Background: an optimization exercise with open tools, aiming at small area. Do not read the settings as production practice.
In this exercise RTL edits were held to simulation tests only and were not proved equivalent to the original.
The series may have gaps, and a smaller design here may also do less where the tests do not look.

Figure 1. Metal layers overlaid (run 1).
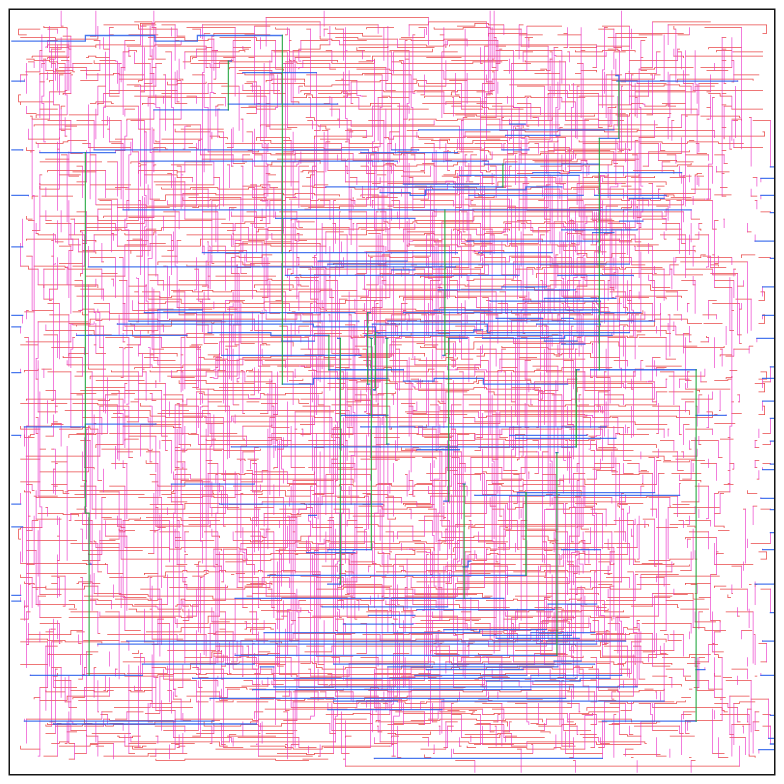
Figure 2. Gate-type map (run 1).
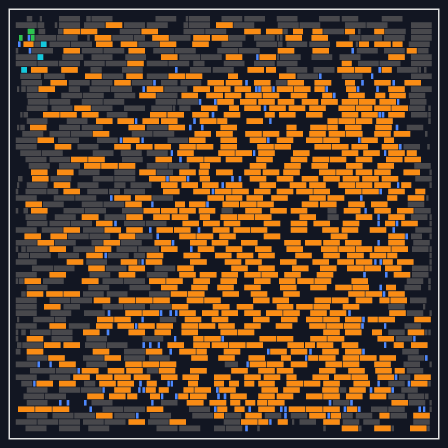
Figure 3. Routed metal per tile (run 1).
Scale bar: 50 um. 36 x 36 tiles, from white (low) to dark blue (high), scaled to the fullest tile. Values are wire area over tile area, all layers added.
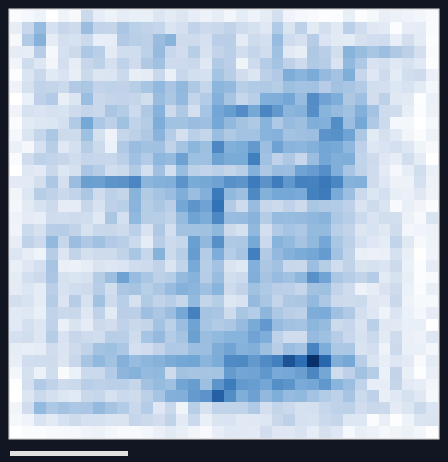
Figure 4. Cells coloured by class (run 1).
Scale bar: 50 um.
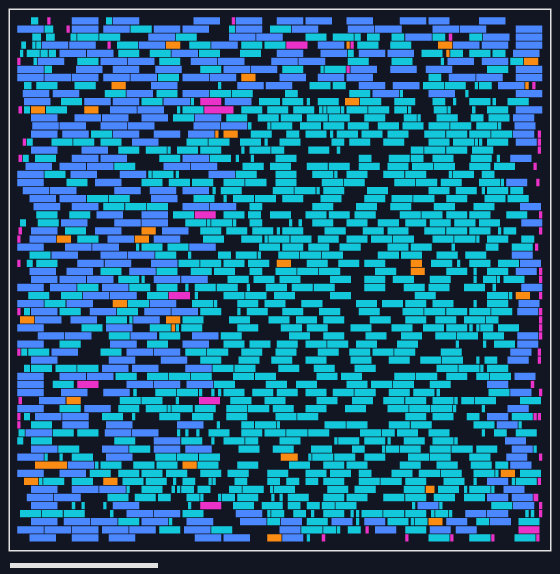
--- flow/flow/run.sh ---
#!/bin/bash
export BUFFER_PORTS_ARGS="-buffer_cell sky130_fd_sc_hd__buf_1"
export PRE_GLOBAL_PLACE_TCL="$PWD/flow/pre_gpl.tcl"
bash standard.sh > standard.log 2>&1
--- flow/flow/pre_gpl.tcl ---
remove_buffers
--- flow/standard.sh ---
#!/bin/bash
# synth_recipe.tcl (not shown) runs the flow's synth.tcl, then flattens the netlist and writes it again
# the make line also repeats each setting of config.mk as NAME=value (left out here)
make -C /OpenROAD-flow-scripts/flow DESIGN_CONFIG=/design/flow/config.mk WORK_HOME=/design/flow/orfs CLKGATE_MAP_FILE= SYNTH_SCRIPT=/design/flow/synth_recipe.tcl "${@:-finish}"
--- flow/config.mk ---
export PLATFORM = sky130hd
export DESIGN_NAME = filter
export DESIGN_NICKNAME = filter
export VERILOG_FILES = /design/flow/design.v
export SDC_FILE = /design/flow/constraint.sdc
export NUM_CORES = 4
export LEC_CHECK = 0
export CAP_MARGIN = 20
export CORE_MARGIN = 2
export CORE_UTILIZATION = 65
export CTS_BUF_LIST = sky130_fd_sc_hd__clkbuf_8
export CTS_CLUSTER_DIAMETER = 80
export CTS_CLUSTER_SIZE = 15
export GPL_TIMING_DRIVEN = 0
export SLEW_MARGIN = 20
export SYNTH_HIERARCHICAL = 1
export SYNTH_MINIMUM_KEEP_SIZE = 0
--- flow/constraint.sdc ---
create_clock -name core_clock -period 14.0 [get_ports {clk}]
set_input_delay 2.8000 -clock core_clock [delete_from_list [all_inputs] [get_ports {clk}]]
set_output_delay 2.8000 -clock core_clock [all_outputs]
set_load 0.01 [all_outputs]
--- flow/design.v ---
module dff #(
    parameter DATA_WIDTH = 33
) (
    input clk,
    input rst_n,
    input [DATA_WIDTH-1:0] d,
    output reg [DATA_WIDTH-1:0] q
);
always @(posedge clk or negedge rst_n) begin
    if (!rst_n) begin
        q <= 0;
    end else begin
        q <= d;
    end
end
endmodule
module filter #(
    parameter DATA_WIDTH = 16
)
(
    input                               clk,
    input                               rst_n,
    input   signed [DATA_WIDTH-1:0]     FilterIn,
    input                               ValidIn,
    output      signed [32:0]           data_out,
    output                              ValidOut
);
wire [15:0] xin = ValidIn ? FilterIn : 16'd0;
reg [15:0] d1;
reg [15:0] d2;
reg [15:0] d3;
reg [15:0] d4;
reg [15:0] d5;
reg [15:0] d6;
reg [15:0] d7;
reg [15:0] d8;
reg [15:0] d9;
reg [15:0] d10;
reg [15:0] d11;
reg [15:0] d12;
reg [15:0] d13;
reg [15:0] d14;
reg [15:0] d15;
reg [15:0] d16;
reg [4:0] cnt;
reg [19:0] lo_q;
reg [26:0] up_q;
assign ValidOut = |cnt;
always @(posedge clk or negedge rst_n) begin
    if (!rst_n) begin
        cnt <= 5'd0;
        d1 <= 16'd0;
        d2 <= 16'd0;
        d3 <= 16'd0;
        d4 <= 16'd0;
        d5 <= 16'd0;
        d6 <= 16'd0;
        d7 <= 16'd0;
        d8 <= 16'd0;
        d9 <= 16'd0;
        d10 <= 16'd0;
        d11 <= 16'd0;
        d12 <= 16'd0;
        d13 <= 16'd0;
        d14 <= 16'd0;
        d15 <= 16'd0;
        d16 <= 16'd0;
    end else begin
        cnt <= ValidIn ? 5'd17 : (cnt != 5'd0 ? cnt - 5'd1 : 5'd0);
        d1 <= xin;
        d2 <= d1;
        d3 <= d2;
        d4 <= d3;
        d5 <= d4;
        d6 <= d5;
        d7 <= d6;
        d8 <= d7;
        d9 <= d8;
        d10 <= d9;
        d11 <= d10;
        d12 <= d11;
        d13 <= d12;
        d14 <= d13;
        d15 <= d14;
        d16 <= d15;
    end
end
wire c2, c4, c6, c8, c10, c12, c14, c16, c18, c20, c22, c24, c26, c28, c30, c33, c35, c37, c39, c41, c43, c45, c47, c49, c51, c53, c55, c57, c59, c61, c63, c66, c68, c70, c72, c74, c76, c78, c80, c82, c84, c86, c88, c90, c92, c94, c96, c99, c101, c103, c105, c107, c109, c111, c113, c115, c117, c119, c121, c123, c125, c127, c129, c132, c134, c136, c138, c140, c142, c144, c146, c148, c150, c152, c154, c156, c158, c160, c162, c165, c167, c169, c171, c173, c175, c177, c179, c181, c183, c185, c187, c189, c191, c193, c195, c198, c200, c202, c204, c206, c208, c210, c212, c214, c216, c218, c220, c222, c224, c226, c228, c231, c233, c235, c237, c239, c241, c243, c245, c247, c249, c251, c253, c255, c257, c259, c261, c264, c267, c270, c273, c276, c279, c282, c285, c288, c291, c294, c297, c300, c303, c306, c309, c312, c315, c318, c321, c324, c327, c330, c333, c336, c339, c342, c345, c348, c351, c354, c356, c360, c362, c364, c367, c370, c373, c376, c379, c382, c385, c388, c391, c394, c397, c400, c403, c406, c408, c411, c413, c415, c417, c419, c421, c423, c425, c427, c429, c431, c433, c435, c437, c439, c441, c443, c446, c448, c451, c454, c456, c458, c460, c462, c464, c466, c468, c470, c472, c474, c476, c478, c480, c483, c486, c488, c490, c492, c494, c496, c498, c500, c502, c504, c506, c508, c510, c512, c514, c516, c518, c520, c522, c524, c526, c529, c531, c533, c535, c537, c539, c541, c543, c545, c547, c549, c551, c553, c555, c557, c559, c562, c565, c567, c569, c571, c573, c575, c577, c579, c581, c583, c585, c587, c589, c591, c593, c595, c597, c599, c601, c604, c607, c610, c613, c616, c619, c622, c625, c628, c631, c634, c637, c640, c643, c646, c648, c650, c654, c657, c660, c663, c665, c667, c669, c671, c673, c675, c677, c680, c683, c685, c687, c689, c691, c693, c695, c697, c699, c701, c703, c705, c707, c709, c711, c713, c715, c717, c719, c721, c723, c726, c728, c730, c732, c734, c736, c738, c740, c742, c745, c748, c750, c752, c754, c756, c758, c760, c762, c764, c766, c768, c771, c773, c775, c777, c779, c781, c783, c785, c787, c789, c791, c793, c796, c798, c800, c802, c804, c806, c808, c810, c812, c814, c816, c818, c821, c824, c826, c828, c830, c832, c834, c836, c838, c840, c842, c844, c846, c848, c850, c852, c854, c856, c858, c860, c862, c864, c866, c868, c870, c872, c874, c876, c878, c881, c884, c886, c888, c890, c892, c894, c896, c898, c900, c902, c904, c906, c908, c910, c912, c915, c917, c919, c921, c923, c925, c927, c929, c931, c933, c935, c937, c939, c941, c943, c946, c949, c951, c953, c955, c957, c959, c961, c963, c965, c967, c969, c971, c973, c975, c977, c979, c981, c984, c986, c988, c990, c992, c994, c996, c998, c1000, c1002, c1004, c1006, c1008, c1010, c1012, c1014, c1016, c1018, c1020, c1022, c1024, c1026, c1028, c1030, c1032, c1034, c1036, c1038, c1040, c1042, c1044, c1046, c1048, c1051, c1054, c1056, c1058, c1060, c1062, c1064, c1066, c1068, c1070, c1072, c1074, c1076, c1078, c1080, c1082, c1085, c1088, c1090, c1092, c1094, c1096, c1098, c1100, c1102, c1104, c1106, c1108, c1110, c1112, c1114, c1116, c1119, c1121, c1123, c1125, c1127, c1129, c1131, c1133, c1135, c1137, c1139, c1141, c1143, c1145, c1147, c1149, c1151, c1153, c1155, c1157, c1159, c1161, c1163, c1165, c1167, c1170, c1172, c1174, c1176, c1178, c1180, c1182, c1184, c1186, c1188, c1190, c1192, c1194, c1196, c1198, c1200, c1202, c1204, c1206, c1208, c1210, c1213, c1216, c1218, c1220, c1222, c1224, c1226, c1228, c1230, c1232, c1235, c1237, c1239, c1241, c1243, c1245, c1247, c1250, c1253, c1255, c1257, c1259, c1261, c1263, c1265, c1268, c1270, c1272, c1274, c1276, c1278, c1281, c1284, c1286, c1288, c1290, c1292, c1295, c1298, c1300, c1302, c1304, c1307, c1310, c1312, c1314, c1317, c1320, c1322, c1325, c1328, c1330, c1333, c1336, c1339, c1342, c1345, c1348, c1351, c1353, c1355, c1357, c1359, c1362, c1364, c1367, c1370, c1372, c1375, c1377, c1379, c1381, c1384, c1386, c1389, c1391, c1394, c1397, c1400, c1403, c1405, c1407, c1409, c1411, c1413, c1416, i31, i64, i97, i130, i163, i196, i229, i262, i265, i268, i271, i274, i277, i280, i283, i286, i289, i292, i295, i298, i301, i304, i307, i310, i313, i316, i319, i322, i325, i328, i331, i334, i337, i340, i343, i346, i349, i352, i357, i358, i365, i368, i371, i374, i377, i380, i383, i386, i389, i392, i395, i398, i401, i404, i409, i444, i449, i452, i481, i484, i527, i560, i563, i602, i605, i608, i611, i614, i617, i620, i623, i626, i629, i632, i635, i638, i641, i644, i651, i652, i655, i658, i661, i678, i681, i724, i743, i746, i769, i794, i819, i822, i879, i882, i913, i944, i947, i982, i1049, i1052, i1083, i1086, i1117, i1168, i1211, i1214, i1233, i1248, i1251, i1266, i1279, i1282, i1293, i1296, i1305, i1308, i1315, i1318, i1323, i1326, i1331, i1334, i1337, i1340, i1343, i1346, i1349, i1360, i1365, i1368, i1373, i1382, i1387, i1392, i1395, i1398, i1401, i1414, s1, s3, s5, s7, s9, s11, s13, s15, s17, s19, s21, s23, s25, s27, s29, s32, s34, s36, s38, s40, s42, s44, s46, s48, s50, s52, s54, s56, s58, s60, s62, s65, s67, s69, s71, s73, s75, s77, s79, s81, s83, s85, s87, s89, s91, s93, s95, s98, s100, s102, s104, s106, s108, s110, s112, s114, s116, s118, s120, s122, s124, s126, s128, s131, s133, s135, s137, s139, s141, s143, s145, s147, s149, s151, s153, s155, s157, s159, s161, s164, s166, s168, s170, s172, s174, s176, s178, s180, s182, s184, s186, s188, s190, s192, s194, s197, s199, s201, s203, s205, s207, s209, s211, s213, s215, s217, s219, s221, s223, s225, s227, s230, s232, s234, s236, s238, s240, s242, s244, s246, s248, s250, s252, s254, s256, s258, s260, s263, s266, s269, s272, s275, s278, s281, s284, s287, s290, s293, s296, s299, s302, s305, s308, s311, s314, s317, s320, s323, s326, s329, s332, s335, s338, s341, s344, s347, s350, s353, s355, s359, s361, s363, s366, s369, s372, s375, s378, s381, s384, s387, s390, s393, s396, s399, s402, s405, s407, s410, s412, s414, s416, s418, s420, s422, s424, s426, s428, s430, s432, s434, s436, s438, s440, s442, s445, s447, s450, s453, s455, s457, s459, s461, s463, s465, s467, s469, s471, s473, s475, s477, s479, s482, s485, s487, s489, s491, s493, s495, s497, s499, s501, s503, s505, s507, s509, s511, s513, s515, s517, s519, s521, s523, s525, s528, s530, s532, s534, s536, s538, s540, s542, s544, s546, s548, s550, s552, s554, s556, s558, s561, s564, s566, s568, s570, s572, s574, s576, s578, s580, s582, s584, s586, s588, s590, s592, s594, s596, s598, s600, s603, s606, s609, s612, s615, s618, s621, s624, s627, s630, s633, s636, s639, s642, s645, s647, s649, s653, s656, s659, s662, s664, s666, s668, s670, s672, s674, s676, s679, s682, s684, s686, s688, s690, s692, s694, s696, s698, s700, s702, s704, s706, s708, s710, s712, s714, s716, s718, s720, s722, s725, s727, s729, s731, s733, s735, s737, s739, s741, s744, s747, s749, s751, s753, s755, s757, s759, s761, s763, s765, s767, s770, s772, s774, s776, s778, s780, s782, s784, s786, s788, s790, s792, s795, s797, s799, s801, s803, s805, s807, s809, s811, s813, s815, s817, s820, s823, s825, s827, s829, s831, s833, s835, s837, s839, s841, s843, s845, s847, s849, s851, s853, s855, s857, s859, s861, s863, s865, s867, s869, s871, s873, s875, s877, s880, s883, s885, s887, s889, s891, s893, s895, s897, s899, s901, s903, s905, s907, s909, s911, s914, s916, s918, s920, s922, s924, s926, s928, s930, s932, s934, s936, s938, s940, s942, s945, s948, s950, s952, s954, s956, s958, s960, s962, s964, s966, s968, s970, s972, s974, s976, s978, s980, s983, s985, s987, s989, s991, s993, s995, s997, s999, s1001, s1003, s1005, s1007, s1009, s1011, s1013, s1015, s1017, s1019, s1021, s1023, s1025, s1027, s1029, s1031, s1033, s1035, s1037, s1039, s1041, s1043, s1045, s1047, s1050, s1053, s1055, s1057, s1059, s1061, s1063, s1065, s1067, s1069, s1071, s1073, s1075, s1077, s1079, s1081, s1084, s1087, s1089, s1091, s1093, s1095, s1097, s1099, s1101, s1103, s1105, s1107, s1109, s1111, s1113, s1115, s1118, s1120, s1122, s1124, s1126, s1128, s1130, s1132, s1134, s1136, s1138, s1140, s1142, s1144, s1146, s1148, s1150, s1152, s1154, s1156, s1158, s1160, s1162, s1164, s1166, s1169, s1171, s1173, s1175, s1177, s1179, s1181, s1183, s1185, s1187, s1189, s1191, s1193, s1195, s1197, s1199, s1201, s1203, s1205, s1207, s1209, s1212, s1215, s1217, s1219, s1221, s1223, s1225, s1227, s1229, s1231, s1234, s1236, s1238, s1240, s1242, s1244, s1246, s1249, s1252, s1254, s1256, s1258, s1260, s1262, s1264, s1267, s1269, s1271, s1273, s1275, s1277, s1280, s1283, s1285, s1287, s1289, s1291, s1294, s1297, s1299, s1301, s1303, s1306, s1309, s1311, s1313, s1316, s1319, s1321, s1324, s1327, s1329, s1332, s1335, s1338, s1341, s1344, s1347, s1350, s1352, s1354, s1356, s1358, s1361, s1363, s1366, s1369, s1371, s1374, s1376, s1378, s1380, s1383, s1385, s1388, s1390, s1393, s1396, s1399, s1402, s1404, s1406, s1408, s1410, s1412, s1415;
ha us1 (.a(xin[0]), .b(d16[0]), .s(s1), .co(c2));
fa us3 (.a(xin[1]), .b(d16[1]), .c(c2), .s(s3), .co(c4));
fa us5 (.a(xin[2]), .b(d16[2]), .c(c4), .s(s5), .co(c6));
fa us7 (.a(xin[3]), .b(d16[3]), .c(c6), .s(s7), .co(c8));
fa us9 (.a(xin[4]), .b(d16[4]), .c(c8), .s(s9), .co(c10));
fa us11 (.a(xin[5]), .b(d16[5]), .c(c10), .s(s11), .co(c12));
fa us13 (.a(xin[6]), .b(d16[6]), .c(c12), .s(s13), .co(c14));
fa us15 (.a(xin[7]), .b(d16[7]), .c(c14), .s(s15), .co(c16));
fa us17 (.a(xin[8]), .b(d16[8]), .c(c16), .s(s17), .co(c18));
fa us19 (.a(xin[9]), .b(d16[9]), .c(c18), .s(s19), .co(c20));
fa us21 (.a(xin[10]), .b(d16[10]), .c(c20), .s(s21), .co(c22));
fa us23 (.a(xin[11]), .b(d16[11]), .c(c22), .s(s23), .co(c24));
fa us25 (.a(xin[12]), .b(d16[12]), .c(c24), .s(s25), .co(c26));
fa us27 (.a(xin[13]), .b(d16[13]), .c(c26), .s(s27), .co(c28));
fa us29 (.a(xin[14]), .b(d16[14]), .c(c28), .s(s29), .co(c30));
assign i31 = ~c30;
fa us32 (.a(xin[15]), .b(d16[15]), .c(i31), .s(s32), .co(c33));
ha us34 (.a(d1[0]), .b(d15[0]), .s(s34), .co(c35));
fa us36 (.a(d1[1]), .b(d15[1]), .c(c35), .s(s36), .co(c37));
fa us38 (.a(d1[2]), .b(d15[2]), .c(c37), .s(s38), .co(c39));
fa us40 (.a(d1[3]), .b(d15[3]), .c(c39), .s(s40), .co(c41));
fa us42 (.a(d1[4]), .b(d15[4]), .c(c41), .s(s42), .co(c43));
fa us44 (.a(d1[5]), .b(d15[5]), .c(c43), .s(s44), .co(c45));
fa us46 (.a(d1[6]), .b(d15[6]), .c(c45), .s(s46), .co(c47));
fa us48 (.a(d1[7]), .b(d15[7]), .c(c47), .s(s48), .co(c49));
fa us50 (.a(d1[8]), .b(d15[8]), .c(c49), .s(s50), .co(c51));
fa us52 (.a(d1[9]), .b(d15[9]), .c(c51), .s(s52), .co(c53));
fa us54 (.a(d1[10]), .b(d15[10]), .c(c53), .s(s54), .co(c55));
fa us56 (.a(d1[11]), .b(d15[11]), .c(c55), .s(s56), .co(c57));
fa us58 (.a(d1[12]), .b(d15[12]), .c(c57), .s(s58), .co(c59));
fa us60 (.a(d1[13]), .b(d15[13]), .c(c59), .s(s60), .co(c61));
fa us62 (.a(d1[14]), .b(d15[14]), .c(c61), .s(s62), .co(c63));
assign i64 = ~c63;
fa us65 (.a(d1[15]), .b(d15[15]), .c(i64), .s(s65), .co(c66));
ha us67 (.a(d2[0]), .b(d14[0]), .s(s67), .co(c68));
fa us69 (.a(d2[1]), .b(d14[1]), .c(c68), .s(s69), .co(c70));
fa us71 (.a(d2[2]), .b(d14[2]), .c(c70), .s(s71), .co(c72));
fa us73 (.a(d2[3]), .b(d14[3]), .c(c72), .s(s73), .co(c74));
fa us75 (.a(d2[4]), .b(d14[4]), .c(c74), .s(s75), .co(c76));
fa us77 (.a(d2[5]), .b(d14[5]), .c(c76), .s(s77), .co(c78));
fa us79 (.a(d2[6]), .b(d14[6]), .c(c78), .s(s79), .co(c80));
fa us81 (.a(d2[7]), .b(d14[7]), .c(c80), .s(s81), .co(c82));
fa us83 (.a(d2[8]), .b(d14[8]), .c(c82), .s(s83), .co(c84));
fa us85 (.a(d2[9]), .b(d14[9]), .c(c84), .s(s85), .co(c86));
fa us87 (.a(d2[10]), .b(d14[10]), .c(c86), .s(s87), .co(c88));
fa us89 (.a(d2[11]), .b(d14[11]), .c(c88), .s(s89), .co(c90));
fa us91 (.a(d2[12]), .b(d14[12]), .c(c90), .s(s91), .co(c92));
fa us93 (.a(d2[13]), .b(d14[13]), .c(c92), .s(s93), .co(c94));
fa us95 (.a(d2[14]), .b(d14[14]), .c(c94), .s(s95), .co(c96));
assign i97 = ~c96;
fa us98 (.a(d2[15]), .b(d14[15]), .c(i97), .s(s98), .co(c99));
ha us100 (.a(d3[0]), .b(d13[0]), .s(s100), .co(c101));
fa us102 (.a(d3[1]), .b(d13[1]), .c(c101), .s(s102), .co(c103));
fa us104 (.a(d3[2]), .b(d13[2]), .c(c103), .s(s104), .co(c105));
fa us106 (.a(d3[3]), .b(d13[3]), .c(c105), .s(s106), .co(c107));
fa us108 (.a(d3[4]), .b(d13[4]), .c(c107), .s(s108), .co(c109));
fa us110 (.a(d3[5]), .b(d13[5]), .c(c109), .s(s110), .co(c111));
fa us112 (.a(d3[6]), .b(d13[6]), .c(c111), .s(s112), .co(c113));
fa us114 (.a(d3[7]), .b(d13[7]), .c(c113), .s(s114), .co(c115));
fa us116 (.a(d3[8]), .b(d13[8]), .c(c115), .s(s116), .co(c117));
fa us118 (.a(d3[9]), .b(d13[9]), .c(c117), .s(s118), .co(c119));
fa us120 (.a(d3[10]), .b(d13[10]), .c(c119), .s(s120), .co(c121));
fa us122 (.a(d3[11]), .b(d13[11]), .c(c121), .s(s122), .co(c123));
fa us124 (.a(d3[12]), .b(d13[12]), .c(c123), .s(s124), .co(c125));
fa us126 (.a(d3[13]), .b(d13[13]), .c(c125), .s(s126), .co(c127));
fa us128 (.a(d3[14]), .b(d13[14]), .c(c127), .s(s128), .co(c129));
assign i130 = ~c129;
fa us131 (.a(d3[15]), .b(d13[15]), .c(i130), .s(s131), .co(c132));
ha us133 (.a(d4[0]), .b(d12[0]), .s(s133), .co(c134));
fa us135 (.a(d4[1]), .b(d12[1]), .c(c134), .s(s135), .co(c136));
fa us137 (.a(d4[2]), .b(d12[2]), .c(c136), .s(s137), .co(c138));
fa us139 (.a(d4[3]), .b(d12[3]), .c(c138), .s(s139), .co(c140));
fa us141 (.a(d4[4]), .b(d12[4]), .c(c140), .s(s141), .co(c142));
fa us143 (.a(d4[5]), .b(d12[5]), .c(c142), .s(s143), .co(c144));
fa us145 (.a(d4[6]), .b(d12[6]), .c(c144), .s(s145), .co(c146));
fa us147 (.a(d4[7]), .b(d12[7]), .c(c146), .s(s147), .co(c148));
fa us149 (.a(d4[8]), .b(d12[8]), .c(c148), .s(s149), .co(c150));
fa us151 (.a(d4[9]), .b(d12[9]), .c(c150), .s(s151), .co(c152));
fa us153 (.a(d4[10]), .b(d12[10]), .c(c152), .s(s153), .co(c154));
fa us155 (.a(d4[11]), .b(d12[11]), .c(c154), .s(s155), .co(c156));
fa us157 (.a(d4[12]), .b(d12[12]), .c(c156), .s(s157), .co(c158));
fa us159 (.a(d4[13]), .b(d12[13]), .c(c158), .s(s159), .co(c160));
fa us161 (.a(d4[14]), .b(d12[14]), .c(c160), .s(s161), .co(c162));
assign i163 = ~c162;
fa us164 (.a(d4[15]), .b(d12[15]), .c(i163), .s(s164), .co(c165));
ha us166 (.a(d5[0]), .b(d11[0]), .s(s166), .co(c167));
fa us168 (.a(d5[1]), .b(d11[1]), .c(c167), .s(s168), .co(c169));
fa us170 (.a(d5[2]), .b(d11[2]), .c(c169), .s(s170), .co(c171));
fa us172 (.a(d5[3]), .b(d11[3]), .c(c171), .s(s172), .co(c173));
fa us174 (.a(d5[4]), .b(d11[4]), .c(c173), .s(s174), .co(c175));
fa us176 (.a(d5[5]), .b(d11[5]), .c(c175), .s(s176), .co(c177));
fa us178 (.a(d5[6]), .b(d11[6]), .c(c177), .s(s178), .co(c179));
fa us180 (.a(d5[7]), .b(d11[7]), .c(c179), .s(s180), .co(c181));
fa us182 (.a(d5[8]), .b(d11[8]), .c(c181), .s(s182), .co(c183));
fa us184 (.a(d5[9]), .b(d11[9]), .c(c183), .s(s184), .co(c185));
fa us186 (.a(d5[10]), .b(d11[10]), .c(c185), .s(s186), .co(c187));
fa us188 (.a(d5[11]), .b(d11[11]), .c(c187), .s(s188), .co(c189));
fa us190 (.a(d5[12]), .b(d11[12]), .c(c189), .s(s190), .co(c191));
fa us192 (.a(d5[13]), .b(d11[13]), .c(c191), .s(s192), .co(c193));
fa us194 (.a(d5[14]), .b(d11[14]), .c(c193), .s(s194), .co(c195));
assign i196 = ~c195;
fa us197 (.a(d5[15]), .b(d11[15]), .c(i196), .s(s197), .co(c198));
ha us199 (.a(d6[0]), .b(d10[0]), .s(s199), .co(c200));
fa us201 (.a(d6[1]), .b(d10[1]), .c(c200), .s(s201), .co(c202));
fa us203 (.a(d6[2]), .b(d10[2]), .c(c202), .s(s203), .co(c204));
fa us205 (.a(d6[3]), .b(d10[3]), .c(c204), .s(s205), .co(c206));
fa us207 (.a(d6[4]), .b(d10[4]), .c(c206), .s(s207), .co(c208));
fa us209 (.a(d6[5]), .b(d10[5]), .c(c208), .s(s209), .co(c210));
fa us211 (.a(d6[6]), .b(d10[6]), .c(c210), .s(s211), .co(c212));
fa us213 (.a(d6[7]), .b(d10[7]), .c(c212), .s(s213), .co(c214));
fa us215 (.a(d6[8]), .b(d10[8]), .c(c214), .s(s215), .co(c216));
fa us217 (.a(d6[9]), .b(d10[9]), .c(c216), .s(s217), .co(c218));
fa us219 (.a(d6[10]), .b(d10[10]), .c(c218), .s(s219), .co(c220));
fa us221 (.a(d6[11]), .b(d10[11]), .c(c220), .s(s221), .co(c222));
fa us223 (.a(d6[12]), .b(d10[12]), .c(c222), .s(s223), .co(c224));
fa us225 (.a(d6[13]), .b(d10[13]), .c(c224), .s(s225), .co(c226));
fa us227 (.a(d6[14]), .b(d10[14]), .c(c226), .s(s227), .co(c228));
assign i229 = ~c228;
fa us230 (.a(d6[15]), .b(d10[15]), .c(i229), .s(s230), .co(c231));
ha us232 (.a(d7[0]), .b(d9[0]), .s(s232), .co(c233));
fa us234 (.a(d7[1]), .b(d9[1]), .c(c233), .s(s234), .co(c235));
fa us236 (.a(d7[2]), .b(d9[2]), .c(c235), .s(s236), .co(c237));
fa us238 (.a(d7[3]), .b(d9[3]), .c(c237), .s(s238), .co(c239));
fa us240 (.a(d7[4]), .b(d9[4]), .c(c239), .s(s240), .co(c241));
fa us242 (.a(d7[5]), .b(d9[5]), .c(c241), .s(s242), .co(c243));
fa us244 (.a(d7[6]), .b(d9[6]), .c(c243), .s(s244), .co(c245));
fa us246 (.a(d7[7]), .b(d9[7]), .c(c245), .s(s246), .co(c247));
fa us248 (.a(d7[8]), .b(d9[8]), .c(c247), .s(s248), .co(c249));
fa us250 (.a(d7[9]), .b(d9[9]), .c(c249), .s(s250), .co(c251));
fa us252 (.a(d7[10]), .b(d9[10]), .c(c251), .s(s252), .co(c253));
fa us254 (.a(d7[11]), .b(d9[11]), .c(c253), .s(s254), .co(c255));
fa us256 (.a(d7[12]), .b(d9[12]), .c(c255), .s(s256), .co(c257));
fa us258 (.a(d7[13]), .b(d9[13]), .c(c257), .s(s258), .co(c259));
fa us260 (.a(d7[14]), .b(d9[14]), .c(c259), .s(s260), .co(c261));
assign i262 = ~c261;
fa us263 (.a(d7[15]), .b(d9[15]), .c(i262), .s(s263), .co(c264));
assign i265 = ~s166;
ha us266 (.a(s100), .b(i265), .s(s266), .co(c267));
assign i268 = ~s168;
fa us269 (.a(s102), .b(i268), .c(c267), .s(s269), .co(c270));
assign i271 = ~s170;
fa us272 (.a(s104), .b(i271), .c(c270), .s(s272), .co(c273));
assign i274 = ~s172;
fa us275 (.a(s106), .b(i274), .c(c273), .s(s275), .co(c276));
assign i277 = ~s174;
fa us278 (.a(s108), .b(i277), .c(c276), .s(s278), .co(c279));
assign i280 = ~s176;
fa us281 (.a(s110), .b(i280), .c(c279), .s(s281), .co(c282));
assign i283 = ~s178;
fa us284 (.a(s112), .b(i283), .c(c282), .s(s284), .co(c285));
assign i286 = ~s180;
fa us287 (.a(s114), .b(i286), .c(c285), .s(s287), .co(c288));
assign i289 = ~s182;
fa us290 (.a(s116), .b(i289), .c(c288), .s(s290), .co(c291));
assign i292 = ~s184;
fa us293 (.a(s118), .b(i292), .c(c291), .s(s293), .co(c294));
assign i295 = ~s186;
fa us296 (.a(s120), .b(i295), .c(c294), .s(s296), .co(c297));
assign i298 = ~s188;
fa us299 (.a(s122), .b(i298), .c(c297), .s(s299), .co(c300));
assign i301 = ~s190;
fa us302 (.a(s124), .b(i301), .c(c300), .s(s302), .co(c303));
assign i304 = ~s192;
fa us305 (.a(s126), .b(i304), .c(c303), .s(s305), .co(c306));
assign i307 = ~s194;
fa us308 (.a(s128), .b(i307), .c(c306), .s(s308), .co(c309));
assign i310 = ~s131;
fa us311 (.a(i310), .b(s197), .c(c309), .s(s311), .co(c312));
assign i313 = ~c132;
fa us314 (.a(i313), .b(c198), .c(c312), .s(s314), .co(c315));
assign i316 = ~s232;
ha us317 (.a(s139), .b(i316), .s(s317), .co(c318));
assign i319 = ~s234;
fa us320 (.a(s141), .b(i319), .c(c318), .s(s320), .co(c321));
assign i322 = ~s236;
fa us323 (.a(s143), .b(i322), .c(c321), .s(s323), .co(c324));
assign i325 = ~s238;
fa us326 (.a(s145), .b(i325), .c(c324), .s(s326), .co(c327));
assign i328 = ~s240;
fa us329 (.a(s147), .b(i328), .c(c327), .s(s329), .co(c330));
assign i331 = ~s242;
fa us332 (.a(s149), .b(i331), .c(c330), .s(s332), .co(c333));
assign i334 = ~s244;
fa us335 (.a(s151), .b(i334), .c(c333), .s(s335), .co(c336));
assign i337 = ~s246;
fa us338 (.a(s153), .b(i337), .c(c336), .s(s338), .co(c339));
assign i340 = ~s248;
fa us341 (.a(s155), .b(i340), .c(c339), .s(s341), .co(c342));
assign i343 = ~s250;
fa us344 (.a(s157), .b(i343), .c(c342), .s(s344), .co(c345));
assign i346 = ~s252;
fa us347 (.a(s159), .b(i346), .c(c345), .s(s347), .co(c348));
assign i349 = ~s254;
fa us350 (.a(s161), .b(i349), .c(c348), .s(s350), .co(c351));
assign i352 = ~c351;
fa us353 (.a(s164), .b(s256), .c(i352), .s(s353), .co(c354));
fa us355 (.a(c165), .b(s258), .c(c354), .s(s355), .co(c356));
assign i357 = ~s260;
assign i358 = ~c356;
ha us359 (.a(i357), .b(i358), .s(s359), .co(c360));
ha us361 (.a(s263), .b(c360), .s(s361), .co(c362));
ha us363 (.a(c264), .b(c362), .s(s363), .co(c364));
assign i365 = ~s67;
ha us366 (.a(s137), .b(i365), .s(s366), .co(c367));
assign i368 = ~s69;
fa us369 (.a(s317), .b(i368), .c(c367), .s(s369), .co(c370));
assign i371 = ~s71;
fa us372 (.a(s320), .b(i371), .c(c370), .s(s372), .co(c373));
assign i374 = ~s73;
fa us375 (.a(s323), .b(i374), .c(c373), .s(s375), .co(c376));
assign i377 = ~s75;
fa us378 (.a(s326), .b(i377), .c(c376), .s(s378), .co(c379));
assign i380 = ~s77;
fa us381 (.a(s329), .b(i380), .c(c379), .s(s381), .co(c382));
assign i383 = ~s79;
fa us384 (.a(s332), .b(i383), .c(c382), .s(s384), .co(c385));
assign i386 = ~s81;
fa us387 (.a(s335), .b(i386), .c(c385), .s(s387), .co(c388));
assign i389 = ~s83;
fa us390 (.a(s338), .b(i389), .c(c388), .s(s390), .co(c391));
assign i392 = ~s85;
fa us393 (.a(s341), .b(i392), .c(c391), .s(s393), .co(c394));
assign i395 = ~s87;
fa us396 (.a(s344), .b(i395), .c(c394), .s(s396), .co(c397));
assign i398 = ~s89;
fa us399 (.a(s347), .b(i398), .c(c397), .s(s399), .co(c400));
assign i401 = ~s91;
fa us402 (.a(s350), .b(i401), .c(c400), .s(s402), .co(c403));
assign i404 = ~c403;
fa us405 (.a(s353), .b(s93), .c(i404), .s(s405), .co(c406));
fa us407 (.a(s355), .b(s95), .c(c406), .s(s407), .co(c408));
assign i409 = ~c408;
fa us410 (.a(s359), .b(s98), .c(i409), .s(s410), .co(c411));
fa us412 (.a(s361), .b(c99), .c(c411), .s(s412), .co(c413));
ha us414 (.a(s363), .b(c413), .s(s414), .co(c415));
ha us416 (.a(c364), .b(c415), .s(s416), .co(c417));
ha us418 (.a(d8[2]), .b(s1), .s(s418), .co(c419));
fa us420 (.a(d8[3]), .b(s3), .c(c419), .s(s420), .co(c421));
fa us422 (.a(d8[4]), .b(s5), .c(c421), .s(s422), .co(c423));
fa us424 (.a(d8[5]), .b(s7), .c(c423), .s(s424), .co(c425));
fa us426 (.a(d8[6]), .b(s9), .c(c425), .s(s426), .co(c427));
fa us428 (.a(d8[7]), .b(s11), .c(c427), .s(s428), .co(c429));
fa us430 (.a(d8[8]), .b(s13), .c(c429), .s(s430), .co(c431));
fa us432 (.a(d8[9]), .b(s15), .c(c431), .s(s432), .co(c433));
fa us434 (.a(d8[10]), .b(s17), .c(c433), .s(s434), .co(c435));
fa us436 (.a(d8[11]), .b(s19), .c(c435), .s(s436), .co(c437));
fa us438 (.a(d8[12]), .b(s21), .c(c437), .s(s438), .co(c439));
fa us440 (.a(d8[13]), .b(s23), .c(c439), .s(s440), .co(c441));
fa us442 (.a(d8[14]), .b(s25), .c(c441), .s(s442), .co(c443));
assign i444 = ~d8[15];
fa us445 (.a(i444), .b(s27), .c(c443), .s(s445), .co(c446));
ha us447 (.a(s29), .b(c446), .s(s447), .co(c448));
assign i449 = ~s32;
ha us450 (.a(i449), .b(c448), .s(s450), .co(c451));
assign i452 = ~c33;
ha us453 (.a(i452), .b(c451), .s(s453), .co(c454));
ha us455 (.a(s366), .b(d8[0]), .s(s455), .co(c456));
fa us457 (.a(s369), .b(d8[1]), .c(c456), .s(s457), .co(c458));
fa us459 (.a(s372), .b(s418), .c(c458), .s(s459), .co(c460));
fa us461 (.a(s375), .b(s420), .c(c460), .s(s461), .co(c462));
fa us463 (.a(s378), .b(s422), .c(c462), .s(s463), .co(c464));
fa us465 (.a(s381), .b(s424), .c(c464), .s(s465), .co(c466));
fa us467 (.a(s384), .b(s426), .c(c466), .s(s467), .co(c468));
fa us469 (.a(s387), .b(s428), .c(c468), .s(s469), .co(c470));
fa us471 (.a(s390), .b(s430), .c(c470), .s(s471), .co(c472));
fa us473 (.a(s393), .b(s432), .c(c472), .s(s473), .co(c474));
fa us475 (.a(s396), .b(s434), .c(c474), .s(s475), .co(c476));
fa us477 (.a(s399), .b(s436), .c(c476), .s(s477), .co(c478));
fa us479 (.a(s402), .b(s438), .c(c478), .s(s479), .co(c480));
assign i481 = ~s405;
fa us482 (.a(i481), .b(s440), .c(c480), .s(s482), .co(c483));
assign i484 = ~s407;
fa us485 (.a(i484), .b(s442), .c(c483), .s(s485), .co(c486));
fa us487 (.a(s410), .b(s445), .c(c486), .s(s487), .co(c488));
fa us489 (.a(s412), .b(s447), .c(c488), .s(s489), .co(c490));
fa us491 (.a(s414), .b(s450), .c(c490), .s(s491), .co(c492));
fa us493 (.a(s416), .b(s453), .c(c492), .s(s493), .co(c494));
fa us495 (.a(c417), .b(c454), .c(c494), .s(s495), .co(c496));
ha us497 (.a(s34), .b(s133), .s(s497), .co(c498));
fa us499 (.a(s36), .b(s135), .c(c498), .s(s499), .co(c500));
fa us501 (.a(s38), .b(s137), .c(c500), .s(s501), .co(c502));
fa us503 (.a(s40), .b(s139), .c(c502), .s(s503), .co(c504));
fa us505 (.a(s42), .b(s141), .c(c504), .s(s505), .co(c506));
fa us507 (.a(s44), .b(s143), .c(c506), .s(s507), .co(c508));
fa us509 (.a(s46), .b(s145), .c(c508), .s(s509), .co(c510));
fa us511 (.a(s48), .b(s147), .c(c510), .s(s511), .co(c512));
fa us513 (.a(s50), .b(s149), .c(c512), .s(s513), .co(c514));
fa us515 (.a(s52), .b(s151), .c(c514), .s(s515), .co(c516));
fa us517 (.a(s54), .b(s153), .c(c516), .s(s517), .co(c518));
fa us519 (.a(s56), .b(s155), .c(c518), .s(s519), .co(c520));
fa us521 (.a(s58), .b(s157), .c(c520), .s(s521), .co(c522));
fa us523 (.a(s60), .b(s159), .c(c522), .s(s523), .co(c524));
fa us525 (.a(s62), .b(s161), .c(c524), .s(s525), .co(c526));
assign i527 = ~c526;
fa us528 (.a(s65), .b(s164), .c(i527), .s(s528), .co(c529));
fa us530 (.a(c66), .b(c165), .c(c529), .s(s530), .co(c531));
ha us532 (.a(s201), .b(d8[0]), .s(s532), .co(c533));
fa us534 (.a(s203), .b(d8[1]), .c(c533), .s(s534), .co(c535));
fa us536 (.a(s205), .b(d8[2]), .c(c535), .s(s536), .co(c537));
fa us538 (.a(s207), .b(d8[3]), .c(c537), .s(s538), .co(c539));
fa us540 (.a(s209), .b(d8[4]), .c(c539), .s(s540), .co(c541));
fa us542 (.a(s211), .b(d8[5]), .c(c541), .s(s542), .co(c543));
fa us544 (.a(s213), .b(d8[6]), .c(c543), .s(s544), .co(c545));
fa us546 (.a(s215), .b(d8[7]), .c(c545), .s(s546), .co(c547));
fa us548 (.a(s217), .b(d8[8]), .c(c547), .s(s548), .co(c549));
fa us550 (.a(s219), .b(d8[9]), .c(c549), .s(s550), .co(c551));
fa us552 (.a(s221), .b(d8[10]), .c(c551), .s(s552), .co(c553));
fa us554 (.a(s223), .b(d8[11]), .c(c553), .s(s554), .co(c555));
fa us556 (.a(s225), .b(d8[12]), .c(c555), .s(s556), .co(c557));
fa us558 (.a(s227), .b(d8[13]), .c(c557), .s(s558), .co(c559));
assign i560 = ~s230;
fa us561 (.a(i560), .b(d8[14]), .c(c559), .s(s561), .co(c562));
assign i563 = ~c562;
fa us564 (.a(c231), .b(d8[15]), .c(i563), .s(s564), .co(c565));
ha us566 (.a(s272), .b(s266), .s(s566), .co(c567));
fa us568 (.a(s275), .b(s269), .c(c567), .s(s568), .co(c569));
fa us570 (.a(s278), .b(s272), .c(c569), .s(s570), .co(c571));
fa us572 (.a(s281), .b(s275), .c(c571), .s(s572), .co(c573));
fa us574 (.a(s284), .b(s278), .c(c573), .s(s574), .co(c575));
fa us576 (.a(s287), .b(s281), .c(c575), .s(s576), .co(c577));
fa us578 (.a(s290), .b(s284), .c(c577), .s(s578), .co(c579));
fa us580 (.a(s293), .b(s287), .c(c579), .s(s580), .co(c581));
fa us582 (.a(s296), .b(s290), .c(c581), .s(s582), .co(c583));
fa us584 (.a(s299), .b(s293), .c(c583), .s(s584), .co(c585));
fa us586 (.a(s302), .b(s296), .c(c585), .s(s586), .co(c587));
fa us588 (.a(s305), .b(s299), .c(c587), .s(s588), .co(c589));
fa us590 (.a(s308), .b(s302), .c(c589), .s(s590), .co(c591));
fa us592 (.a(s311), .b(s305), .c(c591), .s(s592), .co(c593));
fa us594 (.a(s314), .b(s308), .c(c593), .s(s594), .co(c595));
fa us596 (.a(c315), .b(s311), .c(c595), .s(s596), .co(c597));
ha us598 (.a(s314), .b(c597), .s(s598), .co(c599));
ha us600 (.a(c315), .b(c599), .s(s600), .co(c601));
assign i602 = ~s266;
ha us603 (.a(s499), .b(i602), .s(s603), .co(c604));
assign i605 = ~s269;
fa us606 (.a(s501), .b(i605), .c(c604), .s(s606), .co(c607));
assign i608 = ~s566;
fa us609 (.a(s503), .b(i608), .c(c607), .s(s609), .co(c610));
assign i611 = ~s568;
fa us612 (.a(s505), .b(i611), .c(c610), .s(s612), .co(c613));
assign i614 = ~s570;
fa us615 (.a(s507), .b(i614), .c(c613), .s(s615), .co(c616));
assign i617 = ~s572;
fa us618 (.a(s509), .b(i617), .c(c616), .s(s618), .co(c619));
assign i620 = ~s574;
fa us621 (.a(s511), .b(i620), .c(c619), .s(s621), .co(c622));
assign i623 = ~s576;
fa us624 (.a(s513), .b(i623), .c(c622), .s(s624), .co(c625));
assign i626 = ~s578;
fa us627 (.a(s515), .b(i626), .c(c625), .s(s627), .co(c628));
assign i629 = ~s580;
fa us630 (.a(s517), .b(i629), .c(c628), .s(s630), .co(c631));
assign i632 = ~s582;
fa us633 (.a(s519), .b(i632), .c(c631), .s(s633), .co(c634));
assign i635 = ~s584;
fa us636 (.a(s521), .b(i635), .c(c634), .s(s636), .co(c637));
assign i638 = ~s586;
fa us639 (.a(s523), .b(i638), .c(c637), .s(s639), .co(c640));
assign i641 = ~s588;
fa us642 (.a(s525), .b(i641), .c(c640), .s(s642), .co(c643));
assign i644 = ~c643;
fa us645 (.a(s528), .b(s590), .c(i644), .s(s645), .co(c646));
fa us647 (.a(s530), .b(s592), .c(c646), .s(s647), .co(c648));
fa us649 (.a(c531), .b(s594), .c(c648), .s(s649), .co(c650));
assign i651 = ~s596;
assign i652 = ~c650;
ha us653 (.a(i651), .b(i652), .s(s653), .co(c654));
assign i655 = ~s598;
ha us656 (.a(i655), .b(c654), .s(s656), .co(c657));
assign i658 = ~s600;
ha us659 (.a(i658), .b(c657), .s(s659), .co(c660));
assign i661 = ~c601;
ha us662 (.a(i661), .b(c660), .s(s662), .co(c663));
ha us664 (.a(i265), .b(s497), .s(s664), .co(c665));
ha us666 (.a(d8[0]), .b(s232), .s(s666), .co(c667));
fa us668 (.a(s67), .b(c665), .c(s603), .s(s668), .co(c669));
fa us670 (.a(s666), .b(s168), .c(s3), .s(s670), .co(c671));
fa us672 (.a(d8[1]), .b(s34), .c(c667), .s(s672), .co(c673));
fa us674 (.a(s234), .b(s672), .c(s170), .s(s674), .co(c675));
fa us676 (.a(s133), .b(s69), .c(c669), .s(s676), .co(c677));
assign i678 = ~s674;
fa us679 (.a(i678), .b(s606), .c(s676), .s(s679), .co(c680));
assign i681 = ~c671;
ha us682 (.a(i681), .b(s679), .s(s682), .co(c683));
fa us684 (.a(s199), .b(s135), .c(s71), .s(s684), .co(c685));
fa us686 (.a(s36), .b(c673), .c(s236), .s(s686), .co(c687));
fa us688 (.a(s172), .b(c675), .c(s686), .s(s688), .co(c689));
fa us690 (.a(s684), .b(c677), .c(s609), .s(s690), .co(c691));
fa us692 (.a(c680), .b(s690), .c(c683), .s(s692), .co(c693));
fa us694 (.a(s688), .b(s418), .c(s7), .s(s694), .co(c695));
fa us696 (.a(s201), .b(s366), .c(s73), .s(s696), .co(c697));
fa us698 (.a(s133), .b(s38), .c(s238), .s(s698), .co(c699));
fa us700 (.a(c687), .b(s174), .c(c689), .s(s700), .co(c701));
fa us702 (.a(c685), .b(s696), .c(c691), .s(s702), .co(c703));
fa us704 (.a(s698), .b(s700), .c(s420), .s(s704), .co(c705));
fa us706 (.a(s612), .b(s702), .c(c693), .s(s706), .co(c707));
fa us708 (.a(s704), .b(s9), .c(c695), .s(s708), .co(c709));
fa us710 (.a(s203), .b(s75), .c(c697), .s(s710), .co(c711));
fa us712 (.a(s135), .b(s40), .c(s240), .s(s712), .co(c713));
fa us714 (.a(c699), .b(s176), .c(c701), .s(s714), .co(c715));
fa us716 (.a(s369), .b(s710), .c(c703), .s(s716), .co(c717));
fa us718 (.a(s712), .b(s714), .c(s422), .s(s718), .co(c719));
fa us720 (.a(s615), .b(s716), .c(c707), .s(s720), .co(c721));
fa us722 (.a(c705), .b(s718), .c(c709), .s(s722), .co(c723));
assign i724 = ~s722;
ha us725 (.a(s720), .b(i724), .s(s725), .co(c726));
ha us727 (.a(s455), .b(s42), .s(s727), .co(c728));
fa us729 (.a(s133), .b(s205), .c(s77), .s(s729), .co(c730));
fa us731 (.a(s727), .b(s242), .c(c713), .s(s731), .co(c732));
fa us733 (.a(s178), .b(c715), .c(s731), .s(s733), .co(c734));
fa us735 (.a(c711), .b(s729), .c(s372), .s(s735), .co(c736));
fa us737 (.a(s735), .b(c717), .c(s618), .s(s737), .co(c738));
fa us739 (.a(s1), .b(s733), .c(s424), .s(s739), .co(c740));
fa us741 (.a(c719), .b(s739), .c(s13), .s(s741), .co(c742));
assign i743 = ~c723;
fa us744 (.a(s737), .b(c721), .c(i743), .s(s744), .co(c745));
assign i746 = ~s741;
ha us747 (.a(i746), .b(s744), .s(s747), .co(c748));
ha us749 (.a(c728), .b(s44), .s(s749), .co(c750));
fa us751 (.a(s135), .b(s207), .c(s79), .s(s751), .co(c752));
fa us753 (.a(s749), .b(s244), .c(c732), .s(s753), .co(c754));
fa us755 (.a(s457), .b(s180), .c(c734), .s(s755), .co(c756));
fa us757 (.a(c730), .b(s751), .c(s375), .s(s757), .co(c758));
fa us759 (.a(s753), .b(s3), .c(s755), .s(s759), .co(c760));
fa us761 (.a(c736), .b(s757), .c(s621), .s(s761), .co(c762));
fa us763 (.a(s759), .b(s426), .c(c740), .s(s763), .co(c764));
fa us765 (.a(s763), .b(s15), .c(c742), .s(s765), .co(c766));
fa us767 (.a(c738), .b(s761), .c(c745), .s(s767), .co(c768));
assign i769 = ~s765;
ha us770 (.a(i769), .b(s767), .s(s770), .co(c771));
fa us772 (.a(s199), .b(s497), .c(s455), .s(s772), .co(c773));
fa us774 (.a(s772), .b(s209), .c(s81), .s(s774), .co(c775));
fa us776 (.a(c750), .b(s46), .c(s246), .s(s776), .co(c777));
fa us778 (.a(c754), .b(s182), .c(c756), .s(s778), .co(c779));
fa us780 (.a(c752), .b(s774), .c(s378), .s(s780), .co(c781));
fa us782 (.a(s776), .b(s459), .c(s5), .s(s782), .co(c783));
fa us784 (.a(s778), .b(c760), .c(s782), .s(s784), .co(c785));
fa us786 (.a(c758), .b(s780), .c(s624), .s(s786), .co(c787));
fa us788 (.a(s784), .b(s428), .c(c764), .s(s788), .co(c789));
fa us790 (.a(s788), .b(s17), .c(c766), .s(s790), .co(c791));
fa us792 (.a(c762), .b(s786), .c(c768), .s(s792), .co(c793));
assign i794 = ~s790;
ha us795 (.a(i794), .b(s792), .s(s795), .co(c796));
fa us797 (.a(s201), .b(s603), .c(c773), .s(s797), .co(c798));
fa us799 (.a(s797), .b(s211), .c(s457), .s(s799), .co(c800));
fa us801 (.a(s799), .b(s83), .c(c775), .s(s801), .co(c802));
ha us803 (.a(s48), .b(s248), .s(s803), .co(c804));
fa us805 (.a(c777), .b(s803), .c(s184), .s(s805), .co(c806));
fa us807 (.a(s801), .b(s381), .c(c781), .s(s807), .co(c808));
fa us809 (.a(c779), .b(s7), .c(c783), .s(s809), .co(c810));
fa us811 (.a(s461), .b(s805), .c(c785), .s(s811), .co(c812));
fa us813 (.a(s807), .b(s627), .c(c787), .s(s813), .co(c814));
fa us815 (.a(s809), .b(s811), .c(s430), .s(s815), .co(c816));
fa us817 (.a(c789), .b(s815), .c(s19), .s(s817), .co(c818));
assign i819 = ~c791;
fa us820 (.a(s813), .b(i819), .c(c793), .s(s820), .co(c821));
assign i822 = ~s817;
ha us823 (.a(i822), .b(s820), .s(s823), .co(c824));
fa us825 (.a(s199), .b(s203), .c(s606), .s(s825), .co(c826));
fa us827 (.a(c798), .b(s825), .c(s213), .s(s827), .co(c828));
ha us829 (.a(s67), .b(s50), .s(s829), .co(c830));
fa us831 (.a(c800), .b(s827), .c(s459), .s(s831), .co(c832));
fa us833 (.a(c804), .b(s829), .c(s250), .s(s833), .co(c834));
fa us835 (.a(s85), .b(c802), .c(s831), .s(s835), .co(c836));
fa us837 (.a(s186), .b(c806), .c(s833), .s(s837), .co(c838));
fa us839 (.a(s384), .b(c808), .c(s835), .s(s839), .co(c840));
fa us841 (.a(s9), .b(c810), .c(s463), .s(s841), .co(c842));
fa us843 (.a(s837), .b(c812), .c(s841), .s(s843), .co(c844));
fa us845 (.a(s839), .b(s630), .c(c814), .s(s845), .co(c846));
fa us847 (.a(s843), .b(s432), .c(c816), .s(s847), .co(c848));
fa us849 (.a(s847), .b(s21), .c(c818), .s(s849), .co(c850));
fa us851 (.a(s845), .b(c821), .c(c824), .s(s851), .co(c852));
fa us853 (.a(s532), .b(s205), .c(c826), .s(s853), .co(c854));
fa us855 (.a(s609), .b(s853), .c(s215), .s(s855), .co(c856));
fa us857 (.a(s133), .b(s69), .c(c830), .s(s857), .co(c858));
fa us859 (.a(c828), .b(s855), .c(c832), .s(s859), .co(c860));
fa us861 (.a(s52), .b(s857), .c(s252), .s(s861), .co(c862));
fa us863 (.a(s87), .b(s461), .c(c836), .s(s863), .co(c864));
fa us865 (.a(c834), .b(s188), .c(c838), .s(s865), .co(c866));
fa us867 (.a(s859), .b(s387), .c(c840), .s(s867), .co(c868));
fa us869 (.a(s861), .b(s11), .c(s465), .s(s869), .co(c870));
fa us871 (.a(c842), .b(s865), .c(c844), .s(s871), .co(c872));
fa us873 (.a(s863), .b(s867), .c(s633), .s(s873), .co(c874));
fa us875 (.a(s869), .b(s871), .c(s434), .s(s875), .co(c876));
fa us877 (.a(c848), .b(s875), .c(s23), .s(s877), .co(c878));
assign i879 = ~c850;
fa us880 (.a(c846), .b(s873), .c(i879), .s(s880), .co(c881));
assign i882 = ~s877;
ha us883 (.a(i882), .b(s880), .s(s883), .co(c884));
fa us885 (.a(s534), .b(s207), .c(c854), .s(s885), .co(c886));
fa us887 (.a(s612), .b(s885), .c(s217), .s(s887), .co(c888));
fa us889 (.a(s135), .b(s71), .c(c858), .s(s889), .co(c890));
fa us891 (.a(c856), .b(s887), .c(c860), .s(s891), .co(c892));
fa us893 (.a(s54), .b(s889), .c(s254), .s(s893), .co(c894));
fa us895 (.a(s89), .b(s463), .c(c864), .s(s895), .co(c896));
fa us897 (.a(c862), .b(s190), .c(c866), .s(s897), .co(c898));
fa us899 (.a(s891), .b(s390), .c(c868), .s(s899), .co(c900));
fa us901 (.a(s893), .b(s13), .c(s467), .s(s901), .co(c902));
fa us903 (.a(c870), .b(s897), .c(c872), .s(s903), .co(c904));
fa us905 (.a(s895), .b(s899), .c(s636), .s(s905), .co(c906));
fa us907 (.a(s901), .b(s903), .c(s436), .s(s907), .co(c908));
fa us909 (.a(c876), .b(s907), .c(s25), .s(s909), .co(c910));
fa us911 (.a(c874), .b(s905), .c(c881), .s(s911), .co(c912));
assign i913 = ~c884;
fa us914 (.a(c878), .b(i913), .c(s909), .s(s914), .co(c915));
fa us916 (.a(s199), .b(s536), .c(s209), .s(s916), .co(c917));
fa us918 (.a(s916), .b(c886), .c(s615), .s(s918), .co(c919));
fa us920 (.a(s918), .b(s219), .c(c888), .s(s920), .co(c921));
fa us922 (.a(s137), .b(s73), .c(c890), .s(s922), .co(c923));
fa us924 (.a(s920), .b(c892), .c(s91), .s(s924), .co(c925));
fa us926 (.a(s56), .b(s922), .c(s256), .s(s926), .co(c927));
fa us928 (.a(s465), .b(c896), .c(s924), .s(s928), .co(c929));
fa us930 (.a(c894), .b(s192), .c(c898), .s(s930), .co(c931));
fa us932 (.a(s926), .b(s15), .c(s469), .s(s932), .co(c933));
fa us934 (.a(s393), .b(c900), .c(s928), .s(s934), .co(c935));
fa us936 (.a(c902), .b(s930), .c(c904), .s(s936), .co(c937));
fa us938 (.a(s934), .b(s639), .c(c906), .s(s938), .co(c939));
fa us940 (.a(s932), .b(s936), .c(s438), .s(s940), .co(c941));
fa us942 (.a(c908), .b(s940), .c(s27), .s(s942), .co(c943));
assign i944 = ~c910;
fa us945 (.a(s938), .b(i944), .c(c912), .s(s945), .co(c946));
assign i947 = ~s942;
ha us948 (.a(i947), .b(s945), .s(s948), .co(c949));
ha us950 (.a(s317), .b(s75), .s(s950), .co(c951));
fa us952 (.a(s532), .b(s538), .c(s211), .s(s952), .co(c953));
fa us954 (.a(c917), .b(s952), .c(s618), .s(s954), .co(c955));
fa us956 (.a(c919), .b(s954), .c(s221), .s(s956), .co(c957));
fa us958 (.a(s950), .b(c923), .c(s58), .s(s958), .co(c959));
fa us960 (.a(c921), .b(s956), .c(s93), .s(s960), .co(c961));
fa us962 (.a(s258), .b(c927), .c(s958), .s(s962), .co(c963));
fa us964 (.a(c925), .b(s467), .c(c929), .s(s964), .co(c965));
fa us966 (.a(s194), .b(c931), .c(s962), .s(s966), .co(c967));
fa us968 (.a(s17), .b(s471), .c(c933), .s(s968), .co(c969));
fa us970 (.a(s960), .b(s396), .c(c935), .s(s970), .co(c971));
fa us972 (.a(s966), .b(c937), .c(s968), .s(s972), .co(c973));
fa us974 (.a(s964), .b(s970), .c(s642), .s(s974), .co(c975));
fa us976 (.a(s972), .b(s440), .c(c941), .s(s976), .co(c977));
fa us978 (.a(s976), .b(s29), .c(c943), .s(s978), .co(c979));
fa us980 (.a(c939), .b(s974), .c(c946), .s(s980), .co(c981));
assign i982 = ~s978;
ha us983 (.a(i982), .b(s980), .s(s983), .co(c984));
ha us985 (.a(c951), .b(s77), .s(s985), .co(c986));
fa us987 (.a(s534), .b(s540), .c(s213), .s(s987), .co(c988));
fa us989 (.a(c953), .b(s987), .c(s621), .s(s989), .co(c990));
fa us991 (.a(c955), .b(s989), .c(s223), .s(s991), .co(c992));
fa us993 (.a(s320), .b(s985), .c(s60), .s(s993), .co(c994));
fa us995 (.a(c957), .b(s991), .c(s95), .s(s995), .co(c996));
fa us997 (.a(c959), .b(s260), .c(c963), .s(s997), .co(c998));
fa us999 (.a(c961), .b(s469), .c(s197), .s(s999), .co(c1000));
fa us1001 (.a(s993), .b(c967), .c(s997), .s(s1001), .co(c1002));
fa us1003 (.a(c965), .b(s995), .c(s399), .s(s1003), .co(c1004));
fa us1005 (.a(s19), .b(s473), .c(c969), .s(s1005), .co(c1006));
fa us1007 (.a(s999), .b(c971), .c(s1003), .s(s1007), .co(c1008));
fa us1009 (.a(s1001), .b(c973), .c(s1005), .s(s1009), .co(c1010));
fa us1011 (.a(s645), .b(s1009), .c(s442), .s(s1011), .co(c1012));
fa us1013 (.a(c977), .b(s1011), .c(c979), .s(s1013), .co(c1014));
fa us1015 (.a(s1007), .b(c975), .c(s32), .s(s1015), .co(c1016));
fa us1017 (.a(c981), .b(c984), .c(s1015), .s(s1017), .co(c1018));
fa us1019 (.a(c986), .b(s79), .c(s323), .s(s1019), .co(c1020));
fa us1021 (.a(s536), .b(s542), .c(s215), .s(s1021), .co(c1022));
fa us1023 (.a(c988), .b(s1021), .c(s624), .s(s1023), .co(c1024));
fa us1025 (.a(c990), .b(s1023), .c(s225), .s(s1025), .co(c1026));
fa us1027 (.a(s1019), .b(s62), .c(c994), .s(s1027), .co(c1028));
fa us1029 (.a(c992), .b(s1025), .c(c198), .s(s1029), .co(c1030));
fa us1031 (.a(c996), .b(s263), .c(s471), .s(s1031), .co(c1032));
fa us1033 (.a(s98), .b(c998), .c(s1027), .s(s1033), .co(c1034));
fa us1035 (.a(c1000), .b(s1029), .c(s1031), .s(s1035), .co(c1036));
fa us1037 (.a(c1002), .b(s1033), .c(s21), .s(s1037), .co(c1038));
fa us1039 (.a(s402), .b(c1004), .c(s1035), .s(s1039), .co(c1040));
fa us1041 (.a(s475), .b(c1006), .c(s1037), .s(s1041), .co(c1042));
fa us1043 (.a(c1010), .b(s1041), .c(s647), .s(s1043), .co(c1044));
fa us1045 (.a(s1043), .b(s445), .c(c1012), .s(s1045), .co(c1046));
fa us1047 (.a(c1008), .b(s1039), .c(c33), .s(s1047), .co(c1048));
assign i1049 = ~c1016;
fa us1050 (.a(s1045), .b(c1014), .c(i1049), .s(s1050), .co(c1051));
assign i1052 = ~s1050;
ha us1053 (.a(s1047), .b(i1052), .s(s1053), .co(c1054));
fa us1055 (.a(s81), .b(s326), .c(c1020), .s(s1055), .co(c1056));
fa us1057 (.a(s538), .b(s544), .c(s217), .s(s1057), .co(c1058));
fa us1059 (.a(c1022), .b(s1057), .c(s627), .s(s1059), .co(c1060));
fa us1061 (.a(c1024), .b(s1059), .c(s227), .s(s1061), .co(c1062));
fa us1063 (.a(s1055), .b(c99), .c(c1028), .s(s1063), .co(c1064));
fa us1065 (.a(c1026), .b(c264), .c(s65), .s(s1065), .co(c1066));
fa us1067 (.a(s1061), .b(c1030), .c(s473), .s(s1067), .co(c1068));
fa us1069 (.a(c1032), .b(s1065), .c(c1036), .s(s1069), .co(c1070));
fa us1071 (.a(c1034), .b(s1063), .c(s405), .s(s1071), .co(c1072));
fa us1073 (.a(s23), .b(c1038), .c(s477), .s(s1073), .co(c1074));
fa us1075 (.a(s1067), .b(c1040), .c(s1069), .s(s1075), .co(c1076));
fa us1077 (.a(s1071), .b(c1042), .c(s1073), .s(s1077), .co(c1078));
fa us1079 (.a(s649), .b(c1044), .c(s1077), .s(s1079), .co(c1080));
fa us1081 (.a(s447), .b(s1079), .c(c1046), .s(s1081), .co(c1082));
assign i1083 = ~s1081;
fa us1084 (.a(s1075), .b(c1048), .c(i1083), .s(s1084), .co(c1085));
assign i1086 = ~c1051;
ha us1087 (.a(i1086), .b(s1084), .s(s1087), .co(c1088));
ha us1089 (.a(s83), .b(s329), .s(s1089), .co(c1090));
fa us1091 (.a(s540), .b(s546), .c(s219), .s(s1091), .co(c1092));
fa us1093 (.a(c1058), .b(s1091), .c(s630), .s(s1093), .co(c1094));
fa us1095 (.a(c1060), .b(s1093), .c(c66), .s(s1095), .co(c1096));
fa us1097 (.a(c1056), .b(s1089), .c(s230), .s(s1097), .co(c1098));
fa us1099 (.a(c1062), .b(c1066), .c(s1095), .s(s1099), .co(c1100));
fa us1101 (.a(s475), .b(c1068), .c(s1099), .s(s1101), .co(c1102));
fa us1103 (.a(c1064), .b(s1097), .c(c1072), .s(s1103), .co(c1104));
fa us1105 (.a(s407), .b(s25), .c(s479), .s(s1105), .co(c1106));
fa us1107 (.a(c1070), .b(s1101), .c(c1076), .s(s1107), .co(c1108));
fa us1109 (.a(c1074), .b(s1103), .c(c1078), .s(s1109), .co(c1110));
fa us1111 (.a(s1105), .b(c1080), .c(s1109), .s(s1111), .co(c1112));
fa us1113 (.a(s450), .b(s1111), .c(c1082), .s(s1113), .co(c1114));
fa us1115 (.a(s1107), .b(s653), .c(c1085), .s(s1115), .co(c1116));
assign i1117 = ~s1113;
ha us1118 (.a(i1117), .b(s1115), .s(s1118), .co(c1119));
fa us1120 (.a(c1090), .b(s85), .c(s332), .s(s1120), .co(c1121));
fa us1122 (.a(s542), .b(s548), .c(s221), .s(s1122), .co(c1123));
fa us1124 (.a(c1092), .b(s1122), .c(s633), .s(s1124), .co(c1125));
fa us1126 (.a(c1094), .b(s1124), .c(c1096), .s(s1126), .co(c1127));
fa us1128 (.a(s1120), .b(c231), .c(c1098), .s(s1128), .co(c1129));
fa us1130 (.a(c1100), .b(s1126), .c(s477), .s(s1130), .co(c1131));
fa us1132 (.a(s1128), .b(c1104), .c(s27), .s(s1132), .co(c1133));
fa us1134 (.a(c1102), .b(s1130), .c(s410), .s(s1134), .co(c1135));
fa us1136 (.a(s482), .b(c1106), .c(s1132), .s(s1136), .co(c1137));
fa us1138 (.a(c1108), .b(s1134), .c(s656), .s(s1138), .co(c1139));
fa us1140 (.a(c1110), .b(s1136), .c(c1112), .s(s1140), .co(c1141));
fa us1142 (.a(s453), .b(s1140), .c(c1114), .s(s1142), .co(c1143));
fa us1144 (.a(s1138), .b(c1116), .c(c1119), .s(s1144), .co(c1145));
fa us1146 (.a(s87), .b(s335), .c(c1121), .s(s1146), .co(c1147));
fa us1148 (.a(s544), .b(s550), .c(s223), .s(s1148), .co(c1149));
fa us1150 (.a(c1123), .b(s1148), .c(s636), .s(s1150), .co(c1151));
fa us1152 (.a(c1125), .b(s1150), .c(c1127), .s(s1152), .co(c1153));
fa us1154 (.a(s1152), .b(s479), .c(c1131), .s(s1154), .co(c1155));
fa us1156 (.a(s1146), .b(c1129), .c(s29), .s(s1156), .co(c1157));
fa us1158 (.a(s1154), .b(s412), .c(c1135), .s(s1158), .co(c1159));
fa us1160 (.a(c1133), .b(s485), .c(c1137), .s(s1160), .co(c1161));
fa us1162 (.a(s1158), .b(s659), .c(c1139), .s(s1162), .co(c1163));
fa us1164 (.a(s1156), .b(s1160), .c(c454), .s(s1164), .co(c1165));
fa us1166 (.a(c1141), .b(s1164), .c(c1143), .s(s1166), .co(c1167));
assign i1168 = ~s1166;
ha us1169 (.a(s1162), .b(i1168), .s(s1169), .co(c1170));
ha us1171 (.a(s89), .b(s338), .s(s1171), .co(c1172));
fa us1173 (.a(s546), .b(s552), .c(s225), .s(s1173), .co(c1174));
fa us1175 (.a(c1149), .b(s1173), .c(s639), .s(s1175), .co(c1176));
fa us1177 (.a(c1151), .b(s1175), .c(c1153), .s(s1177), .co(c1178));
fa us1179 (.a(s1177), .b(s482), .c(c1155), .s(s1179), .co(c1180));
fa us1181 (.a(c1147), .b(s1171), .c(c1157), .s(s1181), .co(c1182));
fa us1183 (.a(s414), .b(s1179), .c(c1159), .s(s1183), .co(c1184));
fa us1185 (.a(s487), .b(c1161), .c(s1181), .s(s1185), .co(c1186));
fa us1187 (.a(s32), .b(s662), .c(s1183), .s(s1187), .co(c1188));
fa us1189 (.a(s1185), .b(c1165), .c(c1167), .s(s1189), .co(c1190));
fa us1191 (.a(c1163), .b(s1187), .c(c1170), .s(s1191), .co(c1192));
ha us1193 (.a(c1172), .b(s91), .s(s1193), .co(c1194));
fa us1195 (.a(s548), .b(s554), .c(s227), .s(s1195), .co(c1196));
fa us1197 (.a(c1174), .b(s1195), .c(s642), .s(s1197), .co(c1198));
fa us1199 (.a(c1176), .b(s1197), .c(c1178), .s(s1199), .co(c1200));
fa us1201 (.a(s1199), .b(s485), .c(c1180), .s(s1201), .co(c1202));
fa us1203 (.a(c33), .b(s416), .c(s1201), .s(s1203), .co(c1204));
fa us1205 (.a(s341), .b(s1193), .c(c1182), .s(s1205), .co(c1206));
fa us1207 (.a(c663), .b(c1184), .c(s1203), .s(s1207), .co(c1208));
fa us1209 (.a(s489), .b(c1186), .c(s1205), .s(s1209), .co(c1210));
assign i1211 = ~s1209;
fa us1212 (.a(c1188), .b(s1207), .c(i1211), .s(s1212), .co(c1213));
assign i1214 = ~c1190;
ha us1215 (.a(i1214), .b(s1212), .s(s1215), .co(c1216));
fa us1217 (.a(c1194), .b(s93), .c(s344), .s(s1217), .co(c1218));
fa us1219 (.a(s550), .b(s556), .c(c1196), .s(s1219), .co(c1220));
fa us1221 (.a(s1217), .b(s230), .c(s645), .s(s1221), .co(c1222));
fa us1223 (.a(s1219), .b(c1198), .c(c1200), .s(s1223), .co(c1224));
fa us1225 (.a(s1223), .b(c417), .c(s487), .s(s1225), .co(c1226));
fa us1227 (.a(c1202), .b(c1204), .c(s1225), .s(s1227), .co(c1228));
fa us1229 (.a(s1221), .b(c1206), .c(s491), .s(s1229), .co(c1230));
fa us1231 (.a(c1208), .b(s1227), .c(c1213), .s(s1231), .co(c1232));
assign i1233 = ~s1231;
fa us1234 (.a(c1210), .b(s1229), .c(i1233), .s(s1234), .co(c1235));
fa us1236 (.a(s95), .b(s347), .c(c1218), .s(s1236), .co(c1237));
fa us1238 (.a(s552), .b(s558), .c(c1220), .s(s1238), .co(c1239));
fa us1240 (.a(c231), .b(s1236), .c(s647), .s(s1240), .co(c1241));
fa us1242 (.a(s1238), .b(c1224), .c(s489), .s(s1242), .co(c1243));
fa us1244 (.a(c1226), .b(c1228), .c(s1242), .s(s1244), .co(c1245));
fa us1246 (.a(c1222), .b(s1240), .c(s493), .s(s1246), .co(c1247));
assign i1248 = ~s1244;
fa us1249 (.a(c1230), .b(i1248), .c(s1246), .s(s1249), .co(c1250));
assign i1251 = ~s1249;
ha us1252 (.a(c1232), .b(i1251), .s(s1252), .co(c1253));
ha us1254 (.a(s350), .b(c1237), .s(s1254), .co(c1255));
fa us1256 (.a(s554), .b(s98), .c(s561), .s(s1256), .co(c1257));
fa us1258 (.a(s1254), .b(s649), .c(c1241), .s(s1258), .co(c1259));
fa us1260 (.a(c1239), .b(s1256), .c(s491), .s(s1260), .co(c1261));
fa us1262 (.a(c1243), .b(c1245), .c(s1260), .s(s1262), .co(c1263));
fa us1264 (.a(s1258), .b(s495), .c(c1247), .s(s1264), .co(c1265));
assign i1266 = ~s1262;
fa us1267 (.a(i1266), .b(c1250), .c(s1264), .s(s1267), .co(c1268));
fa us1269 (.a(s556), .b(c99), .c(s353), .s(s1269), .co(c1270));
ha us1271 (.a(c1255), .b(s564), .s(s1271), .co(c1272));
fa us1273 (.a(c1257), .b(s1269), .c(s653), .s(s1273), .co(c1274));
fa us1275 (.a(s1273), .b(s493), .c(c1261), .s(s1275), .co(c1276));
fa us1277 (.a(s1271), .b(c1259), .c(c496), .s(s1277), .co(c1278));
assign i1279 = ~c1265;
fa us1280 (.a(c1263), .b(s1275), .c(i1279), .s(s1280), .co(c1281));
assign i1282 = ~s1277;
ha us1283 (.a(i1282), .b(s1280), .s(s1283), .co(c1284));
fa us1285 (.a(s558), .b(s355), .c(c1270), .s(s1285), .co(c1286));
ha us1287 (.a(c565), .b(c1272), .s(s1287), .co(c1288));
fa us1289 (.a(s1285), .b(s656), .c(c1274), .s(s1289), .co(c1290));
fa us1291 (.a(s1289), .b(s495), .c(c1276), .s(s1291), .co(c1292));
assign i1293 = ~s1291;
fa us1294 (.a(s1287), .b(c1278), .c(i1293), .s(s1294), .co(c1295));
assign i1296 = ~s1294;
ha us1297 (.a(c1281), .b(i1296), .s(s1297), .co(c1298));
ha us1299 (.a(s359), .b(c1288), .s(s1299), .co(c1300));
fa us1301 (.a(s561), .b(c1286), .c(s659), .s(s1301), .co(c1302));
fa us1303 (.a(c1290), .b(s1301), .c(c496), .s(s1303), .co(c1304));
assign i1305 = ~s1299;
fa us1306 (.a(i1305), .b(c1292), .c(s1303), .s(s1306), .co(c1307));
assign i1308 = ~c1295;
ha us1309 (.a(i1308), .b(s1306), .s(s1309), .co(c1310));
ha us1311 (.a(s564), .b(s361), .s(s1311), .co(c1312));
fa us1313 (.a(s662), .b(c1302), .c(c1304), .s(s1313), .co(c1314));
assign i1315 = ~c1307;
fa us1316 (.a(s1311), .b(c1300), .c(i1315), .s(s1316), .co(c1317));
assign i1318 = ~s1316;
ha us1319 (.a(s1313), .b(i1318), .s(s1319), .co(c1320));
fa us1321 (.a(c565), .b(s363), .c(c1312), .s(s1321), .co(c1322));
assign i1323 = ~s1321;
fa us1324 (.a(i1323), .b(c663), .c(c1314), .s(s1324), .co(c1325));
assign i1326 = ~c1317;
ha us1327 (.a(i1326), .b(s1324), .s(s1327), .co(c1328));
ha us1329 (.a(c364), .b(c1322), .s(s1329), .co(c1330));
assign i1331 = ~s1329;
ha us1332 (.a(c1325), .b(i1331), .s(s1332), .co(c1333));
assign i1334 = ~s1;
ha us1335 (.a(s664), .b(i1334), .s(s1335), .co(c1336));
assign i1337 = ~s670;
fa us1338 (.a(s668), .b(i1337), .c(c1336), .s(s1338), .co(c1339));
assign i1340 = ~s5;
fa us1341 (.a(s682), .b(i1340), .c(c1339), .s(s1341), .co(c1342));
assign i1343 = ~s694;
fa us1344 (.a(s692), .b(i1343), .c(c1342), .s(s1344), .co(c1345));
assign i1346 = ~s708;
fa us1347 (.a(s706), .b(i1346), .c(c1345), .s(s1347), .co(c1348));
assign i1349 = ~s11;
fa us1350 (.a(s725), .b(i1349), .c(c1348), .s(s1350), .co(c1351));
fa us1352 (.a(s747), .b(c726), .c(c1351), .s(s1352), .co(c1353));
fa us1354 (.a(s770), .b(c748), .c(c1353), .s(s1354), .co(c1355));
fa us1356 (.a(s795), .b(c771), .c(c1355), .s(s1356), .co(c1357));
fa us1358 (.a(s823), .b(c796), .c(c1357), .s(s1358), .co(c1359));
assign i1360 = ~s849;
fa us1361 (.a(i1360), .b(s851), .c(c1359), .s(s1361), .co(c1362));
fa us1363 (.a(s883), .b(c852), .c(c1362), .s(s1363), .co(c1364));
assign i1365 = ~s914;
fa us1366 (.a(s911), .b(i1365), .c(c1364), .s(s1366), .co(c1367));
assign i1368 = ~c915;
fa us1369 (.a(s948), .b(i1368), .c(c1367), .s(s1369), .co(c1370));
fa us1371 (.a(s983), .b(c949), .c(c1370), .s(s1371), .co(c1372));
assign i1373 = ~s1013;
fa us1374 (.a(i1373), .b(s1017), .c(c1372), .s(s1374), .co(c1375));
fa us1376 (.a(s1053), .b(c1018), .c(c1375), .s(s1376), .co(c1377));
fa us1378 (.a(s1087), .b(c1054), .c(c1377), .s(s1378), .co(c1379));
fa us1380 (.a(s1118), .b(c1088), .c(c1379), .s(s1380), .co(c1381));
assign i1382 = ~s1142;
fa us1383 (.a(i1382), .b(s1144), .c(c1381), .s(s1383), .co(c1384));
fa us1385 (.a(up_q[1]), .b(up_q[2]), .c(up_q[0]), .s(s1385), .co(c1386));
assign i1387 = ~up_q[3];
fa us1388 (.a(i1387), .b(up_q[4]), .c(c1386), .s(s1388), .co(c1389));
fa us1390 (.a(up_q[5]), .b(up_q[6]), .c(c1389), .s(s1390), .co(c1391));
assign i1392 = ~up_q[8];
fa us1393 (.a(up_q[7]), .b(i1392), .c(c1391), .s(s1393), .co(c1394));
assign i1395 = ~up_q[10];
fa us1396 (.a(up_q[9]), .b(i1395), .c(c1394), .s(s1396), .co(c1397));
assign i1398 = ~up_q[12];
fa us1399 (.a(up_q[11]), .b(i1398), .c(c1397), .s(s1399), .co(c1400));
assign i1401 = ~up_q[14];
fa us1402 (.a(up_q[13]), .b(i1401), .c(c1400), .s(s1402), .co(c1403));
fa us1404 (.a(up_q[15]), .b(up_q[16]), .c(c1403), .s(s1404), .co(c1405));
fa us1406 (.a(up_q[17]), .b(up_q[18]), .c(c1405), .s(s1406), .co(c1407));
fa us1408 (.a(up_q[19]), .b(up_q[20]), .c(c1407), .s(s1408), .co(c1409));
fa us1410 (.a(up_q[21]), .b(up_q[22]), .c(c1409), .s(s1410), .co(c1411));
fa us1412 (.a(up_q[23]), .b(up_q[24]), .c(c1411), .s(s1412), .co(c1413));
assign i1414 = ~up_q[25];
fa us1415 (.a(i1414), .b(up_q[26]), .c(c1413), .s(s1415), .co(c1416));
always @(posedge clk) begin
    lo_q[0] <= s1335;
    lo_q[1] <= s1338;
    lo_q[2] <= s1341;
    lo_q[3] <= s1344;
    lo_q[4] <= s1347;
    lo_q[5] <= s1350;
    lo_q[6] <= s1352;
    lo_q[7] <= s1354;
    lo_q[8] <= s1356;
    lo_q[9] <= s1358;
    lo_q[10] <= s1361;
    lo_q[11] <= s1363;
    lo_q[12] <= s1366;
    lo_q[13] <= s1369;
    lo_q[14] <= s1371;
    lo_q[15] <= s1374;
    lo_q[16] <= s1376;
    lo_q[17] <= s1378;
    lo_q[18] <= s1380;
    lo_q[19] <= s1383;
    up_q[0] <= c1384;
    up_q[1] <= s1169;
    up_q[2] <= c1145;
    up_q[3] <= s1189;
    up_q[4] <= s1191;
    up_q[5] <= s1215;
    up_q[6] <= c1192;
    up_q[7] <= c1216;
    up_q[8] <= s1234;
    up_q[9] <= s1252;
    up_q[10] <= c1235;
    up_q[11] <= c1253;
    up_q[12] <= s1267;
    up_q[13] <= s1283;
    up_q[14] <= c1268;
    up_q[15] <= s1297;
    up_q[16] <= c1284;
    up_q[17] <= s1309;
    up_q[18] <= c1298;
    up_q[19] <= s1319;
    up_q[20] <= c1310;
    up_q[21] <= s1327;
    up_q[22] <= c1320;
    up_q[23] <= s1332;
    up_q[24] <= c1328;
    up_q[25] <= c1330;
    up_q[26] <= c1333;
end
assign data_out = {s1415, s1412, s1410, s1408, s1406, s1404, s1402, s1399, s1396, s1393, s1390, s1388, s1385, lo_q[19], lo_q[18], lo_q[17], lo_q[16], lo_q[15], lo_q[14], lo_q[13], lo_q[12], lo_q[11], lo_q[10], lo_q[9], lo_q[8], lo_q[7], lo_q[6], lo_q[5], lo_q[4], lo_q[3], lo_q[2], lo_q[1], lo_q[0]};
endmodule
module fa (input a, input b, input c, output s, output co);
assign s = a ^ b ^ c;
assign co = (a & b) | (a & c) | (b & c);
endmodule
module ha (input a, input b, output s, output co);
assign s = a ^ b;
assign co = a & b;
endmodule
==> impl_metrics.env, run 1 <==
export IMPL_r2r_end="up_q[19]"
export IMPL_synth_area_leader_cell="fa_1"
export IMPL_setup_worst_path_start_class="input port"
export IMPL_core_area_um2=31310
export IMPL_place_congestion=0.9070
export IMPL_postPlaceCellArea_um2=21340
export IMPL_synth_top_family_by_area="adder cells"
export IMPL_synthXorXnorAreaFrac_pct=0.04260
export IMPL_synth_most_common_cell="fa_1"
export IMPL_use_met2_pct=39.48
export IMPL_synth_edf_count=0
export IMPL_timing_slew_headroom_pct=36.60
export IMPL_grtUsageMet1_pct=47.60
export IMPL_dp_cells=1578
export IMPL_synth_top_flop_cell="dfrtp_1"
export IMPL_port_buffers=52
export IMPL_regArea_um2=7472
export IMPL_drv_cap=0
export IMPL_r2r_cells=33
export IMPL_synth_compound_area_share_pct=0.1461
export IMPL_seq_cells=308
export IMPL_crit_type="input port to register"
export IMPL_final_cell_mix="569 x fa_1, 261 x dfrtp_1, 146 x inv_1"
export IMPL_finalInstanceArea_um2=21770
export IMPL_cts_buffer_depth=3
export IMPL_synthCells=1130
export IMPL_cts_tree="built"
export IMPL_drt_initial_drc_count=634
export IMPL_holdPathStages=0
export IMPL_netlist_area_um2=20560
export IMPL_vias=8970
export IMPL_cts_buffers=25
export IMPL_reg_top3="up_q x27, lo_q x20"
export IMPL_fp_dieH_um=181.9
export IMPL_worstPathRequired_ns=14.52
export IMPL_met3_usage_pct=10.05
export IMPL_tns_ns=0
export IMPL_synth_mux_area_share_pct=0
export IMPL_dp_hpwl_um=38910
export IMPL_finalNetCount=1862
export IMPL_final_util_pct=69.53
export IMPL_worstPathMaxFanout=21
export IMPL_rrSetupSlack_ns=1.03
export IMPL_ys_seq_area_share_pct=36.34
export IMPL_min_period_ns=13.22
export IMPL_cp_startpoint="ValidIn"
export IMPL_holdCritPathClass="register to register"
export IMPL_clock_skew_ns=0.06517
export IMPL_ios=53
export IMPL_grt_first_pass_wirelength_um=66360
export IMPL_cts_resized_gates=0
export IMPL_cp_depth=28
export IMPL_clk_pin_slew_ns=0.10
export IMPL_final_layout_size_suffix_gt1_share_pct=3.306
export IMPL_largest_reg_flops=27
export IMPL_yosys_warnings=7
export IMPL_layout_commonest_cell="fa_1"
export IMPL_buffers=61
export IMPL_async_reset_ff_share_pct=84.74
export IMPL_post_cts_buffers=0
export IMPL_cpLargestDelayFamily="adder cells"
export IMPL_avgSynthCellArea_um2=18.19
export IMPL_root_buffer="clkbuf_8"
export IMPL_antenna_cells=0
export IMPL_rsz0062_at_grt="false"
export IMPL_ys_types=17
export IMPL_start_util_pct=65.66
export IMPL_synthAdderAreaFrac_pct=59.72
export IMPL_die_x_um=181.9
export IMPL_track_usage_pct=29.00
export IMPL_synth_area_leaders="fa_1 55%, dfrtp_1 32%, dfxtp_1 4.6%"
export IMPL_fillers=2071
export IMPL_worst_pin_slew_ns=0.9510
export IMPL_wl_met2_um=18300
export IMPL_fp_row_count=65
export IMPL_synth_common_cells="569 x fa_1, 261 x dfrtp_1, 141 x inv_1"
export IMPL_maxUsedRoutingLayer="met4"
export IMPL_clkSinkCount=308
export IMPL_multi_input_area_share_pct=57.20
export IMPL_critPathMaxStageDelay_ns=0.80
export IMPL_clockBufferCount=25
export IMPL_outcome="complete, no violations"
-- Figure 1 (at the start) --
- red: met1 (wire length 20.1 mm)
- magenta: met2 (wire length 18300 um)
- green: met4 (wire length 737 um)
- blue: met3 (wire length 4130 um)

-- Figure 2 (at the start) --
- green: NOR gates (cells 3; most used nor3_1)
- blue: inverters (cells 141; most used inv_1; where widely spread)
- cyan: inverting AOI/OAI gates (cells 3)
- orange: adder and majority cells (cells 640; most used fa_1; where widely spread)

-- Figure 3 (at the start) --
- tiles over half the peak: 8.8%
- nearly empty tiles: 1.8%
- mean over tiles: 0.21
- fullest tile: 0.77

-- Figure 4 (at the start) --
- blue: flops (cells 308; share of their area 35%)
- orange: clock drivers and dummy loads (cells 34; share of their area 2.0%)
- magenta: other buffers and delay cells (cells 61; share of their area 1.8%)
- cyan: all other logic (cells 807; share of their area 61%)

Figure 5. Wires after detailed routing (run 1).
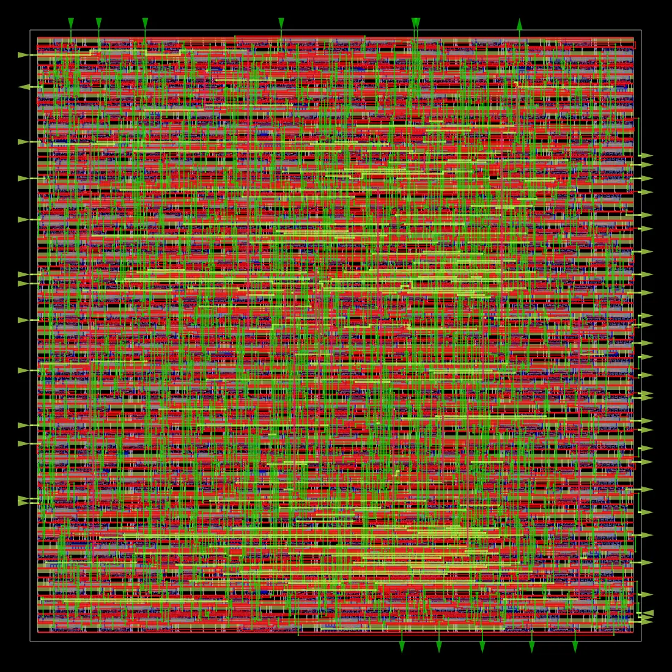

==> run 2, diff against run 1 <==
==> flow/flow/run.sh (replaced) <==
#!/bin/bash
export BUFFER_PORTS_ARGS="-buffer_cell sky130_fd_sc_hd__buf_1"
export PRE_GLOBAL_PLACE_TCL="$PWD/flow/pre_gpl.tcl"
export CTS_ARGS="-sink_clustering_enable -repair_clock_nets -sink_clustering_size 18 -sink_clustering_max_diameter 90 -buf_list sky130_fd_sc_hd__clkbuf_8 -dont_use_dummy_load"
bash standard.sh > standard.log 2>&1
--- a/flow/config.mk
+++ b/flow/config.mk
@@ -8,9 +8,8 @@
 export CAP_MARGIN = 20
 export CORE_MARGIN = 2
 export CORE_UTILIZATION = 65
-export CTS_BUF_LIST = sky130_fd_sc_hd__clkbuf_8
-export CTS_CLUSTER_DIAMETER = 80
-export CTS_CLUSTER_SIZE = 15
+export CTS_CLUSTER_DIAMETER = 100
+export CTS_CLUSTER_SIZE = 26
 export GPL_TIMING_DRIVEN = 0
 export SLEW_MARGIN = 20
 export SYNTH_HIERARCHICAL = 1
Figure 6. Wires after detailed routing (run 2).
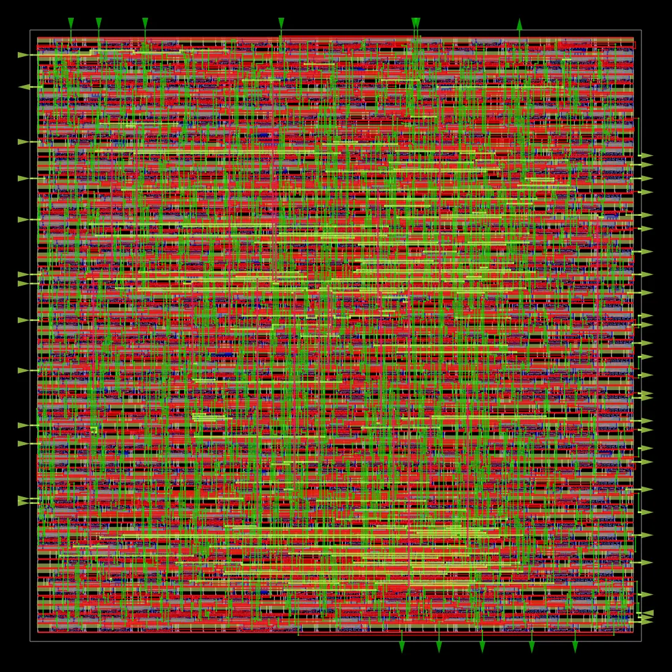
top routing layer in use: met4
via count: 8904
GRT Overall Usage: 28.75%
met2 WL: 18170 um

Figure 7. Metal layers overlaid (run 2).
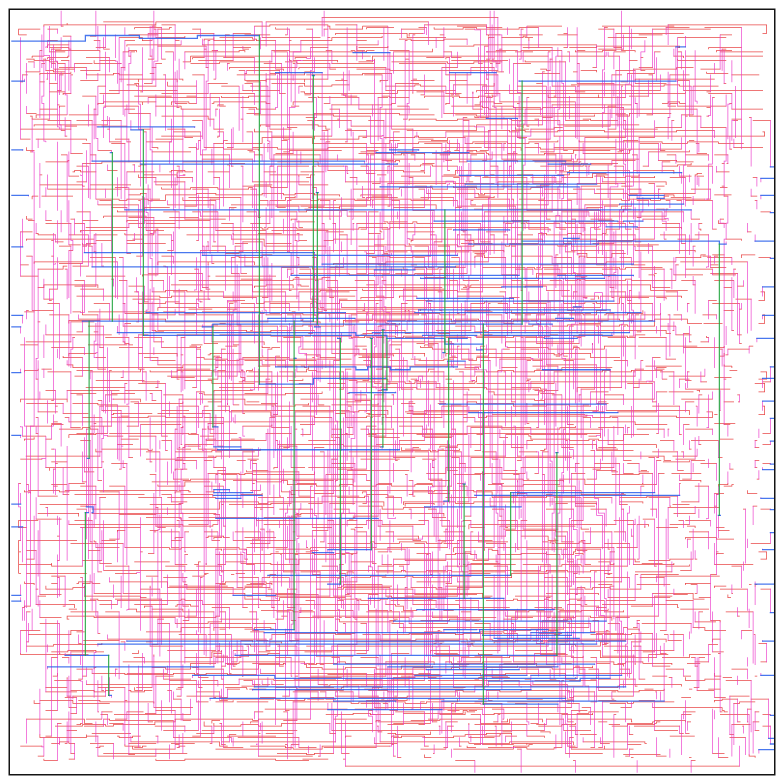
- green: met4 (wire length 965 um)
- red: met1 (wire length 20.2 mm)
- blue: met3 (wire length 3770 um)
- magenta: met2 (wire length 18200 um)

Figure 8. Gate-type map (run 2).
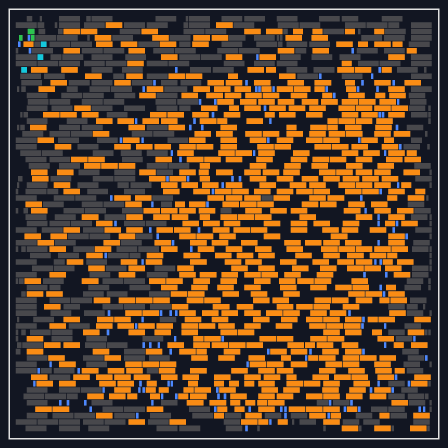
- blue: inverters (cells 141; most used inv_1; where widely spread)
- cyan: inverting AOI/OAI gates (cells 3)
- green: NOR gates (cells 3; most used nor3_1)
- orange: adder and majority cells (cells 640; most used fa_1; where widely spread)

==> run 2 against run 1 <==
Net effect:
- largest cell class unchanged
- clock skew fell by 0.0016 ns
- still clean
- critical endpoint unchanged
- clock-buffer cell count fell by 4
- critical path type unchanged
==> impl_metrics.env, run 2 <==
export IMPL_yosys_warnings=7
export IMPL_finalNetCount=1858
export IMPL_fp_row_count=65
export IMPL_ios=53
export IMPL_worstPathMaxFanout=21
export IMPL_fp_dieH_um=181.9
export IMPL_synthAdderAreaFrac_pct=59.72
export IMPL_root_buffer="clkbuf_8"
export IMPL_rsz0062_at_grt="false"
export IMPL_clock_skew_ns=0.06357
export IMPL_cts_resized_gates=0
export IMPL_buffers=61
export IMPL_post_cts_buffers=0
export IMPL_final_layout_size_suffix_gt1_share_pct=2.673
export IMPL_outcome="complete, no violations"
export IMPL_regArea_um2=7472
export IMPL_ys_types=17
export IMPL_synth_common_cells="569 x fa_1, 261 x dfrtp_1, 141 x inv_1"
export IMPL_place_congestion=0.9070
export IMPL_min_period_ns=13.24
export IMPL_final_util_pct=69.08
export IMPL_rrSetupSlack_ns=1.00
export IMPL_synth_area_leaders="fa_1 55%, dfrtp_1 32%, dfxtp_1 4.6%"
export IMPL_layout_commonest_cell="fa_1"
export IMPL_largest_reg_flops=27
export IMPL_dp_cells=1578
export IMPL_cts_tree="built"
export IMPL_synth_edf_count=0
export IMPL_clkSinkCount=308
export IMPL_postPlaceCellArea_um2=21340
export IMPL_synth_compound_area_share_pct=0.1461
export IMPL_cts_buffer_depth=3
export IMPL_synth_mux_area_share_pct=0
export IMPL_core_area_um2=31310
export IMPL_finalInstanceArea_um2=21630
export IMPL_async_reset_ff_share_pct=84.74
export IMPL_ys_seq_area_share_pct=36.34
export IMPL_avgSynthCellArea_um2=18.19
export IMPL_synthCells=1130
export IMPL_grt_pass1_vias=10621
export IMPL_drv_cap=0
export IMPL_multi_input_area_share_pct=57.57
export IMPL_clockBufferCount=21
export IMPL_clk_pin_slew_ns=0.10
export IMPL_cts_buffers=21
export IMPL_synth_top_flop_cell="dfrtp_1"
export IMPL_grtUsageMet1_pct=47.57
export IMPL_grt_first_pass_wirelength_um=65920
export IMPL_cpLargestDelayFamily="adder cells"
export IMPL_drt_initial_drc_count=555
export IMPL_critPathMaxStageDelay_ns=0.75
export IMPL_synth_area_leader_cell="fa_1"
export IMPL_netlist_area_um2=20560
export IMPL_holdCritPathClass="register to register"
export IMPL_met3_usage_pct=8.925
export IMPL_reg_top3="up_q x27, lo_q x20"
export IMPL_tns_ns=0
export IMPL_worst_pin_slew_ns=0.8823
export IMPL_synthXorXnorAreaFrac_pct=0.04260
export IMPL_final_max_slew_viol_count=0
export IMPL_port_buffers=52
export IMPL_antenna_cells=0
export IMPL_seq_cells=308
export IMPL_r2r_end="up_q[19]"
export IMPL_holdPathStages=0
export IMPL_tapCellCount=402
export IMPL_crit_type="input port to register"
export IMPL_setup_worst_path_start_class="input port"
export IMPL_final_cell_mix="569 x fa_1, 261 x dfrtp_1, 141 x inv_1"
export IMPL_r2r_cells=33
export IMPL_fillers=2084
export IMPL_synth_top_family_by_area="adder cells"
export IMPL_synth_most_common_cell="fa_1"
export IMPL_grt_max_degree=35
export IMPL_use_met2_pct=38.94
Figure 9. Routed metal per tile (run 2).
Scale bar: 50 um. 36 x 36 tiles, from white (low) to dark blue (high), scaled to the fullest tile. Values are wire area over tile area, all layers added.
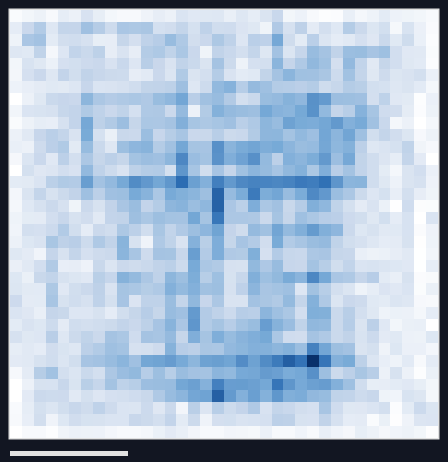

==> run 3, diff against run 2 <==
==> flow/config.mk (replaced) <==
export PLATFORM = sky130hd
export DESIGN_NAME = filter
export DESIGN_NICKNAME = filter
export VERILOG_FILES = /design/flow/design.v
export SDC_FILE = /design/flow/constraint.sdc
export NUM_CORES = 4
export LEC_CHECK = 0
export CAP_MARGIN = 5
export CORE_MARGIN = 2
export CORE_UTILIZATION = 65
export GPL_TIMING_DRIVEN = 0
export SLEW_MARGIN = 5
export SYNTH_HIERARCHICAL = 1
export SYNTH_MINIMUM_KEEP_SIZE = 0
Figure 10. Routed metal per tile (run 3).
Scale bar: 50 um. 36 x 36 tiles, from white (low) to dark blue (high), scaled to the fullest tile. Values are wire area over tile area, all layers added.
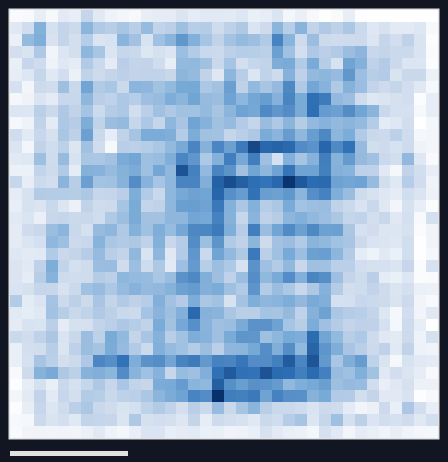
- densest ninth of the die: centre
- nearly empty tiles: 1.2%
- tiles over half the peak: 15%

Figure 11. Cells coloured by class (run 3).
Scale bar: 50 um.
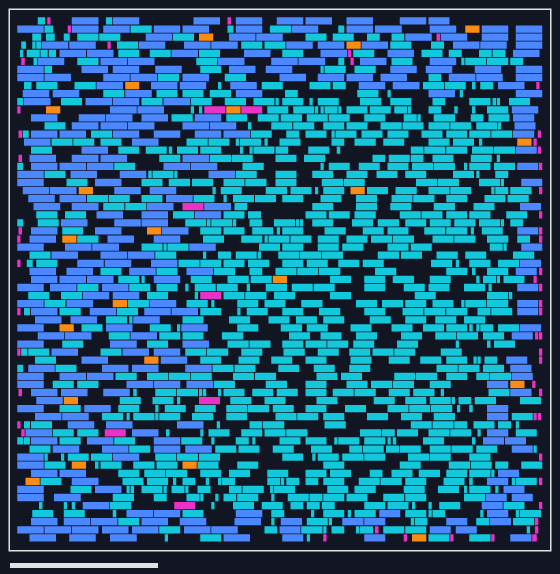
- cyan: all other logic (cells 807; share of their area 62%)
- blue: flops (cells 308; share of their area 35%)
- orange: cells driving clock nets (cells 21; share of their area 1.4%)
- magenta: other buffers and delay cells (cells 59; share of their area 1.6%)

Figure 12. Metal layers overlaid (run 3).
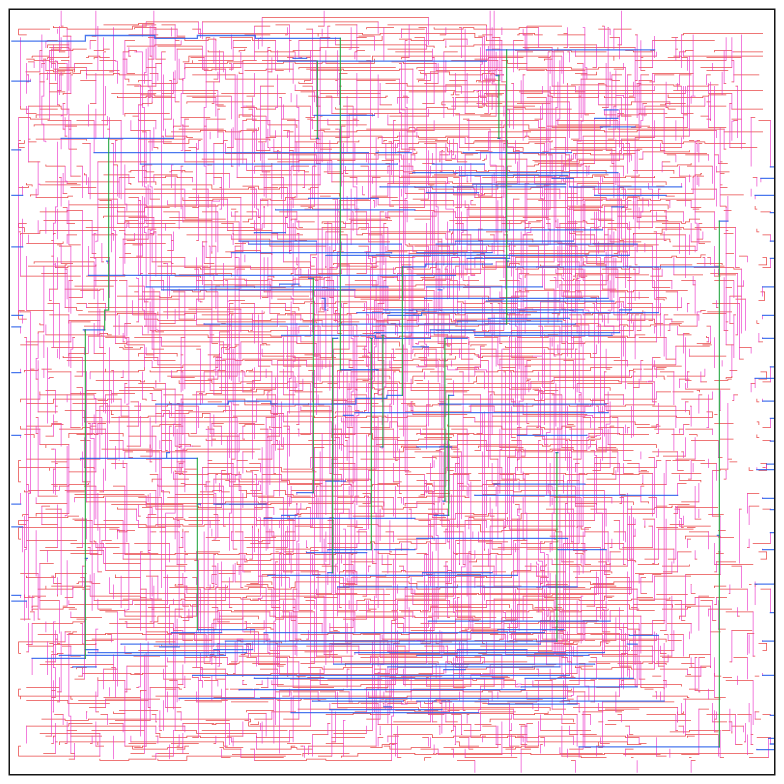
- magenta: met2 (wire length 18200 um)
- red: met1 (wire length 20.4 mm)
- blue: met3 (wire length 3680 um)
- green: met4 (wire length 795 um)

==> run 3 against run 2 <==
Net effect:
- clock skew increased by 0.032 ns
- non-clock buffer count down 2
- hold slack got worse by 0.011 ns
- register-to-register slack better by 0.08 ns
- routed wire length fell by 0.15%
- global-route usage grew 0.076 points
- flip-flop and latch count is the same
- area after synthesis did not move
- highest routed layer unchanged
==> impl_metrics.env, run 3 <==
export IMPL_fp_dieH_um=181.9
export IMPL_ys_seq_area_share_pct=36.34
export IMPL_final_layout_size_suffix_gt1_share_pct=2.510
export IMPL_grtUsageMet1_pct=48.01
export IMPL_finalInstanceArea_um2=21580
export IMPL_synth_area_leaders="fa_1 55%, dfrtp_1 32%, dfxtp_1 4.6%"
export IMPL_cts_buffer_depth=3
export IMPL_start_util_pct=65.66
export IMPL_synth_top_flop_cell="dfrtp_1"
export IMPL_final_util_pct=68.93
export IMPL_grt_max_degree=42
export IMPL_met3_length_um=3677
export IMPL_synth_area_leader_cell="fa_1"
export IMPL_clkSinkCount=308
export IMPL_antenna_cells=0
export IMPL_rsz0062_at_grt="false"
export IMPL_avgSynthCellArea_um2=18.19
export IMPL_critPathMaxStageDelay_ns=0.81
export IMPL_maxUsedRoutingLayer="met4"
export IMPL_grt_pass1_vias=10546
export IMPL_final_max_slew_viol_count=0
export IMPL_clk_pin_slew_ns=0.11
export IMPL_tns_ns=0
export IMPL_largest_reg_flops=27
export IMPL_seq_share_pct=34.62
export IMPL_synthXorXnorAreaFrac_pct=0.04260
export IMPL_synth_compound_area_share_pct=0.1461
export IMPL_synthAdderAreaFrac_pct=59.72
export IMPL_wl_per_cell_um=26.96
export IMPL_outcome="complete, no violations"
export IMPL_min_period_ns=13.26
export IMPL_timing_slew_headroom_pct=38.93
export IMPL_drv_cap=0
export IMPL_synth_top_family_by_area="adder cells"
export IMPL_worstPathMaxFanout=21
export IMPL_synth_mux_area_share_pct=0
export IMPL_holdCritPathClass="register to register"
export IMPL_postPlaceCellArea_um2=21290
export IMPL_regArea_um2=7472
export IMPL_yosys_warnings=7
export IMPL_tapCellCount=402
export IMPL_synthCells=1130
export IMPL_netlist_area_um2=20560
export IMPL_synth_seq_cells=308
export IMPL_post_cts_buffers=0
export IMPL_ys_types=17
export IMPL_async_reset_ff_share_pct=84.74
export IMPL_drt_initial_drc_count=608
export IMPL_holdPathStages=0
export IMPL_port_buffers=52
export IMPL_vias=8949
export IMPL_fillers=2093
export IMPL_cpLargestDelayFamily="adder cells"
export IMPL_fin_cells=1597
export IMPL_fp_row_count=65
export IMPL_seq_cells=308
export IMPL_use_met2_pct=39.11
export IMPL_synth_common_cells="569 x fa_1, 261 x dfrtp_1, 141 x inv_1"
export IMPL_multi_input_area_share_pct=57.70
export IMPL_grt_antenna_before_repair=0
export IMPL_cts_buffers=21
export IMPL_ios=53
export IMPL_reg_top3="up_q x27, lo_q x20"
export IMPL_synth_most_common_cell="fa_1"
export IMPL_hold_viol=0
export IMPL_place_congestion=0.9070
export IMPL_clock_skew_ns=0.09524
export IMPL_setup_worst_path_start_class="input port"
export IMPL_r2r_cells=33
export IMPL_cts_tree="built"
export IMPL_wl_met2_um=18230
export IMPL_root_buffer="clkbuf_8"
export IMPL_crit_type="input port to register"
export IMPL_met3_usage_pct=8.765
export IMPL_rrSetupSlack_ns=1.08
export IMPL_synth_edf_count=0
export IMPL_drc=0
export IMPL_min_to="d2[14]"
export IMPL_core_area_um2=31310
export IMPL_track_usage_pct=28.82
export IMPL_buffers=59
export IMPL_setup_violations_final=0
export IMPL_final_cell_mix="569 x fa_1, 261 x dfrtp_1, 141 x inv_1"
export IMPL_drt_antenna_violating_nets=0
export IMPL_finalNetCount=1856
export IMPL_layout_commonest_cell="fa_1"
export IMPL_clockBufferCount=21
export IMPL_period_share_pct=94.72
export IMPL_cts_resized_gates=0
export IMPL_worst_pin_slew_ns=0.9161
export IMPL_dp_cells=1576
export IMPL_r2r_end="up_q[19]"
export IMPL_grt_first_pass_wirelength_um=65980
export IMPL_cts_htree_levels=1
Figure 13. Gate-type map (run 3).
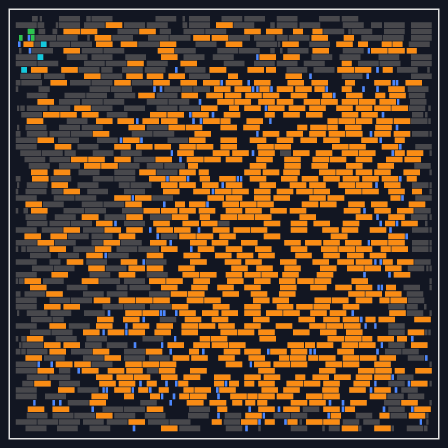

## Run 4: large edit since run 3, in outline
flow/design.v: 924 -> 908 lines; modules unchanged: 3
  filter: edited, 900 -> 884 lines
--- a/flow/config.mk
+++ b/flow/config.mk
@@ -6,7 +6,8 @@
 export NUM_CORES = 4
 export LEC_CHECK = 0
+export ABC_AREA = 1
 export CAP_MARGIN = 5
 export CORE_MARGIN = 2
-export CORE_UTILIZATION = 65
+export CORE_UTILIZATION = 55
 export GPL_TIMING_DRIVEN = 0
 export SLEW_MARGIN = 5
Figure 14. Gate-type map (run 4).
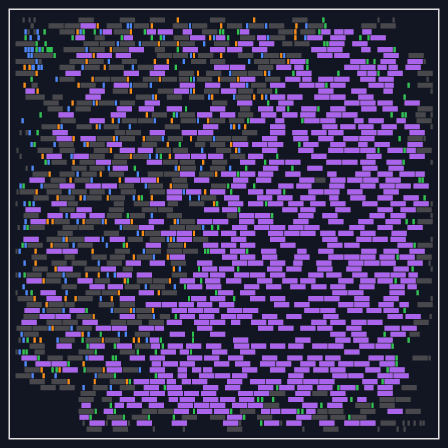
- orange: NOR gates (cells 133; most used nor2_1)
- purple: adder and majority cells (cells 632; most used fa_1; where widely spread)
- blue: NAND gates (cells 154; most used nand2_1)
- green: inverters (cells 168; most used inv_1; where widely spread)

Figure 15. Metal layers overlaid (run 4).
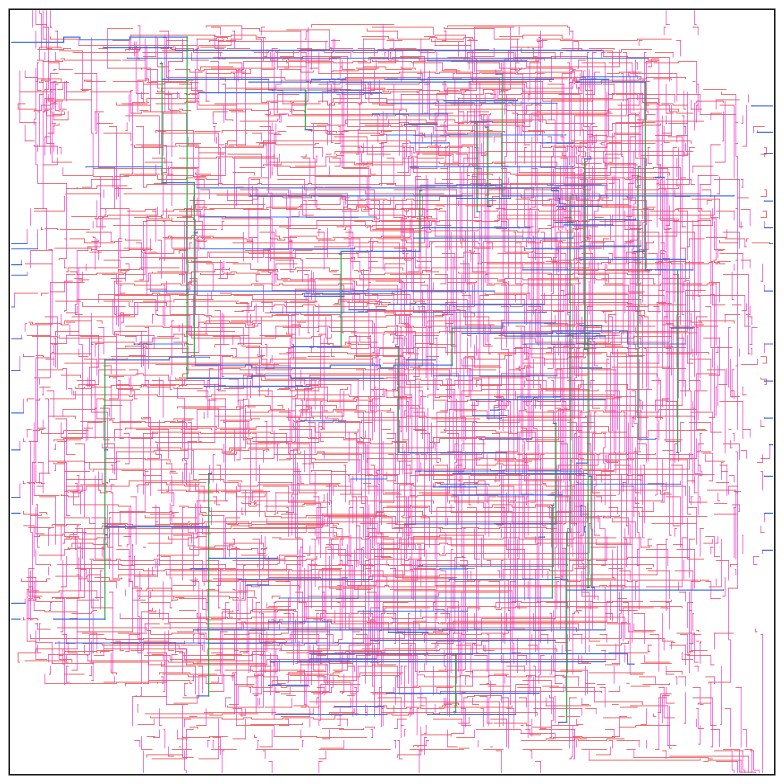
- green: met4 (wire length 956 um)
- magenta: met2 (wire length 19700 um)
- blue: met3 (wire length 3300 um)
- red: met1 (wire length 22.2 mm)

==> run 4 against run 3 <==
Net effect:
- still clean
- area after synthesis fell by 1.0%
- synthesized cell count rose by 27%
- critical path depth did not move
- via count rose by 12%
- highest routed layer unchanged
==> impl_metrics.env, run 4 <==
export IMPL_synthXorXnorAreaFrac_pct=0.04305
export IMPL_cts_htree_levels=1
export IMPL_drc=0
export IMPL_wl_per_cell_um=23.74
export IMPL_cts_resized_gates=0
export IMPL_cts_buffers=22
export IMPL_min_period_ns=13.32
export IMPL_r2r_end="up_q[18]"
export IMPL_timing_slew_headroom_pct=49.19
export IMPL_post_cts_buffers=0
export IMPL_drt_antenna_violating_nets=0
export IMPL_period_share_pct=95.13
export IMPL_setup_violations_final=0
export IMPL_start_util_pct=55.71
export IMPL_clk_pin_slew_ns=0.11
export IMPL_buffers=56
export IMPL_met3_length_um=3298
export IMPL_ios=53
export IMPL_fp_dieH_um=196.3
export IMPL_async_reset_ff_share_pct=1.629
export IMPL_grtUsageMet1_pct=41.40
export IMPL_synth_most_common_cell="fa_1"
export IMPL_postPlaceCellArea_um2=20970
export IMPL_vias=9990
export IMPL_synth_top_flop_cell="dfxtp_1"
export IMPL_min_to="d3[0]"
export IMPL_setup_worst_path_start_class="input port"
export IMPL_antenna_cells=0
export IMPL_final_cell_mix="572 x fa_1, 302 x dfxtp_1, 167 x inv_1"
export IMPL_layout_commonest_cell="fa_1"
export IMPL_wl_met2_um=19670
export IMPL_rsz0062_at_grt="false"
export IMPL_worst_pin_slew_ns=0.7622
export IMPL_synthAdderAreaFrac_pct=59.97
export IMPL_synth_area_leaders="fa_1 56%, dfxtp_1 30%, ha_1 3.7%"
export IMPL_synth_edf_count=0
export IMPL_fin_cells=1942
export IMPL_synthCells=1439
export IMPL_final_max_slew_viol_count=0
export IMPL_avgSynthCellArea_um2=14.14
export IMPL_port_buffers=52
export IMPL_cts_buffer_depth=3
export IMPL_clock_skew_ns=0.06729
export IMPL_ys_types=12
export IMPL_final_util_pct=58.25
export IMPL_yosys_warnings=7
export IMPL_worstPathMaxFanout=17
export IMPL_met3_usage_pct=5.099
export IMPL_use_met2_pct=36.42
export IMPL_seq_share_pct=29.01
export IMPL_netlist_area_um2=20350
export IMPL_finalNetCount=2127
export IMPL_cts_tree="built"
export IMPL_regArea_um2=6171
export IMPL_crit_type="input port to register"
export IMPL_track_usage_pct=25.62
export IMPL_tapCellCount=468
export IMPL_maxUsedRoutingLayer="met4"
export IMPL_synth_common_cells="572 x fa_1, 302 x dfxtp_1, 168 x inv_1"
export IMPL_core_area_um2=36520
export IMPL_synth_mux_area_share_pct=0
export IMPL_critPathMaxStageDelay_ns=0.73
export IMPL_drt_initial_drc_count=752
export IMPL_dp_cells=1920
export IMPL_hold_viol=0
export IMPL_outcome="complete, no violations"
export IMPL_multi_input_area_share_pct=62.49
Figure 16. Routed metal per tile (run 4).
Scale bar: 50 um. 39 x 39 tiles, from white (low) to dark blue (high), scaled to the fullest tile. Values are wire area over tile area, all layers added.
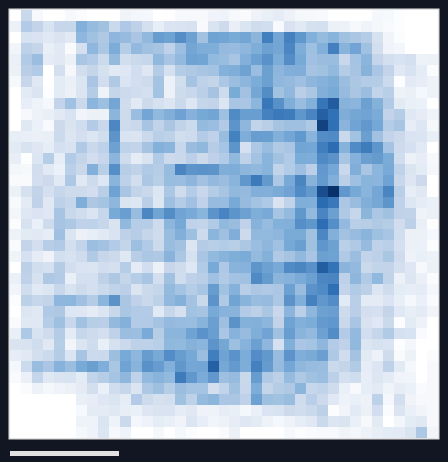
- fullest tile: 0.66
- mean over tiles: 0.19
- nearly empty tiles: 6.1%
- tiles over half the peak: 13%

Figure 17. Wires after detailed routing (run 4).
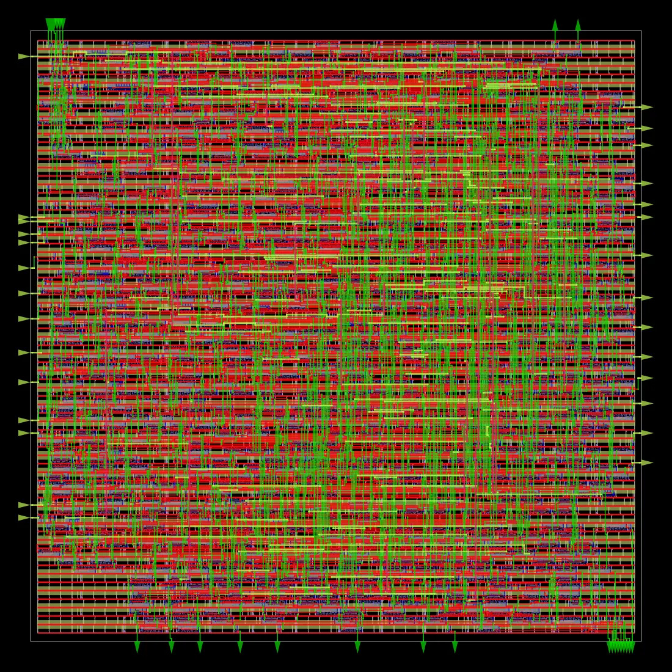

==> run 5, diff against run 4 <==
--- a/flow/config.mk
+++ b/flow/config.mk
@@ -8,7 +8,7 @@
 export ABC_AREA = 1
 export CAP_MARGIN = 5
 export CORE_MARGIN = 2
-export CORE_UTILIZATION = 55
+export CORE_UTILIZATION = 72
 export GPL_TIMING_DRIVEN = 0
 export SLEW_MARGIN = 5
 export SYNTH_HIERARCHICAL = 1
Figure 18. Wires after detailed routing (run 5).
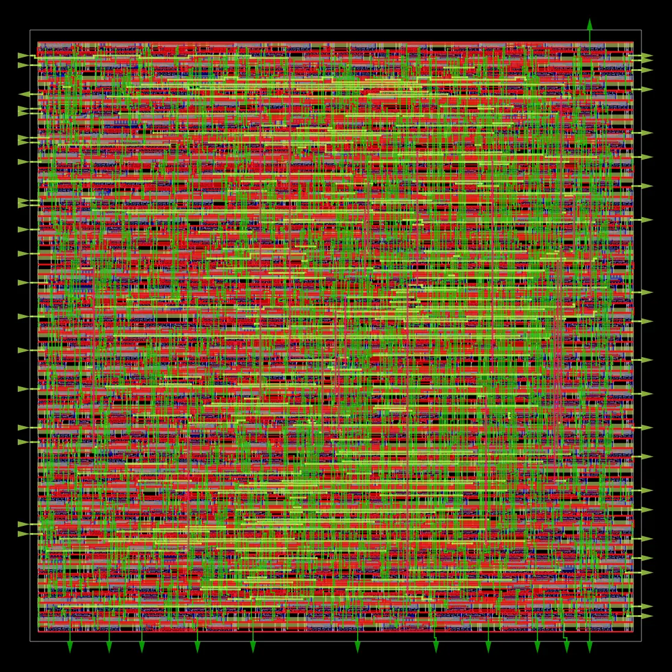
met2 WL: 19810 um
wire length on met1: 18540 um

Figure 19. Gate-type map (run 5).
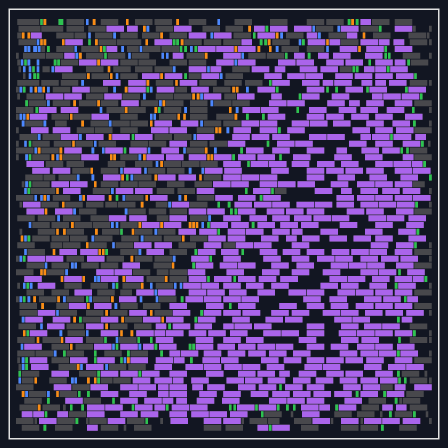
- purple: adder and majority cells (cells 632; most used fa_1; where widely spread)
- orange: NOR gates (cells 133; most used nor2_1)
- green: inverters (cells 168; most used inv_1; where widely spread)
- blue: NAND gates (cells 154; most used nand2_1)

==> run 5 against run 4 <==
Net effect:
- still clean
- final cell count is 4.6% lower
- synthesized cell count unchanged
- hold slack got worse by 0.026 ns
- die area is 23% lower
- non-clock buffer count stayed put
- via count rose by 2.3%
- routed wire length down 3.5%
- clock-buffer cell count did not move
- maximum frequency is 0.16% lower
==> impl_metrics.env, run 5 <==
export IMPL_met3_usage_pct=13.30
export IMPL_hold_viol=0
export IMPL_yosys_warnings=7
export IMPL_outcome="complete, no violations"
export IMPL_worstPathMaxFanout=17
export IMPL_finalNetCount=2127
export IMPL_clk_pin_slew_ns=0.11
export IMPL_synth_edf_count=0
export IMPL_vias=10221
export IMPL_post_cts_buffers=0
export IMPL_cts_buffers=22
export IMPL_r2r_end="up_q[18]"
export IMPL_rsz0062_at_grt="false"
export IMPL_setup_violations_final=0
export IMPL_synth_mux_area_share_pct=0
export IMPL_regArea_um2=6171
export IMPL_buffers=56
export IMPL_track_usage_pct=33.30
export IMPL_grtUsageMet1_pct=49.28
export IMPL_min_period_ns=13.34
export IMPL_synth_area_leaders="fa_1 56%, dfxtp_1 30%, ha_1 3.7%"
export IMPL_drt_initial_drc_count=703
export IMPL_avgSynthCellArea_um2=14.14
export IMPL_antenna_cells=0
export IMPL_timing_slew_headroom_pct=44.39
export IMPL_cts_buffer_depth=3
export IMPL_maxUsedRoutingLayer="met4"
export IMPL_period_share_pct=95.28
export IMPL_cts_tree="built"
export IMPL_synthCells=1439
export IMPL_multi_input_area_share_pct=62.79
export IMPL_final_util_pct=76.22
export IMPL_dp_cells=1830
export IMPL_port_buffers=52
export IMPL_layout_commonest_cell="fa_1"
export IMPL_met3_length_um=5283
export IMPL_critPathMaxStageDelay_ns=0.72
export IMPL_setup_worst_path_start_class="input port"
export IMPL_core_area_um2=27780
export IMPL_final_cell_mix="572 x fa_1, 302 x dfxtp_1, 167 x inv_1"
export IMPL_min_to="d3[15]"
Figure 20. Metal layers overlaid (run 5).
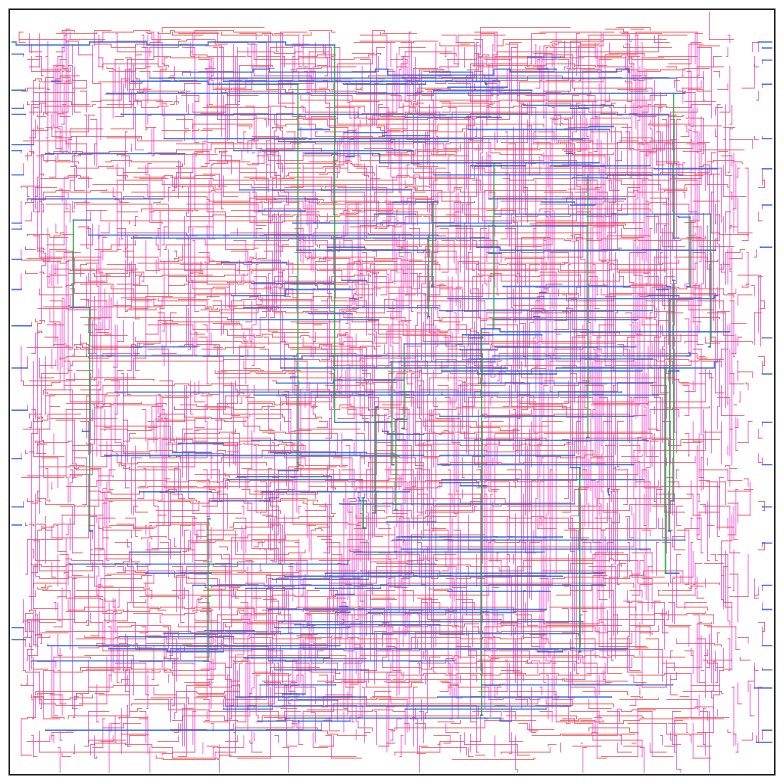
- red: met1 (wire length 18500 um)
- green: met4 (wire length 856 um)
- blue: met3 (wire length 5280 um)
- magenta: met2 (wire length 19800 um)

Figure 21. Routed metal per tile (run 5).
Scale bar: 50 um. 34 x 34 tiles, from white (low) to dark blue (high), scaled to the fullest tile. Values are wire area over tile area, all layers added.
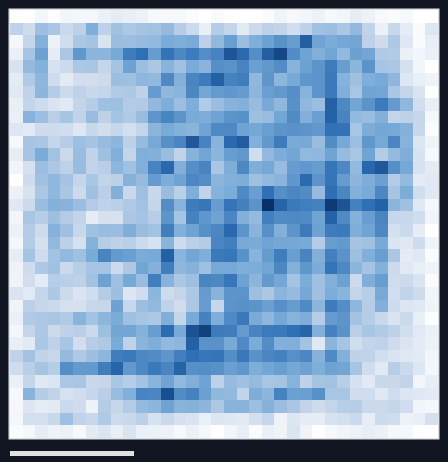

==> run 6, diff against run 5 <==
--- a/flow/config.mk
+++ b/flow/config.mk
@@ -8,7 +8,7 @@
 export ABC_AREA = 1
 export CAP_MARGIN = 5
 export CORE_MARGIN = 2
-export CORE_UTILIZATION = 72
+export CORE_UTILIZATION = 65
 export GPL_TIMING_DRIVEN = 0
 export SLEW_MARGIN = 5
 export SYNTH_HIERARCHICAL = 1
Figure 22. Routed metal per tile (run 6).
Scale bar: 50 um. 36 x 36 tiles, from white (low) to dark blue (high), scaled to the fullest tile. Values are wire area over tile area, all layers added.
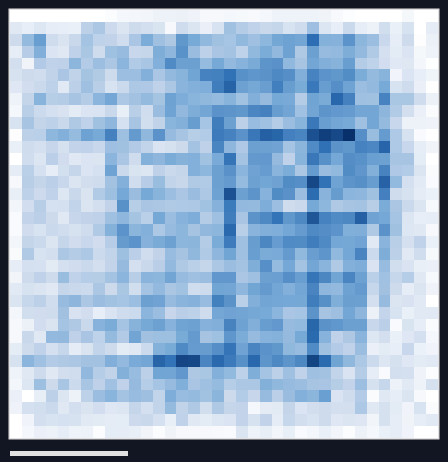
- tiles over half the peak: 22%
- fullest tile: 0.66
- nearly empty tiles: 2.5%

Figure 23. Cells coloured by class (run 6).
Scale bar: 50 um.
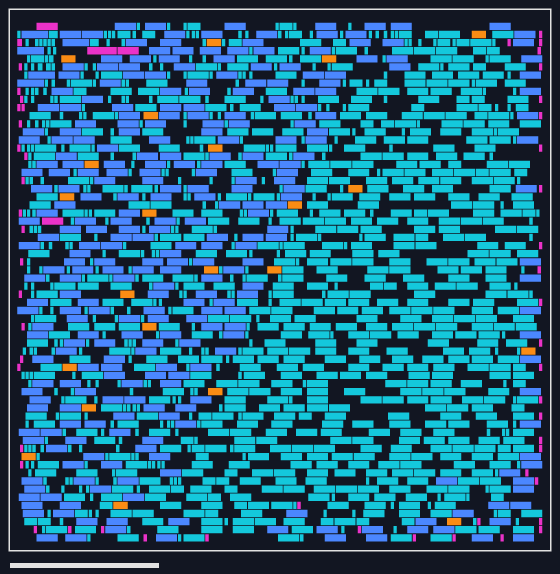
- magenta: other buffers and delay cells (cells 56; share of their area 1.4%)
- blue: flops (cells 307; share of their area 30%)
- cyan: all other logic (cells 1089; share of their area 67%)
- orange: cells driving clock nets (cells 22; share of their area 1.5%)

==> run 6 against run 5 <==
Net effect:
- hold slack worse by 0.0038 ns
- flip-flop and latch count stayed put
- routed wire length is 0.86% higher
- global-route usage is 3.9 points lower
- first-iteration DRC count is 1.8% higher
- clock skew is 0.031 ns lower
- critical path depth stayed put
- die area is 11% higher
- area after synthesis stayed put
==> impl_metrics.env, run 6 <==
export IMPL_outcome="complete, no violations"
export IMPL_clk_pin_slew_ns=0.11
export IMPL_clk_share_pct=1.429
export IMPL_cts_tree="built"
export IMPL_synth_area_leaders="fa_1 56%, dfxtp_1 30%, ha_1 3.7%"
export IMPL_critPathMaxStageDelay_ns=0.72
export IMPL_period_share_pct=95.06
export IMPL_layout_commonest_cell="fa_1"
export IMPL_ys_types=12
export IMPL_met3_length_um=4249
export IMPL_dp_cells=1848
export IMPL_fp_row_count=64
export IMPL_wl_per_cell_um=24.00
export IMPL_fp_dieH_um=180.9
export IMPL_synth_edf_count=0
export IMPL_buffers=56
export IMPL_timing_slew_headroom_pct=54.32
export IMPL_core_area_um2=30670
export IMPL_multi_input_area_share_pct=62.76
export IMPL_rsz0062_at_grt="false"
export IMPL_synth_mux_area_share_pct=0
export IMPL_yosys_warnings=7
export IMPL_final_util_pct=69.07
export IMPL_port_buffers=52
export IMPL_worstPathMaxFanout=17
export IMPL_drt_initial_drc_count=716
export IMPL_seq_share_pct=29.13
export IMPL_place_ws_ns=0.02388
export IMPL_finalNetCount=2127
export IMPL_synthCells=1439
export IMPL_maxUsedRoutingLayer="met4"
export IMPL_setup_worst_path_start_class="input port"
export IMPL_wl_met2_um=19080
export IMPL_grtUsageMet1_pct=47.52
export IMPL_met3_usage_pct=7.216
export IMPL_antenna_cells=0
export IMPL_cts_buffers=22
export IMPL_track_usage_pct=29.38
export IMPL_min_period_ns=13.31
export IMPL_setup_violations_final=0
export IMPL_min_to="d2[15]"
export IMPL_post_cts_buffers=0
export IMPL_hold_viol=0
export IMPL_regArea_um2=6171
export IMPL_tapCellCount=396
export IMPL_r2r_end="up_q[18]"
export IMPL_root_buffer="clkbuf_8"
Figure 24. Wires after detailed routing (run 6).
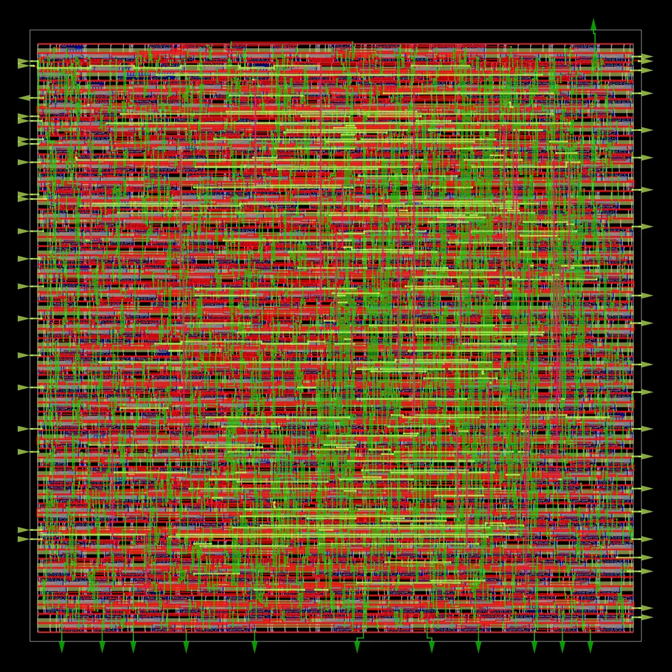
wire length on met1: 20510 um
via count: 10263


==> gallery <==
Cells coloured by class.
Scale bar: 50 um.
image #1
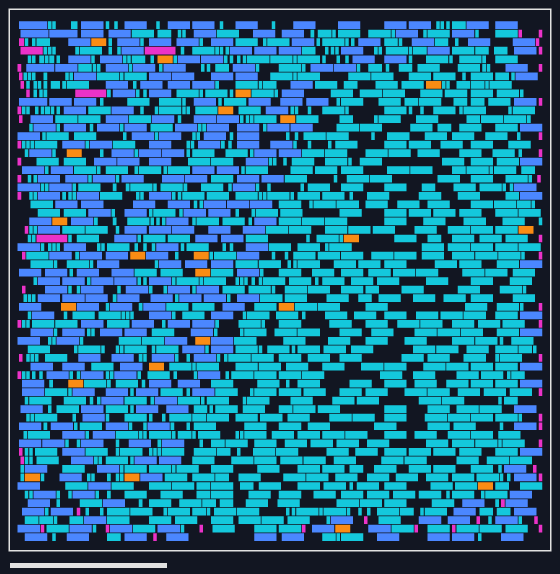
image #2
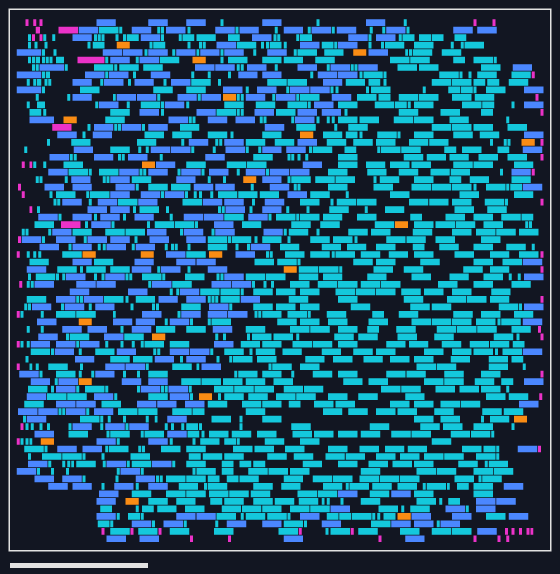
image #3
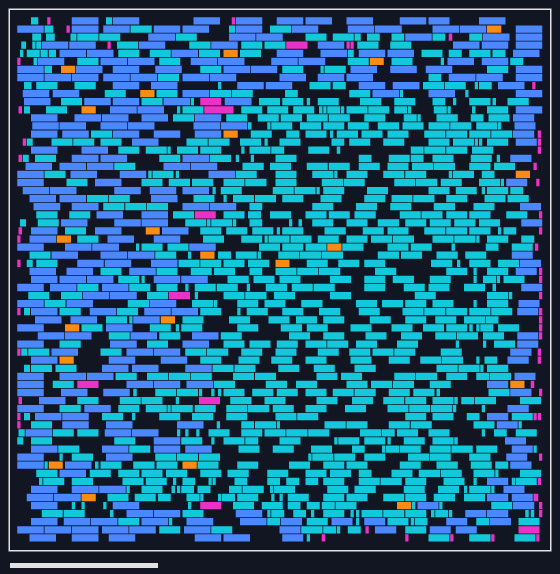
The one with the lowest utilization is image #2.
The one with the largest die is image #2.
Run 4 is image #2.
Run 5 is image #1.
Run 2 is image #3.

Key to image #1:
- orange: cells driving clock nets (cells 22; share of their area 1.5%)
- blue: flops (cells 307; share of their area 30%)
- magenta: other buffers and delay cells (cells 56; share of their area 1.4%)
- cyan: all other logic (cells 1089; share of their area 67%)

[static timing again, ports no longer ideal]
Ports are ideal in the flow. The routed layouts listed here were re-timed in OpenROAD.
Step 1: set_driving_cell puts a clkbuf_16 on clk and a buf_2 on each other input, an assumption about the parent block.
Step 2, shift: input delay + t, output delay - t, t = (earliest + latest rising clock arrival at the registers) / 2. This alone moves slack from input paths to output paths.
Slacks: ideal ports / drivers / drivers and shift; pairs: ideal ports / drivers.
run	t (ns)	setup WS [ns]	worst setup path after step 2	latest minus earliest clock arrival (ns)	cell pins on the clock port's net
run 1	0.660	0.780 / 0.812 / 0.152	input to register	0.076 / 0.076	1
run 2	0.617	0.755 / 0.787 / 0.169	input to register	0.076 / 0.075	1
run 3	0.606	0.739 / 0.768 / 0.162	input to register	0.102 / 0.102	1
run 4	0.625	0.682 / 0.715 / 0.089	input to register	0.067 / 0.067	1
run 5	0.608	0.661 / 0.693 / 0.086	input to register	0.095 / 0.095	1
run 6	0.617	0.691 / 0.721 / 0.104	input to register	0.064 / 0.063	1
After both steps every run listed still meets setup and hold. The setup slack of run 1, which loses most, moves by +0.032 ns with the drivers and by -0.628 ns with both steps.
